This design comes from an exercise in tuning for small area and a short achievable clock period on the open sky130 flow, not from production work.
RTL that was checked went through simulation tests only; none was proved equivalent to the original.
The series may have gaps, and a smaller design here may also do less where the tests do not look.
The RTL of run 7 was laid out without a check of its function.
Power and IR drop assume default switching activity.

==> design.v <==
`timescale 1ns / 1ps
module RISC_V(
	input  wire [31:0] in,
	input  wire        clk,
	output wire [31:0] alu_output_data
);
wire op_ok    = ~in[6] & in[4] & ~in[3] & in[1] & in[0];
wire is_r_d   = op_ok &  in[5] & ~in[2];    
wire is_i_d   = op_ok & ~in[5] & ~in[2];    
wire is_lui_d = op_ok &  in[5] &  in[2];    
wire use_a_d  = is_r_d | is_i_d;            
wire use_b_d  = is_r_d;                     
reg        is_r, is_i, is_lui;
reg [31:7] ir;
wire [4:0] rd  = ir[11:7];
wire [2:0] f3  = ir[14:12];
wire [4:0] rs1 = ir[19:15];
wire [4:0] rs2 = ir[24:20];
wire       b30 = ir[30];
wire        wr_d = (is_r | is_i | is_lui) & (rd != 5'd0);    
reg  [4:0]  wa;           
reg         we;
reg  [4:0]  wa3;          
reg         we3;
reg  fwd1, fwd2, byp1, byp2, en1, en2;
wire fwd1_d = use_a_d & wr_d & (in[19:15] == rd);
wire fwd2_d = use_b_d & wr_d & (in[24:20] == rd);
wire byp1_d = use_a_d & we   & (in[19:15] == wa);
wire byp2_d = use_b_d & we   & (in[24:20] == wa);
always @(posedge clk) begin
	is_r   <= is_r_d;
	is_i   <= is_i_d;
	is_lui <= is_lui_d;
	ir     <= in[31:7];
	fwd1   <= fwd1_d;
	fwd2   <= fwd2_d;
	byp1   <= byp1_d;
	byp2   <= byp2_d;
	en1    <= use_a_d & ~byp1_d;
	en2    <= use_b_d & ~byp2_d;
end
wire [31:0] rf [0:31];    
assign rf[0] = 32'd0;
reg  [31:0] res_q;        
wire [31:0] res;          
wire        use_a = is_r | is_i;
wire [31:0] sel1 = en1 ? (32'd1 << rs1) : 32'd0;
wire [31:0] sel2 = en2 ? (32'd1 << rs2) : 32'd0;
reg  [31:0] rdata1, rdata2;
integer k;
always @(*) begin
	rdata1 = {32{byp1}} & res_q;
	rdata2 = {32{byp2}} & res_q;
	for (k = 1; k < 32; k = k + 1) begin
		rdata1 = rdata1 | ({32{sel1[k]}} & rf[k]);
		rdata2 = rdata2 | ({32{sel2[k]}} & rf[k]);
	end
end
wire [31:0] imm_i   = {{20{ir[31]}}, ir[31:20]};
wire [31:0] imm_sh  = {26'd0, ir[25:20]};
wire [31:0] imm_u   = {ir[31:12], 12'd0};
wire [31:0] imm     = is_i   ? ((f3 == 3'b101) ? imm_sh : imm_i) :
                      is_lui ? imm_u : 32'd0;
reg  [31:0] ra, rb;
reg  [2:0]  op;
reg         sub, arith;
wire        sub_d = (is_r & (f3 == 3'b000) & b30) |
                    (use_a & (f3 == 3'b010 || f3 == 3'b011));
wire        left_d = use_a & (f3 == 3'b001);
wire [31:0] a_d    = fwd1 ? res : rdata1;
reg  [31:0] a_d_rev;
integer j;
always @(*)
	for (j = 0; j < 32; j = j + 1) a_d_rev[j] = a_d[31 - j];
always @(posedge clk) begin
	ra    <= left_d ? a_d_rev : a_d;
	rb    <= (fwd2 ? res : (rdata2 | imm)) ^ {32{sub_d}};
	op    <= use_a ? f3 : 3'b000;
	sub   <= sub_d;
	arith <= use_a & (f3 == 3'b101) & b30;
	wa    <= rd;
	we    <= wr_d;
end
wire [31:0] a = ra;
wire [31:0] b = rb;
wire [32:0] sum = {1'b0, a} + {1'b0, b} + {32'd0, sub};
wire        big  = |b[31:5];
wire [4:0]  amt  = b[4:0];
wire        fill  = arith & a[31];
wire signed [32:0] sa = {fill, a};
wire [32:0] sr_s  = sa >>> amt;
wire [31:0] sr    = big ? {32{fill}} : sr_s[31:0];
reg  [31:0] sl;
always @(*)
	for (j = 0; j < 32; j = j + 1) sl[j] = sr[31 - j];
reg  [31:0] res_c;
always @(*) begin
	case (op)
		3'b000: res_c = sum[31:0];
		3'b001: res_c = sl;
		3'b010: res_c = {31'd0, sum[31]};
		3'b011: res_c = {31'd0, ~sum[32]};
		3'b100: res_c = a ^ b;
		3'b101: res_c = sr;
		3'b110: res_c = a | b;
		default: res_c = a & b;
	endcase
end
assign res = res_c;
reg  [31:0] out_q;
always @(posedge clk) begin
	out_q <= res;
	res_q <= res & {32{we}};
	wa3   <= wa;
	we3   <= we;
end
genvar g;
generate
	for (g = 1; g < 32; g = g + 1) begin : g_x
		reg [31:0] q;
		always @(posedge clk)
			if (we3 && wa3 == g) q <= res_q;
		assign rf[g] = q;
	end
endgenerate
assign alu_output_data = out_q;
endmodule
==> flow/run.sh <==
#!/bin/bash
# Standard layout with two changes, the SDC unchanged:
#  - timing repair aims below the clock period (setup margin), so the
#    critical paths get sized for the period the design can achieve;
#  - clock tree built from larger sink clusters, without dummy loads.
set -euo pipefail
bash standard.sh \
  "CTS_ARGS=-sink_clustering_enable -repair_clock_nets -dont_use_dummy_load -sink_clustering_size 20 -sink_clustering_max_diameter 70" \
  SETUP_SLACK_MARGIN=9.7 finish > standard_flow.log 2>&1
==> standard.sh <==
#!/bin/bash
# synth_recipe.tcl (not shown) runs the flow's synth.tcl, then flattens the netlist and writes it again
# the make line also repeats each setting of config.mk as NAME=value (left out here)
make -C /OpenROAD-flow-scripts/flow DESIGN_CONFIG=/design/flow/config.mk WORK_HOME=/design/flow/orfs CLKGATE_MAP_FILE= SYNTH_SCRIPT=/design/flow/synth_recipe.tcl "${@:-finish}"
==> config.mk <==
export PLATFORM = sky130hd
export DESIGN_NAME = RISC_V
export DESIGN_NICKNAME = RISC_V
export VERILOG_FILES = /design/flow/design.v
export SDC_FILE = /design/flow/constraint.sdc
export NUM_CORES = 4
export LEC_CHECK = 0
export CAP_MARGIN = 20
export CORE_MARGIN = 2
export CORE_UTILIZATION = 40
export SLEW_MARGIN = 20
==> constraint.sdc <==
create_clock -name core_clock -period 13.5 [get_ports {clk}]
set_input_delay 2.7000 -clock core_clock [delete_from_list [all_inputs] [get_ports {clk}]]
set_output_delay 2.7000 -clock core_clock [all_outputs]
set_load 0.01 [all_outputs]
==> impl_metrics.py, run 1 <==
metrics = {
    "grt": {
        "antenna_found_initial": 13,
        "grt_pass1_wl_um": 365000,
        "overflow": 0,
        "grt_max_degree": 53,
        "grt_pass1_vias": 42600,
        "grt.total_usage": 0.393,
    },
    "setup_path": {
        "critical_path_class": "reg2reg",
        "cp_max_fo": 27,
        "end_kind": "flip-flop",
        "arrival_ps": 4550,
        "start_kind": "flip-flop",
        "worstPathRequired_ps": 14030,
    },
    "final_layout": {
        "nNetsFinal": 4255,
        "drive_gt1_frac": 0.142,
        "syn_to_final_growth_pct": 12.6,
        "finalNonFillerCells": 5919,
    },
    "clock_tree": {
        "cts_tree": "yes",
        "clk_transition_reported_paths_ps": 80,
        "clockRootBuffer": "clkbuf_16",
        "h-tree-depth": 3,
        "clock_latency_ps": 740,
        "cts_buffer_depth": 3,
        "cts_buffers": 83,
        "cts_hold_buf": 0,
        "clkSinkCount": 1171,
    },
    "timing": {
        "min_period_ps": 4030,
        "fmax_mhz": 248,
        "finalSetupTns_ps": 0,
        "hold_viol_final": 0,
        "fin_skew_ps": 95.3,
        "drv_slew": 0,
        "slew_headroom": 0.0873,
        "worst_pin_slew_ps": 1370,
        "rsz0062_at_grt": "true",
        "setup_viol": 0,
        "setup_ws_ps": 9470,
        "finalCritPeriodShare": 0.298,
    },
    "drt": {
        "drtIter0Drc": 11100,
        "vias": 46700,
        "vias_per_cell": 7.90,
        "first_pass_iters": 13,
        "wire_per_inst_um": 46.8,
        "antenna_left": 0,
        "drc_errors": 0,
        "wl_um": 277000,
    },
    "logic_synthesis": {
        "yosysWarnings": 1,
        "synth_fp_nets": 4186,
        "avgSynthCellArea_um2": 13.0,
        "ys_types": 94,
        "netlist_area_mm2": 0.0530,
        "seq_area_frac_synth": 0.630,
        "synthCells": 4087,
        "ys_seq_elements": 1171,
        "synthArstFlopShare": 0,
        "synthFlopType": "edfxtp_1",
        "synth-edff-count": 992,
    },
    "pwr": {
        "pwr-share-seq": 0.608,
        "power.leakage_nw": 21.5,
        "power.share.combinational": 0.031,
        "sw_frac_of_total": 0.217,
        "powerDensity_mw_per_mm2": 107,
        "max-vdd-ir-drop_uv": 79.6,
        "switching_power_mw": 1.39,
        "p_int_mw": 5.02,
    },
    "placement": {
        "gp_congestion": 1.06,
        "post-dp-hpwl_um": 157000,
        "place_ws_ps": 8680,
        "dp.cells": 5777,
        "numPortBuffers": 64,
    },
    "hold_path": {
        "hold_path.class": "reg2reg",
    },
    "floorplan": {
        "die_area_mm2": 0.135,
        "start_util": 0.403,
        "num_io_pins": 65,
        "die_h_um": 368,
        "die_width_um": 368,
    },
    "outcome": {
        "status": "no timing/DRC/antenna violations",
    },
    "job": {
        "drv_cap": 0,
    },
}
run 1: path summary, 6_finish.rpt:
path                    end  depth (start not counted)           start  slack (ps)
max          rb[25]$_DFF_P_                          9  ir[20]$_DFF_P_        9470
min          wa3[2]$_DFF_P_                          0   wa[2]$_DFF_P_         400
max reg2reg  rb[25]$_DFF_P_                          9  ir[20]$_DFF_P_        9470
min reg2reg  wa3[2]$_DFF_P_                          0   wa[2]$_DFF_P_         400
run 1: flip-flops by register name (all words and copies together), names as in the netlist, 3 cells and up:
signal,count
rb,32
wa3,5
ra,32
res_q,32
ir,25
out_q,32
wa,5
g_x.q,992
op,3
run 1: layout make-up:
cell class	instances	area, um2
Antenna cell	10	25.0
Timing Repair inverter	1	5.00
Tap cell	1755	2200
Clock buffer	83	2080
Timing Repair Buffer	275	2400
Multi-Input combinational cell	2530	19100
Fill cell	11800	71800
Sequential cell	1171	33500
Inverter	94	362
run 1: logic make-up (layout without fill, tap and decap cells):
kind of cell             after synthesis  after routing  synth area share
adder cells (fa/ha/maj)               66             66            0.0159
multiplexers                         105            105            0.0325
AO/OA/AOI/OAI                       1409           1409             0.200
other                                  0             10                 0
buffers and inverters                386            453            0.0285
AND/OR/NAND/NOR                      891            891            0.0839
flip-flops                          1171           1171             0.630
XOR/XNOR                              59             59           0.00975
run 1: critical path: stages, from the launching register on:
cell and delay (ps):
dfxtp_1 750, or3b_2 640, nor2_4 350, buf_4 780, a22oi_1 240, nand4_1 150
nor4_1 70, nand4_1 420, o221ai_1 250, xnor2_1 170
run 1: cells in the final DEF (no fill, tap or decap), drive strengths merged, types with 44 or more instances in the layout:
master	Yosys	routed
nor3	65	65
buf	53	239
mux2i	49	49
ha	64	64
nand4	170	170
clkbuf	239	86
o21ai	84	84
nand2	221	221
edfxtp	992	992
a22o	44	44
a222oi	52	52
a221oi	53	53
nand3	92	92
a22oi	845	845
nor2	188	188
a21oi	110	110
mux4	50	50
dfxtp	179	179
inv	92	91
run 1: cells in the mapped netlist, types with 13 or more instances:
library cell  number  area (um2)
a221o_1           28         280
nor4_1            37         231
clkbuf_1         239         897
and2_1            29         181
a21o_1            17         128
o21ai_1           31         155
buf_2             15        75.1
nor2_1           188         706
a22o_1            44         385
o21ai_0           50         250
a22oi_1          844        6340
xor2_1            19         166
nand3_1           92         460
o22ai_1           13        81.3
ha_1              64         801
nor3_1            65         325
inv_1             90         338
a21oi_1          109         546
a221oi_1          53         464
dfxtp_1          179        3580
a2111oi_0         22         193
nand3b_1          14         105
buf_1             33         124
a31oi_1           24         150
nand2_1          221         830
mux4_2            40         901
or3_1             17         106
mux2i_1           49         490
xnor2_1           40         350
edfxtp_1         992       29800
a222oi_1          52         521
nand4_1          170        1060
run 1: layer usage:
metal	routed length (um)	track usage
met1	87600	0.465
met2	109000	0.542
met3	51200	0.202
met4	28300	0.287
met5	710	0.0253
run 1: per-stage QoR:
stage	hold WS [ps]	instance area, um2	power [mW]
floorplan	361	53000	4.06
global placement	390	56600	4.16
detailed placement	389	56600	4.16
CTS	389	59200	6.38
global route	407	59600	6.51
finish	402	59700	6.41
run 1: power by group through the flow:
stage	clock network, mW	registers [mW]	logic (mW)
after floorplan	0	3.96	0.100
after global placement	0	3.98	0.182
after detailed placement	0	3.98	0.181
after CTS	2.30	3.89	0.185
after global routing	2.41	3.89	0.205
final	2.31	3.89	0.200
run 1: repair_timing:
action                                  in CTS  in global routing
resized for setup                          230                 59
cloned                                       2                  3
pin swaps                                   18                 12
endpoints found under the setup margin     141                 91
buffers inserted                            28                 16
==> run_1/power_grid.png <==
Pins as bars on the die edge.
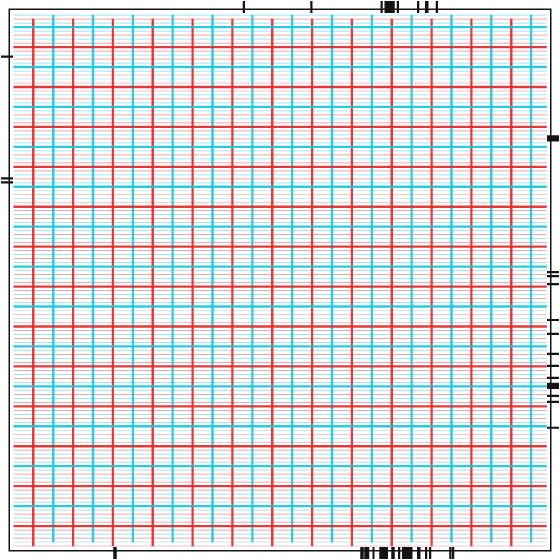
| colour | net |
|---|---|
| red | VSS |
| cyan | VDD |
met5 straps: 26
met1 rails: 134
rows: 133

==> run_1/placement_by_type.png <==
The bar under the picture is 100 um long.
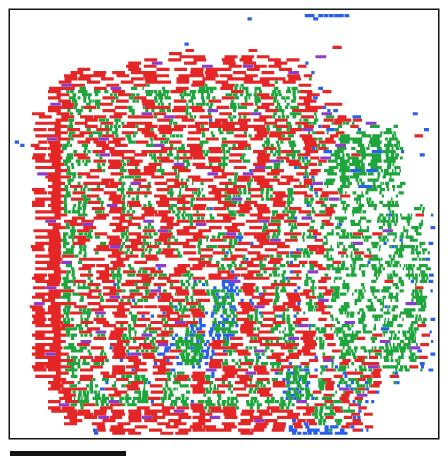
| colour | class | cells | share of their area |
|---|---|---|---|
| green | combinational and other logic | 2625 | 34% |
| red | sequential cells | 1171 | 58% |
| purple | clock drivers | 83 | 3.6% |
| blue | remaining buffers and delay cells | 275 | 4.2% |
Final Util: 0.454
area of the core: 0.131 mm2
sequential cell area share: 0.561
fin area: 0.0597 mm2
Core Rows: 133

==> run_1/clk_routes.png <==
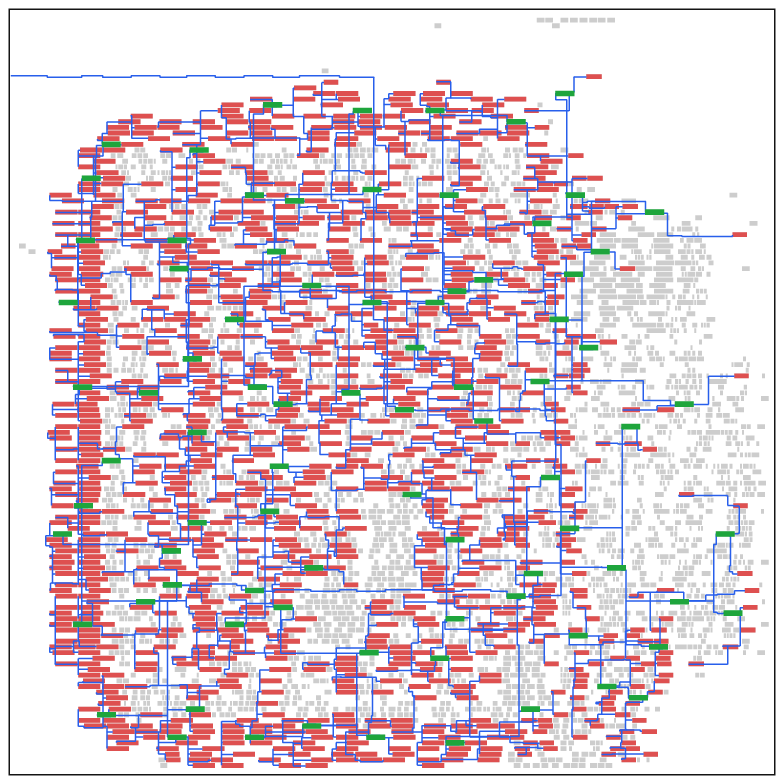
[red] flip-flops | count: 1171
[blue] clock wires | length: 13400 um
[green] clock drivers | count: 83
flops lie: all over the die
routed clock nets: 84
Clk pwr share: 0.361
clock group power: 2.31 mW

==> run_1/chip.png <==
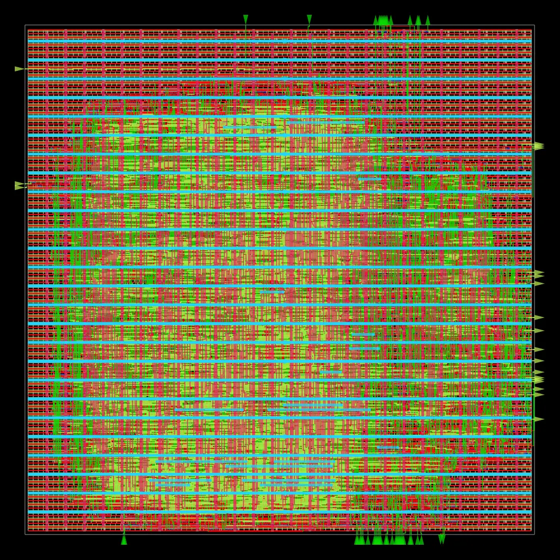

==> run 1 -> run 2 <==
--- a/flow/run.sh
+++ b/flow/run.sh
@@ -8,2 +8,2 @@
   "CTS_ARGS=-sink_clustering_enable -repair_clock_nets -dont_use_dummy_load -sink_clustering_size 20 -sink_clustering_max_diameter 70" \
-  SETUP_SLACK_MARGIN=9.7 finish > standard_flow.log 2>&1
+  SETUP_SLACK_MARGIN=10.0 finish > standard_flow.log 2>&1
==> run_2/chip.png <==
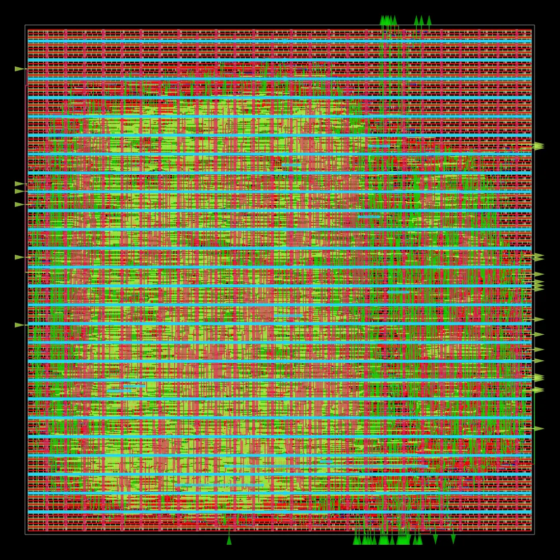
Post-Layout Cell Count: 5970
Ports: 65
Die Area: 0.135 mm2
fin area: 0.0609 mm2

==> run_2/power_grid.png <==
Pins as bars on the die edge.
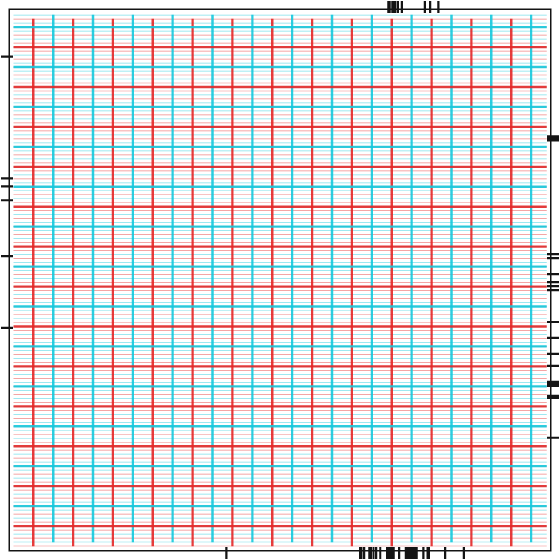
| colour | net |
|---|---|
| red | VSS |
| cyan | VDD |
signal pins: 65
met1 rails: 134
met5 straps: 26
rows: 133
met4 straps: 26
VDD IR-drop max: 103 uV
Die H: 368 um

==> run_2/placement_by_type.png <==
The bar under the picture is 100 um long.
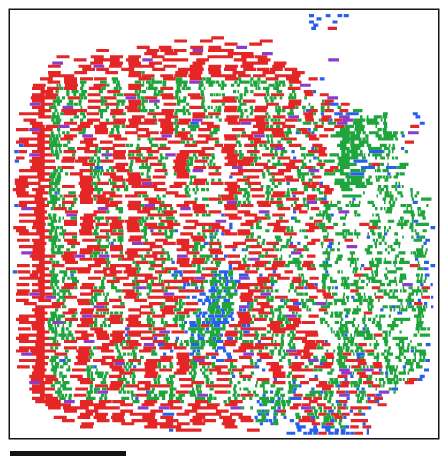
sequential cell area share: 0.551
Final Util: 0.463

==> impl_metrics.py, run 2 <==
metrics = {
    "outcome": {
        "status": "no timing/DRC/antenna violations",
    },
    "drt": {
        "antenna_left": 0,
        "drc_errors": 0,
        "drtIter0Drc": 10200,
        "wire_per_inst_um": 46.9,
        "vias": 46000,
        "vias_per_cell": 7.71,
        "wl_um": 280000,
        "first_pass_iters": 13,
    },
    "setup_path": {
        "crit_buf_inv": 1,
        "arrival_ps": 1200,
        "crit_family": "flip-flops",
        "start_kind": "flip-flop",
        "slowest_stage": "dfxtp_4",
        "cp_max_fo": 1,
        "slowest_delay_ps": 390,
        "end_kind": "output pin",
        "path_cells": "buf_6",
    },
    "clock_tree": {
        "clockRootBuffer": "clkbuf_16",
        "cts_hold_buf": 0,
        "clkSinkCount": 1171,
        "clk_transition_reported_paths_ps": 80,
        "cts_buffers": 88,
        "cts_buffer_depth": 3,
        "cts_tree": "yes",
        "clock_latency_ps": 750,
    },
    "logic_synthesis": {
        "avgSynthCellArea_um2": 13.0,
        "ys_seq_elements": 1171,
        "yosys-top-cells-area": "edfxtp_1 (56%), a22oi_1 (12%), dfxtp_1 (6.8%), nand4_1 (2.0%), mux4_2 (1.7%)",
        "yosysTopAreaCell": "edfxtp_1",
        "yosysWarnings": 1,
        "synthFlopType": "edfxtp_1",
        "synthArstFlopShare": 0,
        "synth_most_common_cell": "edfxtp_1",
        "synth-edff-count": 992,
        "synth_top_area_frac": 0.562,
    },
    "timing": {
        "fin_skew_ps": 99.0,
        "fmax_mhz": 256,
        "fin_hold_ws_ps": 394,
        "finalCritPeriodShare": 0.289,
        "worst_pin_slew_ps": 1360,
        "rsz0062_at_grt": "true",
        "min_period_ps": 3900,
        "setup_viol": 0,
        "slew_headroom": 0.0891,
        "hold_viol_final": 0,
    },
    "grt": {
        "overflow": 0,
        "grt_pass1_wl_um": 371000,
        "grt_max_degree": 51,
        "grt.total_usage": 0.400,
        "antenna_found_initial": 15,
    },
    "placement": {
        "gp_congestion": 1.01,
        "post_dp_cell_area_mm2": 0.0568,
    },
    "final_layout": {
        "syn_to_final_growth_pct": 14.9,
        "final_common_cell": "edfxtp_1",
        "drive_gt1_frac": 0.172,
        "nNetsFinal": 4305,
        "final_cell_mix": "edfxtp_1 (992), a22oi_1 (843), nand2_1 (220), buf_4 (204), nand4_1 (170)",
    },
    "floorplan": {
        "die_width_um": 368,
        "start_util": 0.403,
        "num_rows": 133,
    },
    "hold_path": {
        "hold_path.class": "reg2reg",
    },
    "pwr": {
        "powerDensity_mw_per_mm2": 107,
    },
}
[run 2: final timing paths]
kind,slack [ps],to,cells past startpoint,startpoint
setup / recovery,9600,alu_output_data[14],1,out_q[14]$_DFF_P_
hold / removal,390,wa[1]$_DFF_P_,0,ir[8]$_DFF_P_
setup reg to reg,9790,rb[6]$_DFF_P_,10,ir[22]$_DFF_P_
hold reg to reg,390,wa[1]$_DFF_P_,0,ir[8]$_DFF_P_
[run 2: through the flow]
| stage | total power [mW] | std cells | worst slack (ps) |
|---|---|---|---|
| global route | 6.62 | 5960 | 9580 |
| finish | 6.51 | 5970 | 9600 |
| floorplan | 4.06 | 4087 | 9880 |
| CTS | 6.48 | 5933 | 9550 |
| global placement | 4.17 | 5780 | 8120 |
| detailed placement | 4.17 | 5783 | 8680 |
[run 2: metal layers]
| layer | routed length [um] | global-route usage | part of all wire |
|---|---|---|---|
| met5 | 316 | 0.0185 | 0.0011 |
| met4 | 25400 | 0.260 | 0.091 |
| met3 | 49400 | 0.195 | 0.18 |
| met2 | 113000 | 0.564 | 0.40 |
| met1 | 92100 | 0.482 | 0.33 |
[run 2: where the power goes]
| group | switching, mW | internal, mW |
|---|---|---|
| logic | 0.149 | 0.0732 |
| clock network | 1.25 | 1.15 |
| registers | 0.0268 | 3.87 |
[run 2: layout make-up]
cell class | count | area [um2]
multi-input cells | 2530 | 19500
flip-flops and latches | 1171 | 33500
repair inverters | 1 | 5.00
fillers | 11700 | 70600
diodes | 11 | 27.5
clock buffers | 88 | 2200
inverters | 94 | 373
well taps | 1755 | 2200
repair buffers | 320 | 3030
[run 2: what timing repair did]
action / CTS / global route
resized for setup: 329 / 122
setup buffers: 57 / 23
endpoints found under the setup margin: 155 / 95
cloned: 5 / 1
pin swaps: 39 / 31
[run 2: cell families after synthesis]
group | Yosys count | share of synthesized area
fa+ha+maj | 66 | 0.0159
simple gates | 891 | 0.0839
xor+xnor | 59 | 0.00975
flops | 1171 | 0.630
mux | 105 | 0.0325
compound gates | 1409 | 0.200
buf+inv | 386 | 0.0285
==> run 2 -> run 3 <==
--- a/config.mk
+++ b/config.mk
@@ -9,3 +9,3 @@
 export CORE_MARGIN = 2
-export CORE_UTILIZATION = 40
+export CORE_UTILIZATION = 50
 export SLEW_MARGIN = 20
==> run_3/chip.png <==
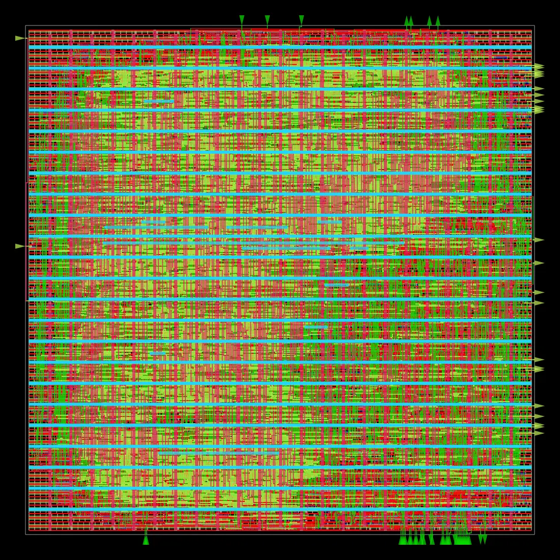
Die Area: 0.109 mm2
Core Rows: 119
routed wire length: 278000 um
Post-Layout Cell Count: 5613
Final Util: 0.572

==> run_3/placement_by_type.png <==
The bar under the picture is 100 um long.
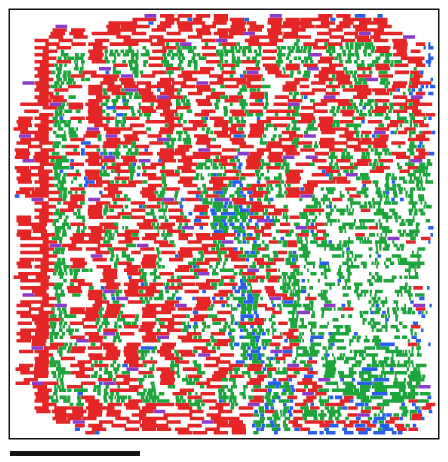
| colour | class | cells | share of their area |
|---|---|---|---|
| green | combinational and other logic | 2625 | 34% |
| blue | remaining buffers and delay cells | 329 | 5.2% |
| purple | clock drivers | 79 | 3.4% |
| red | sequential cells | 1171 | 57% |

==> impl_metrics.py, run 3 <==
metrics = {
    "clock_tree": {
        "clockRootBuffer": "clkbuf_16",
        "clock_latency_ps": 720,
        "cts_buffer_depth": 3,
        "h-tree-depth": 3,
        "clk_transition_reported_paths_ps": 90,
        "cts_tree": "yes",
        "cts_buffers": 79,
        "cts_hold_buf": 0,
        "clkSinkCount": 1171,
    },
    "final_layout": {
        "drive_gt1_frac": 0.170,
        "stdcell_area_mm2": 0.0602,
        "largest_reg_flops": 992,
        "top_register": "g_x.q",
        "nNetsFinal": 4305,
        "final_cell_mix": "edfxtp_1 (992), a22oi_1 (843), buf_4 (222), nand2_1 (219), nand4_1 (170)",
        "final_common_cell": "edfxtp_1",
        "syn_to_final_growth_pct": 13.5,
        "fillers": 8523,
    },
    "timing": {
        "finalSetupTns_ps": 0,
        "fmax_mhz": 256,
        "slew_headroom": 0.109,
        "fin_hold_ws_ps": 406,
        "setup_ws_ps": 9590,
        "setup_viol": 0,
        "min_period_ps": 3910,
        "drv_slew": 0,
        "fin_skew_ps": 92.8,
        "worst_pin_slew_ps": 1320,
        "finalCritPeriodShare": 0.290,
        "hold_viol_final": 0,
        "rsz0062_at_grt": "true",
    },
    "setup_path": {
        "r2r_start": "en2$_DFF_P_",
        "crit_buf_inv": 1,
        "critical_path_class": "reg2out",
        "slowest_stage": "dfxtp_4",
        "arrival_ps": 1210,
        "crit_family": "flip-flops",
        "slowest_delay_ps": 400,
        "path_cells": "buf_6",
        "start_kind": "flip-flop",
        "end_kind": "output pin",
        "cp_max_fo": 1,
        "worstPathRequired_ps": 10800,
        "cp-startpoint": "out_q[25]$_DFF_P_",
    },
    "logic_synthesis": {
        "synth_top_area_frac": 0.562,
        "yosysWarnings": 1,
        "synthFlopType": "edfxtp_1",
        "synth_most_common_cell": "edfxtp_1",
        "synth_fp_nets": 4186,
        "yosys-top-cells-area": "edfxtp_1 (56%), a22oi_1 (12%), dfxtp_1 (6.8%), nand4_1 (2.0%), mux4_2 (1.7%)",
        "synthArstFlopShare": 0,
        "seq_area_frac_synth": 0.630,
        "ys_seq_elements": 1171,
        "ys_top_cells_by_count": "edfxtp_1 (992), a22oi_1 (844), clkbuf_1 (239)",
        "avgSynthCellArea_um2": 13.0,
        "synthCells": 4087,
        "netlist_area_mm2": 0.0530,
        "ys_types": 94,
        "yosysTopAreaCell": "edfxtp_1",
        "synth-edff-count": 992,
    },
    "grt": {
        "antenna_found_initial": 17,
        "grt_max_degree": 51,
        "grt_pass1_vias": 42900,
        "grt_pass1_wl_um": 366000,
        "overflow": 0,
        "grt.total_usage": 0.502,
    },
    "hold_path": {
        "hp-start": "wa[3]$_DFF_P_",
        "hold_path.class": "reg2reg",
    },
    "job": {
        "drv_cap": 0,
    },
    "floorplan": {
        "design.core.area_mm2": 0.105,
        "die_width_um": 330,
        "die_h_um": 330,
        "num_io_pins": 65,
        "start_util": 0.503,
    },
    "drt": {
        "vias": 47000,
        "first_pass_iters": 15,
        "vias_per_cell": 8.38,
        "drtIter0Drc": 11000,
        "wire_per_inst_um": 49.6,
        "drc_errors": 0,
        "antenna_left": 0,
    },
    "pwr": {
        "power.leakage_nw": 21.9,
        "max-vdd-ir-drop_uv": 108,
        "power.total_mw": 6.36,
        "powerDensity_mw_per_mm2": 106,
    },
    "placement": {
        "place_ws_ps": 8510,
        "post_dp_cell_area_mm2": 0.0562,
        "gp_congestion": 1.01,
        "post-dp-hpwl_um": 153000,
        "numPortBuffers": 64,
    },
    "outcome": {
        "status": "no timing/DRC/antenna violations",
    },
}
==> run_3/wires.png <==
Two of the layers only.
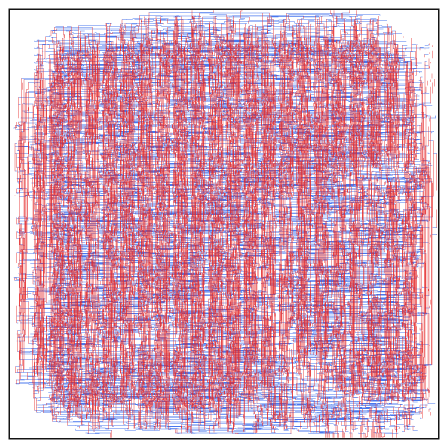
| colour | layer | wire length |
|---|---|---|
| red | metal 2 | 108 mm |
| blue | metal 1 | 90.3 mm |

## run 3: cell counts after synthesis
Identical to the previous run, type by type.
## run 3: kinds of logic (layout without fill, tap and decap cells)
family	count (synthesis)	in the layout	synth area share
simple gates	891	891	0.0839
compound gates	1409	1409	0.200
fa+ha+maj	66	66	0.0159
mux	105	105	0.0325
other cells	0	18	0
buf+inv	386	503	0.0285
xor+xnor	59	59	0.00975
flops	1171	1171	0.630
## run 3: area by class of cell
cell class              instances  area [um2]  share of cell area
repair buffers                329        3010              0.0500
diodes                         18        45.0            0.000749
multi-input cells            2530       19500               0.324
well taps                    1391        1740              0.0289
repair inverters                1        5.00           0.0000832
flip-flops and latches       1171       33500               0.557
clock buffers                  79        1980              0.0329
inverters                      94         374             0.00622
## run 3: final timing paths
check                           cells after the start  slack, ps             endpoint
worst max-delay path                                1       9590  alu_output_data[25]
worst min-delay path                                0        410       wa3[3]$_DFF_P_
worst max register to register                      9       9820       rb[14]$_DFF_P_
worst min register to register                      0        410       wa3[3]$_DFF_P_
## run 3: stage by stage
| stage | utilization | instances |
|---|---|---|
| floorplan | - | 4087 |
| global placement | 0.533 | 5406 |
| detailed placement | 0.534 | 5408 |
| CTS | 0.566 | 5570 |
| global route | 0.571 | 5595 |
| finish | 0.572 | 5613 |
## run 3: per-layer routing
metal	share of wire	up-vias	global-route usage
met5	0.0019	-	0.0209
met4	0.094	24	0.339
met3	0.19	1719	0.268
met2	0.39	5608	0.679
met1	0.32	22700	0.613
li1	-	17000	-
## run 3: worst register-to-register path: stages (launching register included)
cell and delay [ps]:
dfxtp_1 580, nand3_2 520, nor2_4 680, buf_6 560, a22oi_1 220, nand4_1 130
nor4_1 80, nand4_1 390, o21ai_0 220, xnor2_1 160
## run 3: timing repair
item / CTS / global route
gates resized for setup: 307 / 101
cloned: 6 / 0
setup buffers: 77 / 25
pin swaps: 46 / 34
setup endpoints to repair: 152 / 99
## run 3: report_power, final
part           switching (mW)  internal [mW]
Clock                    1.23           1.03
Combinational           0.137         0.0717
Sequential             0.0254           3.87
Total                    1.39           4.97
==> run 3 -> run 4 <==
--- a/flow/run.sh
+++ b/flow/run.sh
@@ -8,2 +8,2 @@
   "CTS_ARGS=-sink_clustering_enable -repair_clock_nets -dont_use_dummy_load -sink_clustering_size 20 -sink_clustering_max_diameter 70" \
-  SETUP_SLACK_MARGIN=10.0 finish > standard_flow.log 2>&1
+  SETUP_SLACK_MARGIN=10.3 finish > standard_flow.log 2>&1
--- a/config.mk
+++ b/config.mk
@@ -9,3 +9,3 @@
 export CORE_MARGIN = 2
-export CORE_UTILIZATION = 50
+export CORE_UTILIZATION = 40
 export SLEW_MARGIN = 20
==> run_4/power_grid.png <==
Pins as bars on the die edge.
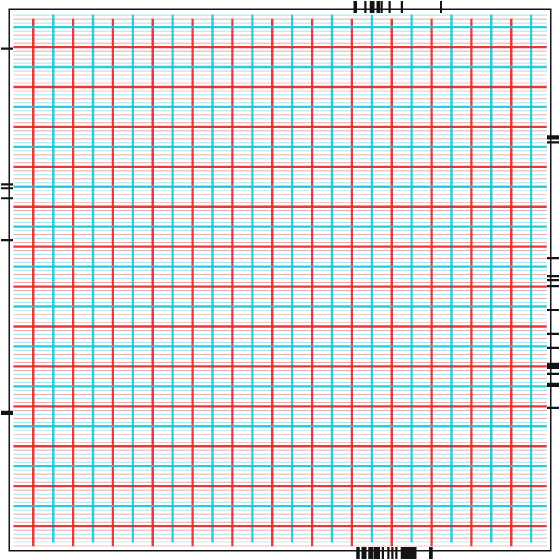
| colour | net |
|---|---|
| red | VSS |
| cyan | VDD |
met4 straps: 26
rows: 133
signal pins: 65
met5 straps: 26
met1 rails: 134
DIE WIDTH: 368 um
VDD IR-drop max: 96.3 uV

==> run_4/chip.png <==
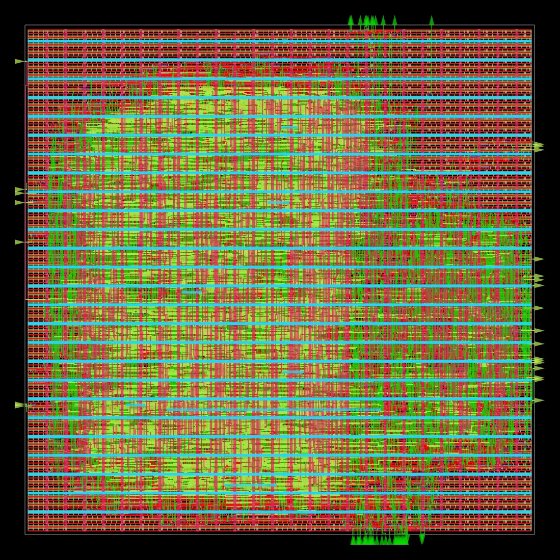
Core Rows: 133
Post-Layout Cell Count: 6094
Die Area: 0.135 mm2

==> run_4/placement_by_type.png <==
The bar under the picture is 100 um long.
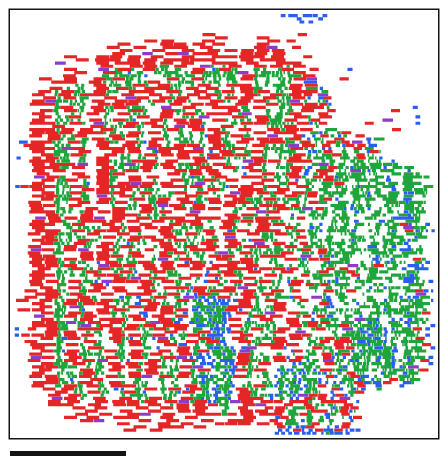
sequential cell area share: 0.533
fin area: 0.0630 mm2

==> impl_metrics.py, run 4 <==
metrics = {
    "outcome": {
        "status": "no timing/DRC/antenna violations",
    },
    "timing": {
        "fin_skew_ps": 115,
        "worst_pin_slew_ps": 1190,
        "rsz0062_at_grt": "true",
        "finalSetupTns_ps": 0,
        "fin_hold_ws_ps": 399,
        "drv_slew": 0,
        "fmax_mhz": 255,
        "min_period_ps": 3920,
        "slew_headroom": 0.201,
        "setup_ws_ps": 9580,
        "hold_viol_final": 0,
        "finalCritPeriodShare": 0.290,
        "setup_viol": 0,
    },
    "logic_synthesis": {
        "synth_most_common_cell": "edfxtp_1",
        "ys_seq_elements": 1171,
        "ys_top_cells_by_count": "edfxtp_1 (992), a22oi_1 (844), clkbuf_1 (239)",
        "avgSynthCellArea_um2": 13.0,
        "synthArstFlopShare": 0,
        "synthFlopType": "edfxtp_1",
        "synthCells": 4087,
        "yosysWarnings": 1,
        "synth-edff-count": 992,
        "synth_fp_nets": 4186,
        "yosysTopAreaCell": "edfxtp_1",
        "synth_top_area_frac": 0.562,
        "ys_types": 94,
        "yosys-top-cells-area": "edfxtp_1 (56%), a22oi_1 (12%), dfxtp_1 (6.8%), nand4_1 (2.0%), mux4_2 (1.7%)",
        "netlist_area_mm2": 0.0530,
        "seq_area_frac_synth": 0.630,
    },
    "pwr": {
        "powerDensity_mw_per_mm2": 103,
        "power.total_mw": 6.47,
        "sw_frac_of_total": 0.220,
        "power.share.combinational": 0.041,
        "switching_power_mw": 1.42,
        "pwr-share-seq": 0.601,
        "power.leakage_nw": 22.8,
        "p_clk_frac": 0.358,
        "p_int_mw": 5.05,
    },
    "clock_tree": {
        "cts_buffers": 83,
        "clockRootBuffer": "clkbuf_16",
        "h-tree-depth": 3,
        "clkSinkCount": 1171,
        "cts_tree": "yes",
        "cts_buffer_depth": 3,
        "clock_latency_ps": 760,
        "clk_transition_reported_paths_ps": 80,
    },
    "floorplan": {
        "design.core.area_mm2": 0.131,
        "num_io_pins": 65,
        "start_util": 0.403,
    },
    "grt": {
        "grt_max_degree": 51,
        "antenna_found_initial": 11,
        "grt_pass1_vias": 44000,
        "overflow": 0,
        "grt_pass1_wl_um": 374000,
        "grt.total_usage": 0.402,
    },
    "final_layout": {
        "largest_reg_flops": 992,
        "seqCellArea_mm2": 0.0336,
        "final_cell_mix": "edfxtp_1 (992), a22oi_1 (838), buf_4 (309), nand2_1 (208), nand4_1 (170)",
        "drive_gt1_frac": 0.234,
        "multiInputGateArea_mm2": 0.0207,
        "syn_to_final_growth_pct": 19.0,
        "top_register": "g_x.q",
        "nNetsFinal": 4433,
        "final_common_cell": "edfxtp_1",
        "fillers": 11500,
        "final_util": 0.480,
    },
    "placement": {
        "post-dp-hpwl_um": 156000,
        "place_ws_ps": 8620,
        "numPortBuffers": 64,
        "gp_congestion": 1.02,
        "post_dp_cell_area_mm2": 0.0567,
        "dp.cells": 5779,
    },
    "setup_path": {
        "end_kind": "output pin",
        "worstPathRequired_ps": 10800,
        "critical_path_class": "reg2out",
        "crit_buf_inv": 1,
        "path_cells": "buf_6",
        "crit_family": "flip-flops",
        "arrival_ps": 1220,
        "slowest_delay_ps": 390,
        "cp_max_fo": 1,
        "start_kind": "flip-flop",
        "slowest_stage": "dfxtp_4",
    },
    "drt": {
        "vias": 47100,
        "drtIter0Drc": 10800,
        "vias_per_cell": 7.72,
        "wire_per_inst_um": 46.2,
        "wl_um": 282000,
        "antenna_left": 0,
        "drc_errors": 0,
        "first_pass_iters": 14,
    },
    "job": {
        "drv_cap": 0,
    },
    "hold_path": {
        "hold_path.class": "reg2reg",
    },
}
run 4: metal layers:
layer,part of all wire,GRT usage
met3,0.18,0.201
met1,0.32,0.469
met4,0.099,0.286
met5,0.00088,0.0185
met2,0.40,0.568
run 4: final timing paths:
path | start | endpoint | slack (ps) | depth (start not counted)
max | out_q[29]$_DFF_P_ | alu_output_data[29] | 9580 | 1
min | wa[2]$_DFF_P_ | wa3[2]$_DFF_P_ | 400 | 0
max reg2reg | ir[17]$_DFF_P_ | ra[1]$_DFF_P_ | 9820 | 10
min reg2reg | wa[2]$_DFF_P_ | wa3[2]$_DFF_P_ | 400 | 0
run 4: power groups by stage:
stage               Combinational [mW]  Clock [mW]  Sequential [mW]
floorplan                        0.101           0             3.96
detailed placement               0.182           0             3.97
global route                     0.270        2.42             3.89
finish                           0.265        2.32             3.89
CTS                              0.221        2.30             3.89
global placement                 0.184           0             3.97
run 4: cell type report:
type | count | share of cell area
diodes | 7 | 0.000278
inverters | 94 | 0.00597
flip-flops and latches | 1171 | 0.533
clock buffers | 83 | 0.0329
well taps | 1755 | 0.0348
multi-input cells | 2530 | 0.328
repair buffers | 454 | 0.0651
run 4: timing repair:
item                       CTS  global route
gates cloned                 5             1
setup endpoints to repair  163           126
buffers inserted           132            86
hold buffers                 0             0
pin swaps                  102           106
resized for setup          535           223
run 4: cell families (layout without fill, tap and decap cells):
logic type                 count (synthesis)  after routing  synth area share
AOI/OAI and AO/OA                       1409           1409             0.200
xor gates and xnor gates                  59             59           0.00975
adders and majority gates                 66             66            0.0159
buffers and inverters                    386            631            0.0285
DFF                                     1171           1171             0.630
muxes                                    105            105            0.0325
other                                      0              7                 0
and+or+nand+nor                          891            891            0.0839
run 4: worst register-to-register path, cell delays in order, from the launching register on:
cell and delay, ps:
dfxtp_4 520, nand2b_2 350, nor3_2 70, buf_6 250, buf_4 380, a22oi_1 270
nand4_1 120, a2111oi_0 820, nand3_1 290, o32ai_4 380, mux2i_1 120
==> run 4 -> run 5 <==
--- a/flow/run.sh
+++ b/flow/run.sh
@@ -7,3 +7,3 @@
 bash standard.sh \
-  "CTS_ARGS=-sink_clustering_enable -repair_clock_nets -dont_use_dummy_load -sink_clustering_size 20 -sink_clustering_max_diameter 70" \
-  SETUP_SLACK_MARGIN=10.3 finish > standard_flow.log 2>&1
+  "CTS_ARGS=-sink_clustering_enable -repair_clock_nets -dont_use_dummy_load -sink_clustering_size 25 -sink_clustering_max_diameter 80" \
+  SETUP_SLACK_MARGIN=10.0 finish > standard_flow.log 2>&1
==> impl_metrics.py, run 5 <==
metrics = {
    "clock_tree": {
        "cts_buffers": 68,
        "clockRootBuffer": "clkbuf_16",
        "cts_tree": "yes",
        "cts_buffer_depth": 3,
        "h-tree-depth": 3,
        "clkSinkCount": 1171,
        "cts_hold_buf": 0,
    },
    "timing": {
        "hold_viol_final": 0,
        "finalCritPeriodShare": 0.289,
        "finalSetupTns_ps": 0,
        "setup_ws_ps": 9590,
        "drv_slew": 0,
        "slew_headroom": 0.0848,
        "rsz0062_at_grt": "true",
        "fmax_mhz": 256,
        "min_period_ps": 3910,
        "setup_viol": 0,
        "worst_pin_slew_ps": 1360,
    },
    "drt": {
        "drc_errors": 0,
        "drtIter0Drc": 10300,
        "vias_per_cell": 7.71,
        "vias": 46000,
        "top_layer": "met5",
        "wl_met3_um": 49100,
        "antenna_left": 0,
        "first_pass_iters": 13,
        "m1WireLength_um": 91100,
        "route.met2.wl_um": 112000,
        "wire_per_inst_um": 46.9,
    },
    "setup_path": {
        "critical_path_class": "reg2out",
        "arrival_ps": 1210,
        "crit_buf_inv": 1,
        "crit_family": "flip-flops",
        "cp-startpoint": "out_q[14]$_DFF_P_",
        "rr_worst_depth": 10,
        "r2r-end": "rb[8]$_DFF_P_",
        "slowest_delay_ps": 400,
        "r2r_start": "ir[23]$_DFF_P_",
        "slowest_stage": "dfxtp_4",
        "cp_max_fo": 1,
        "end_kind": "output pin",
        "rrSetupSlack_ps": 9830,
        "worstPathRequired_ps": 10800,
        "start_kind": "flip-flop",
    },
    "logic_synthesis": {
        "ys_top_cells_by_count": "edfxtp_1 (992), a22oi_1 (844), clkbuf_1 (239)",
        "synth_fp_nets": 4186,
        "avgSynthCellArea_um2": 13.0,
        "yosysWarnings": 1,
        "netlist_area_mm2": 0.0530,
        "seq_area_frac_synth": 0.630,
        "yosysTopAreaCell": "edfxtp_1",
        "ys_seq_elements": 1171,
        "synthFlopType": "edfxtp_1",
        "synth_top_area_frac": 0.562,
        "synthArstFlopShare": 0,
        "yosys-top-cells-area": "edfxtp_1 (56%), a22oi_1 (12%), dfxtp_1 (6.8%), nand4_1 (2.0%), mux4_2 (1.7%)",
        "synthCells": 4087,
        "synth_most_common_cell": "edfxtp_1",
        "synth-edff-count": 992,
        "ys_types": 94,
    },
    "final_layout": {
        "syn_to_final_growth_pct": 14.2,
        "final_cell_mix": "edfxtp_1 (992), a22oi_1 (844), buf_4 (221), nand2_1 (220), nand4_1 (170)",
        "final_common_cell": "edfxtp_1",
        "top_register": "g_x.q",
        "drive_gt1_frac": 0.170,
        "nNetsFinal": 4305,
        "fillers": 11800,
        "largest_reg_flops": 992,
    },
    "placement": {
        "post-dp-hpwl_um": 162000,
        "gp_congestion": 1.01,
        "place_ws_ps": 8680,
        "numPortBuffers": 64,
        "dp.cells": 5783,
    },
    "grt": {
        "grt_max_degree": 51,
        "overflow": 0,
        "grt.total_usage": 0.400,
        "grt_pass1_vias": 42700,
        "grt_pass1_wl_um": 370000,
    },
    "floorplan": {
        "design.core.area_mm2": 0.131,
        "die_h_um": 368,
        "die_width_um": 368,
        "num_rows": 133,
        "die_area_mm2": 0.135,
        "num_io_pins": 65,
        "start_util": 0.403,
    },
    "pwr": {
        "power.leakage_nw": 21.8,
        "powerDensity_mw_per_mm2": 103,
        "max-vdd-ir-drop_uv": 108,
        "power.share.combinational": 0.035,
        "sw_frac_of_total": 0.220,
        "pwr-share-seq": 0.628,
        "switching_power_mw": 1.37,
        "p_int_mw": 4.84,
    },
    "outcome": {
        "status": "no timing/DRC/antenna violations",
    },
    "job": {
        "drv_cap": 0,
    },
    "hold_path": {
        "whs_endpoint": "wa3[1]$_DFF_P_",
        "holdPathStages": 0,
        "hp-start": "wa[1]$_DFF_P_",
        "hold_path.class": "reg2reg",
    },
}
==> run 5: power by group through the flow <==
stage | clock (mW) | combinational (mW) | sequential (mW)
6_report | 2.09 | 0.219 | 3.89
5_1_grt | 2.19 | 0.224 | 3.89
4_1_cts | 2.08 | 0.205 | 3.89
3_5_place_dp | 0 | 0.192 | 3.98
3_3_place_gp | 0 | 0.195 | 3.98
2_1_floorplan | 0 | 0.101 | 3.96
==> run 5: timing repair <==
item,CTS,global route
endpoints found under the setup margin,156,96
gates cloned,5,1
hold endpoints to repair,0,0
buffers inserted,61,39
gates resized for setup,332,112
pin swaps,37,39
==> run 5: per-stage QoR <==
step	cell area, um2	hold slack (ps)	utilization	power (mW)
floorplan	53000	361	-	4.06
global placement	56700	403	0.431	4.17
detailed placement	56800	396	0.432	4.17
CTS	59700	408	0.454	6.18
global route	60500	427	0.460	6.31
finish	60500	396	0.460	6.21
==> run 5: cell type report <==
| class | instances | area, um2 | share of cell area |
|---|---|---|---|
| Antenna cell | 13 | 32.5 | 0.000537 |
| Clock buffer | 68 | 1700 | 0.0281 |
| Inverter | 94 | 373 | 0.00616 |
| Multi-Input combinational cell | 2530 | 19500 | 0.323 |
| Sequential cell | 1171 | 33500 | 0.554 |
| Tap cell | 1755 | 2200 | 0.0363 |
| Timing Repair Buffer | 340 | 3190 | 0.0526 |
| Timing Repair inverter | 1 | 5.00 | 0.0000827 |
==> run 5: how the worst max path moves through the flow <==
| stage | endpoint | slack, ps | depth (start not counted) |
|---|---|---|---|
| 3_3_place_gp | ra[26]$_DFF_P_ | 8120 | 12 |
| 6_report | alu_output_data[14] | 9590 | 1 |
| 4_1_cts | alu_output_data[22] | 9570 | 1 |
| 5_1_grt | alu_output_data[22] | 9570 | 1 |
| 2_1_floorplan | en1$_DFF_P_ | 9880 | 4 |
| 3_5_place_dp | ra[26]$_DFF_P_ | 8680 | 13 |
==> run 5: worst reg2reg max path: stages (launching register included) <==
cell and delay [ps]:
dfxtp_1 510, nand3b_1 160, buf_4 230, buf_12 140
nor2_4 60, clkbuf_8 390, a22oi_1 350, nand2_1 70
nor3_1 1070, a32oi_2 340, xor2_1 220
==> run 5: metal layers <==
| metal | vias up | global-route usage |
|---|---|---|
| li1 | 17000 | - |
| met1 | 22300 | 0.483 |
| met2 | 5104 | 0.564 |
| met3 | 1599 | 0.191 |
| met4 | 35 | 0.269 |
| met5 | - | 0.0110 |
==> run 5: cells by family after synthesis <==
kind of cell	share of synthesized area
AOI/OAI and AO/OA	0.200
muxes	0.0325
adders and majority gates	0.0159
xor gates and xnor gates	0.00975
buffers and inverters	0.0285
DFF	0.630
and+or+nand+nor	0.0839
==> run_5/placement_by_type.png <==
The bar under the picture is 100 um long.
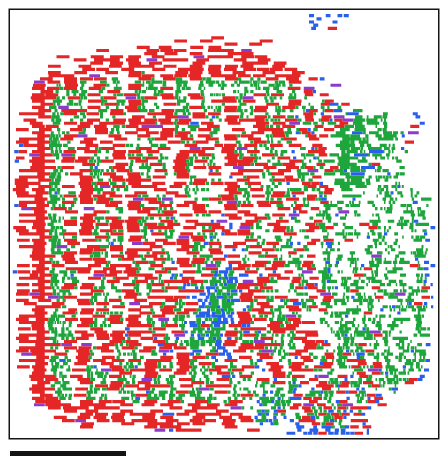
| colour | class | cells | share of their area |
|---|---|---|---|
| green | combinational and other logic | 2625 | 34% |
| purple | clock drivers | 68 | 2.9% |
| blue | remaining buffers and delay cells | 340 | 5.5% |
| red | sequential cells | 1171 | 57% |
fin area: 0.0605 mm2
sequential cell area share: 0.554
Final Util: 0.460

==> run_5/chip.png <==
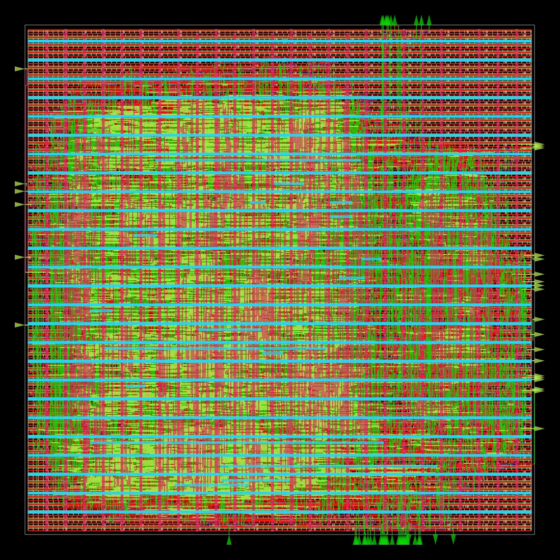
routed wire length: 280000 um
Post-Layout Cell Count: 5972

==> run_5/clk_routes.png <==
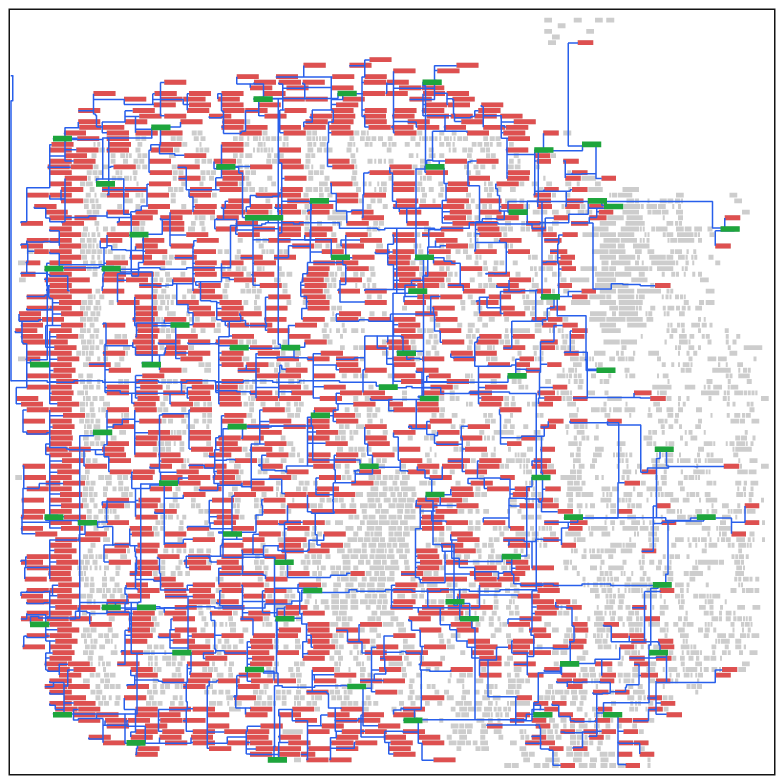
[red] flip-flops | count: 1171
[green] clock drivers | count: 68
[blue] clock wires | length: 13300 um
routed clock nets: 69
flops lie: all over the die
worst skew pair latency: 760 ps
Final Skew: 117 ps
clock group power: 2.09 mW
Clk pwr share: 0.337

==> run 5 -> run 6 <==
--- a/config.mk
+++ b/config.mk
@@ -9,3 +9,3 @@
 export CORE_MARGIN = 2
-export CORE_UTILIZATION = 40
+export CORE_UTILIZATION = 50
 export SLEW_MARGIN = 20
==> run_6/placement_by_type.png <==
The bar under the picture is 100 um long.
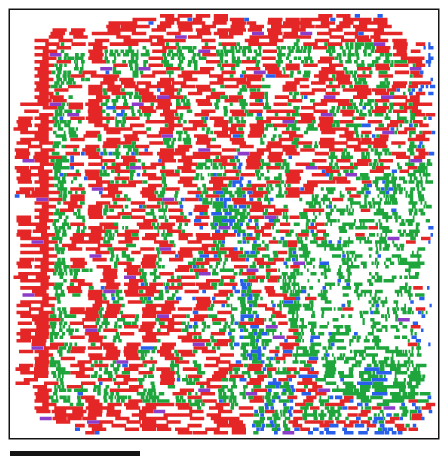
sequential cell area share: 0.561
Core Rows: 119
Final Util: 0.568

==> run_6/chip.png <==
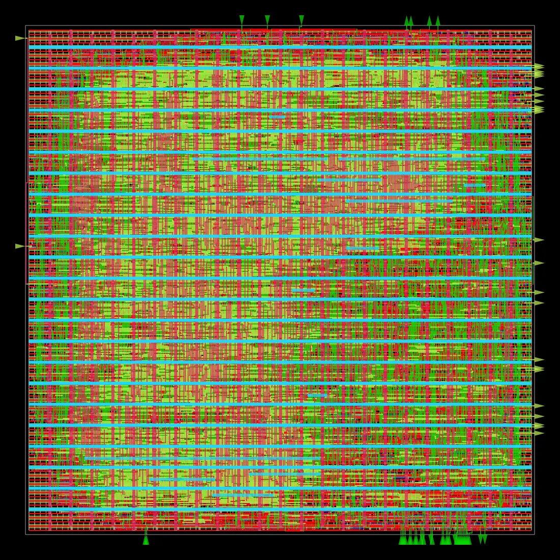
Die H: 330 um
routed wire length: 277000 um
Die Area: 0.109 mm2
DIE WIDTH: 330 um
Post-Layout Cell Count: 5583

==> run_6/wires.png <==
Two of the layers only.
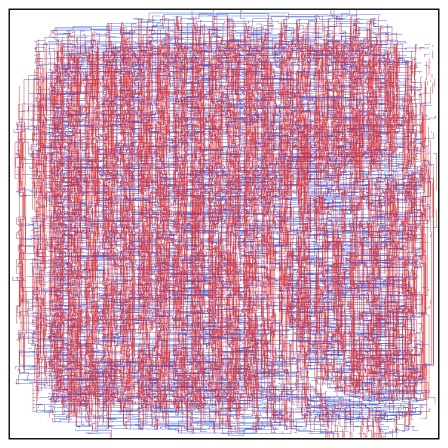
| colour | layer | wire length |
|---|---|---|
| blue | metal 1 | 89.6 mm |
| red | metal 2 | 109 mm |
GRT Util Overall: 0.499
Via Count: 47.0k
WL/cell: 49.7 um

==> impl_metrics.py, run 6 <==
metrics = {
    "outcome": {
        "status": "no timing/DRC/antenna violations",
    },
    "drt": {
        "drc_errors": 0,
        "drtIter0Drc": 11100,
        "m1WireLength_um": 89600,
        "antenna_left": 0,
        "first_pass_iters": 22,
        "top_layer": "met5",
        "vias_per_cell": 8.41,
        "route.met2.wl_um": 109000,
        "wl_met3_um": 52700,
    },
    "clock_tree": {
        "clock_latency_ps": 770,
        "cts_tree": "yes",
        "clockRootBuffer": "clkbuf_16",
        "clk_transition_reported_paths_ps": 100,
        "cts_buffers": 58,
        "clkSinkCount": 1171,
        "cts_buffer_depth": 3,
        "h-tree-depth": 2,
    },
    "floorplan": {
        "start_util": 0.503,
        "design.core.area_mm2": 0.105,
        "num_io_pins": 65,
    },
    "pwr": {
        "max-vdd-ir-drop_uv": 104,
        "power.share.combinational": 0.035,
        "power.total_mw": 6.02,
        "p_int_mw": 4.70,
        "powerDensity_mw_per_mm2": 101,
        "power.leakage_nw": 21.6,
        "pwr-share-seq": 0.646,
        "switching_power_mw": 1.32,
        "p_clk_frac": 0.319,
        "sw_frac_of_total": 0.219,
    },
    "final_layout": {
        "syn_to_final_growth_pct": 12.7,
        "largest_reg_flops": 992,
        "top_register": "g_x.q",
        "nNetsFinal": 4280,
        "final_cell_mix": "edfxtp_1 (992), a22oi_1 (842), nand2_1 (219), buf_4 (206), nand4_1 (170)",
        "final_common_cell": "edfxtp_1",
        "drive_gt1_frac": 0.168,
    },
    "setup_path": {
        "slowest_delay_ps": 410,
        "r2r-end": "rb[31]$_DFF_P_",
        "critical_path_class": "reg2out",
        "end_kind": "output pin",
        "r2r_start": "ir[20]$_DFF_P_",
        "slowest_stage": "dfxtp_4",
        "crit_buf_inv": 1,
        "crit_family": "flip-flops",
        "path_cells": "buf_6",
        "worstPathRequired_ps": 10800,
        "cp_max_fo": 1,
        "rr_worst_depth": 8,
        "arrival_ps": 1280,
        "start_kind": "flip-flop",
        "rrSetupSlack_ps": 9810,
    },
    "timing": {
        "setup_viol": 0,
        "setup_ws_ps": 9520,
        "slew_headroom": 0.186,
        "fin_skew_ps": 82.4,
        "fmax_mhz": 251,
        "min_period_ps": 3980,
        "hold_viol_final": 0,
        "worst_pin_slew_ps": 1220,
        "fin_hold_ws_ps": 407,
        "finalSetupTns_ps": 0,
        "finalCritPeriodShare": 0.295,
        "rsz0062_at_grt": "true",
        "drv_slew": 0,
    },
    "logic_synthesis": {
        "ys_top_cells_by_count": "edfxtp_1 (992), a22oi_1 (844), clkbuf_1 (239)",
        "avgSynthCellArea_um2": 13.0,
        "synthFlopType": "edfxtp_1",
        "synthCells": 4087,
        "ys_seq_elements": 1171,
        "yosysWarnings": 1,
        "synthArstFlopShare": 0,
        "netlist_area_mm2": 0.0530,
        "synth-edff-count": 992,
        "synth_fp_nets": 4186,
        "synth_most_common_cell": "edfxtp_1",
        "synth_top_area_frac": 0.562,
        "seq_area_frac_synth": 0.630,
        "yosys-top-cells-area": "edfxtp_1 (56%), a22oi_1 (12%), dfxtp_1 (6.8%), nand4_1 (2.0%), mux4_2 (1.7%)",
        "yosysTopAreaCell": "edfxtp_1",
        "ys_types": 94,
    },
    "hold_path": {
        "hold_path.class": "reg2reg",
        "hp-start": "wa[2]$_DFF_P_",
        "holdPathStages": 0,
        "whs_endpoint": "wa3[2]$_DFF_P_",
    },
    "placement": {
        "gp_congestion": 1.01,
        "place_ws_ps": 8510,
        "post-dp-hpwl_um": 153000,
        "numPortBuffers": 64,
    },
    "grt": {
        "overflow": 0,
        "antenna_found_initial": 10,
        "grt_pass1_vias": 42600,
        "grt_max_degree": 51,
        "grt_pass1_wl_um": 366000,
    },
    "job": {
        "drv_cap": 0,
    },
}
[run 6: cell counts after synthesis]
No cell type changed its count.
[run 6: metrics by stage]
stage	util	area [um2]	instances
after floorplan	-	53000	4087
after global placement	0.533	56100	5406
after detailed placement	0.534	56200	5408
after CTS	0.561	59000	5544
after global routing	0.567	59700	5571
final	0.568	59700	5583
[run 6: layer usage]
metal / track usage / vias to the layer above
li1: - / 16900
met1: 0.610 / 22600
met2: 0.683 / 5673
met3: 0.266 / 1708
met4: 0.324 / 26
met5: 0.0165 / -
[run 6: final cells by class]
cell class | count | area (um2)
Tap cell | 1391 | 1740
Fill cell | 8555 | 45500
Inverter | 94 | 367
Timing Repair Buffer | 325 | 3040
Clock buffer | 58 | 1450
Antenna cell | 13 | 32.5
Multi-Input combinational cell | 2530 | 19600
Timing Repair inverter | 1 | 5.00
Sequential cell | 1171 | 33500
[run 6: cell families after synthesis]
group / synth area share
AOI/OAI and AO/OA: 0.200
and+or+nand+nor: 0.0839
DFF: 0.630
muxes: 0.0325
xor gates and xnor gates: 0.00975
adders and majority gates: 0.0159
buffers and inverters: 0.0285
[run 6: timing repair]
item                       in CTS  in global routing
gates resized for setup       310                118
setup buffers                  72                 26
pin swaps                      52                 41
cloned                          6                  0
hold buffers                    0                  0
setup endpoints to repair     152                108
[run 6: how the worst max path moves through the flow]
stage / from / endpoint / slack (ps) / cells past startpoint
finish: out_q[26]$_DFF_P_ / alu_output_data[26] / 9520 / 1
detailed placement: rb[2]$_DFF_P_ / rb[28]$_DFF_P_ / 8510 / 12
global route: out_q[26]$_DFF_P_ / alu_output_data[26] / 9520 / 1
floorplan: in[3] / en1$_DFF_P_ / 9880 / 4
CTS: out_q[26]$_DFF_P_ / alu_output_data[26] / 9510 / 1
global placement: rb[2]$_DFF_P_ / rb[28]$_DFF_P_ / 8010 / 12
[run 6: power groups by stage]
| stage | logic, mW | registers (mW) | clock network [mW] |
|---|---|---|---|
| CTS | 0.195 | 3.89 | 1.89 |
| finish | 0.211 | 3.89 | 1.92 |
| floorplan | 0.101 | 3.96 | 0 |
| detailed placement | 0.180 | 3.98 | 0 |
| global placement | 0.181 | 3.98 | 0 |
| global route | 0.218 | 3.89 | 2.00 |
==> run 6 -> run 7 <==
==> design.v (replaced) <==
`timescale 1ns / 1ps
module RISC_V(
	input  wire [31:0] in,
	input  wire        clk,
	output wire [31:0] alu_output_data
);
wire op_ok = ~in[6] & in[4] & ~in[3] & in[1] & in[0];
wire is_r_d   = op_ok &  in[5] & ~in[2];    
wire is_i_d   = op_ok & ~in[5] & ~in[2];    
wire is_lui_d = op_ok &  in[5] &  in[2];    
reg        is_r, is_i, is_lui;
reg [31:7] ir;
always @(posedge clk) begin
	is_r   <= is_r_d;
	is_i   <= is_i_d;
	is_lui <= is_lui_d;
	ir     <= in[31:7];
end
wire [4:0] rd  = ir[11:7];
wire [2:0] f3  = ir[14:12];
wire [4:0] rs1 = ir[19:15];
wire [4:0] rs2 = ir[24:20];
wire       b30 = ir[30];
wire [31:0] rf [0:31];    
assign rf[0] = 32'd0;
wire        use_a = is_r | is_i;
wire [31:0] sel1 = use_a ? (32'd1 << rs1) : 32'd0;
wire [31:0] sel2 = is_r  ? (32'd1 << rs2) : 32'd0;
reg  [31:0] rdata1, rdata2;
integer k;
always @(*) begin
	rdata1 = 32'd0;
	rdata2 = 32'd0;
	for (k = 1; k < 32; k = k + 1) begin
		rdata1 = rdata1 | ({32{sel1[k]}} & rf[k]);
		rdata2 = rdata2 | ({32{sel2[k]}} & rf[k]);
	end
end
wire [31:0] imm_i   = {{20{ir[31]}}, ir[31:20]};
wire [31:0] imm_sh  = {26'd0, ir[25:20]};
wire [31:0] imm_u   = {ir[31:12], 12'd0};
wire [31:0] imm     = is_i   ? ((f3 == 3'b101) ? imm_sh : imm_i) :
                      is_lui ? imm_u : 32'd0;
reg  [31:0] ra, rb;
reg         fwd_a, fwd_b;
reg  [2:0]  op;
reg         sub, arith;
reg  [4:0]  wa;
reg         we;
wire        wr_d  = (is_r | is_i | is_lui) & (rd != 5'd0);
always @(posedge clk) begin
	ra    <= rdata1;
	rb    <= rdata2 | imm;
	fwd_a <= use_a & we & (wa == rs1) & (rs1 != 5'd0);
	fwd_b <= is_r  & we & (wa == rs2) & (rs2 != 5'd0);
	op    <= use_a ? f3 : 3'b000;
	sub   <= (is_r & (f3 == 3'b000) & b30) |
	         (use_a & (f3 == 3'b010 || f3 == 3'b011));
	arith <= use_a & (f3 == 3'b101) & b30;
	wa    <= rd;
	we    <= wr_d;
end
reg  [31:0] res_q;
wire [31:0] a = fwd_a ? res_q : ra;
wire [31:0] b = fwd_b ? res_q : rb;
wire [31:0] bx = b ^ {32{sub}};
wire [32:0] sum = {1'b0, a} + {1'b0, bx} + {32'd0, sub};
wire        big  = |b[31:5];
wire [4:0]  amt  = b[4:0];
wire [31:0] sll  = big ? 32'd0 : (a << amt);
wire signed [32:0] sa = {arith & a[31], a};
wire [32:0] sr_s = sa >>> amt;
wire [31:0] sr   = big ? {32{sa[32]}} : sr_s[31:0];
reg  [31:0] res;
always @(*) begin
	case (op)
		3'b000: res = sum[31:0];
		3'b001: res = sll;
		3'b010: res = {31'd0, sum[31]};
		3'b011: res = {31'd0, ~sum[32]};
		3'b100: res = a ^ b;
		3'b101: res = sr;
		3'b110: res = a | b;
		default: res = a & b;
	endcase
end
always @(posedge clk) begin
	res_q <= res;
end
genvar g;
generate
	for (g = 1; g < 32; g = g + 1) begin : g_x
		reg [31:0] q;
		always @(posedge clk)
			if (we && wa == g) q <= res;
		assign rf[g] = q;
	end
endgenerate
assign alu_output_data = res_q;
endmodule
==> run.sh (new file) <==
#!/bin/bash
# synth_recipe.tcl (not shown) runs the flow's synth.tcl, then flattens the netlist and writes it again
# the make line also repeats each setting of config.mk as NAME=value (left out here)
make -C /OpenROAD-flow-scripts/flow DESIGN_CONFIG=/design/flow/config.mk WORK_HOME=/design/flow/orfs CLKGATE_MAP_FILE= SYNTH_SCRIPT=/design/flow/synth_recipe.tcl finish
--- a/config.mk
+++ b/config.mk
@@ -9,3 +9,3 @@
 export CORE_MARGIN = 2
-export CORE_UTILIZATION = 50
+export CORE_UTILIZATION = 25
 export SLEW_MARGIN = 20
removed: flow/run.sh
removed: standard.sh
==> impl_metrics.py, run 7 <==
metrics = {
    "outcome": {
        "status": "no timing/DRC/antenna violations",
    },
    "floorplan": {
        "num_io_pins": 65,
        "die_area_mm2": 0.213,
        "die_width_um": 462,
        "design.core.area_mm2": 0.209,
        "num_rows": 168,
        "die_h_um": 462,
        "start_util": 0.251,
    },
    "final_layout": {
        "top_register": "g_x.q",
        "drive_gt1_frac": 0.118,
        "seqCellArea_mm2": 0.0325,
        "stdcell_area_mm2": 0.0613,
        "final_common_cell": "edfxtp_1",
        "fillers": 21100,
        "final_cell_mix": "edfxtp_1 (992), a22oi_1 (598), nand3_1 (196), a22o_1 (169), a221oi_1 (167)",
        "syn_to_final_growth_pct": 16.9,
        "largest_reg_flops": 992,
        "nNetsFinal": 4278,
        "multiInputGateArea_mm2": 0.0193,
    },
    "timing": {
        "drv_slew": 0,
        "worst_pin_slew_ps": 1230,
        "setup_viol": 0,
        "finalCritPeriodShare": 0.440,
        "fmax_mhz": 168,
        "slew_headroom": 0.176,
        "fin_skew_ps": 102,
        "hold_viol_final": 0,
        "rsz0062_at_grt": "false",
        "min_period_ps": 5940,
        "finalSetupTns_ps": 0,
    },
    "logic_synthesis": {
        "yosysTopAreaCell": "edfxtp_1",
        "yosys-top-cells-area": "edfxtp_1 (57%), a22oi_1 (8.6%), dfxtp_1 (5.2%), mux2i_1 (3.1%), a22o_1 (2.8%)",
        "synthSimpleGateAreaFrac": 0.0792,
        "yosysWarnings": 1,
        "synth_fp_nets": 4245,
        "muxShareOfSynthArea": 0.0371,
        "synthCells": 4115,
        "synthArstFlopShare": 0,
        "synthFlopType": "edfxtp_1",
        "synth_top_area_frac": 0.568,
        "avgSynthCellArea_um2": 12.7,
        "synth_compound_area_frac": 0.202,
        "netlist_area_mm2": 0.0524,
        "ys_top_cells_by_count": "edfxtp_1 (992), a22oi_1 (598), clkbuf_1 (248)",
        "synth_top_family_by_area": "compound AO/OA/AOI/OAI gates",
        "ys_seq_elements": 1129,
        "synthXorXnorAreaFrac": 0.0104,
        "post_synth_fa_ha_maj_area_fraction": 0.0233,
        "seq_area_frac_synth": 0.620,
        "ys_types": 77,
        "synth_most_common_cell": "edfxtp_1",
    },
    "clock_tree": {
        "cts_buffer_depth": 3,
        "clockRootBuffer": "clkbuf_16",
        "clk_transition_reported_paths_ps": 60,
        "clock_latency_ps": 780,
        "cts-resized-gates": 0,
        "clkSinkCount": 1129,
        "cts_hold_buf": 0,
        "cts_tree": "yes",
        "cts_buffers": 111,
        "postCtsSetupBuffers": 0,
    },
    "setup_path": {
        "start_kind": "flip-flop",
        "rr_worst_depth": 13,
        "worstPathRequired_ps": 13890,
        "cp_max_fo": 34,
        "end_kind": "flip-flop",
        "critical_path_class": "reg2reg",
        "arrival_ps": 6320,
    },
    "pwr": {
        "powerDensity_mw_per_mm2": 117,
        "max-vdd-ir-drop_uv": 120,
        "power.share.combinational": 0.018,
        "pwr-share-seq": 0.529,
        "power.leakage_nw": 21.1,
        "switching_power_mw": 1.57,
        "sw_frac_of_total": 0.218,
        "p_clk_frac": 0.453,
        "p_int_mw": 5.61,
    },
    "grt": {
        "antenna_found_initial": 16,
        "grt_max_degree": 68,
        "grt_pass1_vias": 42800,
        "grt_pass1_wl_um": 364000,
    },
    "drt": {
        "drc_errors": 0,
        "wire_per_inst_um": 38.8,
        "first_pass_iters": 13,
        "vias": 45900,
        "drtIter0Drc": 10400,
        "vias_per_cell": 6.50,
        "antenna_left": 0,
    },
    "placement": {
        "numPortBuffers": 64,
        "gp_congestion": 0.993,
        "post_dp_cell_area_mm2": 0.0575,
        "post-dp-hpwl_um": 156000,
    },
    "job": {
        "drv_cap": 0,
    },
    "hold_path": {
        "holdPathStages": 0,
        "hold_path.class": "reg2reg",
    },
}
[run 7: stage by stage]
stage,cells,util,hold WS [ps],power (mW),worst slack [ps]
after floorplan,4115,-,323,3.91,7960
after global placement,6839,0.275,335,3.99,7740
after detailed placement,6840,0.275,335,3.99,7720
after CTS,7051,0.293,349,7.18,7680
after global routing,7052,0.293,367,7.32,7290
final,7061,0.293,350,7.18,7560
[run 7: cells by family after synthesis]
| logic type | count (synthesis) |
|---|---|
| AO/OA/AOI/OAI | 1402 |
| flip-flops | 1129 |
| AND/OR/NAND/NOR | 855 |
| buffers and inverters | 383 |
| multiplexers | 187 |
| adder cells (fa/ha/maj) | 97 |
| XOR/XNOR | 62 |
[run 7: worst paths after layout]
check | start | slack (ps) | endpoint
setup reg to reg | fwd_a$_DFF_P_ | 7560 | g_x[29].q[24]$_DFFE_PP_
setup / recovery | fwd_a$_DFF_P_ | 7560 | g_x[29].q[24]$_DFFE_PP_
hold reg to reg | ir[11]$_DFF_P_ | 350 | wa[4]$_DFF_P_
hold / removal | ir[11]$_DFF_P_ | 350 | wa[4]$_DFF_P_
[run 7: power groups by stage]
stage	clock network, mW	logic (mW)	registers [mW]
after detailed placement	0	0.123	3.87
after global routing	3.40	0.133	3.79
after CTS	3.27	0.124	3.79
after floorplan	0	0.0609	3.85
final	3.26	0.128	3.80
after global placement	0	0.122	3.87
[run 7: cell type report]
cell class              instances  area share
clock inverters                67      0.0127
diodes                         10    0.000408
multi-input cells            2603       0.315
well taps                    2805      0.0572
flip-flops and latches       1129       0.531
inverters                      78     0.00478
repair buffers                225      0.0302
clock buffers                 144      0.0491
[run 7: metal layers]
layer / share of wire / global-route usage / up-vias
li1: - / - / 16900
met1: 0.34 / 0.304 / 22400
met2: 0.40 / 0.351 / 5034
met3: 0.17 / 0.112 / 1473
met4: 0.083 / 0.149 / 18
met5: 0.00065 / 0.00113 / -
[run 7: worst max-delay path, cell delays in order (launching register included)]
cell       delay (ps)
dfxtp_2           310
buf_4             540
mux2i_1           660
inv_1             320
ha_1              430
nand3_1           120
nor3_1            190
a21boi_0          450
o2111ai_1         280
a31oi_1           630
a21boi_0          260
xor2_1            190
o221ai_1          230
o22a_1            900
==> run_7/wires.png <==
Two of the layers only.
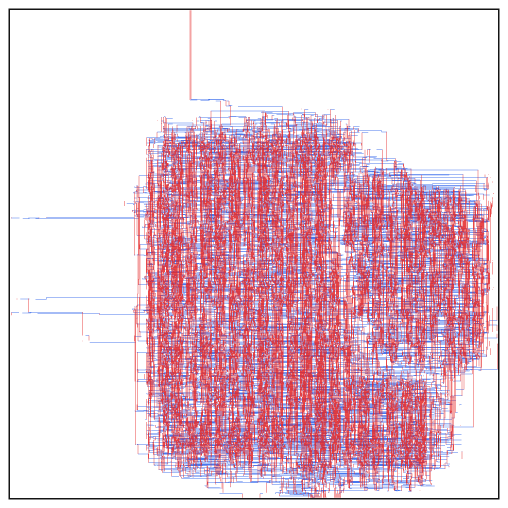
| colour | layer | wire length |
|---|---|---|
| red | metal 2 | 109 mm |
| blue | metal 1 | 94.1 mm |
GRT Util Overall: 0.247
routed wire length: 274000 um

==> run_7/power_grid.png <==
Pins as bars on the die edge.
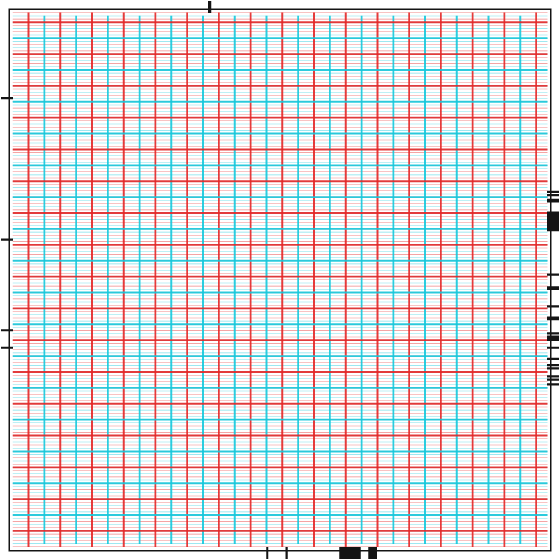
| colour | net |
|---|---|
| red | VSS |
| cyan | VDD |
rows: 168
met1 rails: 169
met5 straps: 33
signal pins: 65
met4 straps: 33

==> run_7/placement_by_type.png <==
The bar under the picture is 100 um long.
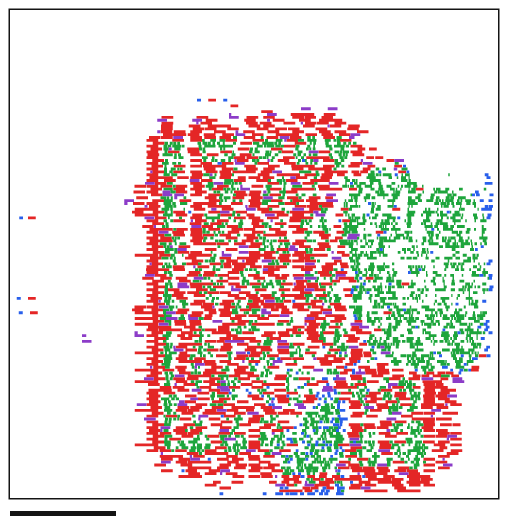
| colour | class | cells | share of their area |
|---|---|---|---|
| blue | remaining buffers and delay cells | 225 | 3.2% |
| purple | clock drivers and dummy loads | 211 | 6.6% |
| green | combinational and other logic | 2681 | 34% |
| red | sequential cells | 1129 | 56% |

==> separate check: timing with driven ports <==
In the flow no input, the clock included, has a driving cell. The finished layouts below were timed again as built, in two steps.
Step 1, drivers: a clkbuf_16 drives clk and a buf_2 each remaining input, both assumed.
Step 2 moves the port delays by t, midway between the first and last clock arrival at a register: inputs arrive t later, outputs are due t later. That takes back most of the time a late clock gives input paths.
Slacks: ideal / step 1 / step 2; pairs: ideal / step 1.
run | t, ns | setup slack, ns | worst setup path at the end | latest minus earliest clock arrival (ns) | worst data-port slew with drivers (ns)
run 1 | 0.764 | 9.474 / 9.474 / 9.232 | input to register | 0.098 / 0.099 | 0.04
run 2 | 0.776 | 9.601 / 9.528 / 9.379 | input to register | 0.109 / 0.110 | 0.04
run 3 | 0.746 | 9.591 / 9.517 / 9.401 | input to register | 0.099 / 0.098 | 0.05
run 4 | 0.764 | 9.578 / 9.501 / 9.650 | input to register | 0.136 / 0.136 | 0.04
run 5 | 0.770 | 9.595 / 9.522 / 9.368 | input to register | 0.118 / 0.117 | 0.04
run 6 | 0.795 | 9.520 / 9.448 / 9.335 | input to register | 0.083 / 0.083 | 0.06
run 7 | 0.814 | 7.561 / 7.561 / 7.561 | register to register | 0.103 / 0.103 | 0.09
After both steps every run listed still meets setup and hold. For run 1, which loses most, drivers alone change the setup slack by 0.000 ns; drivers and shift together by -0.242 ns.
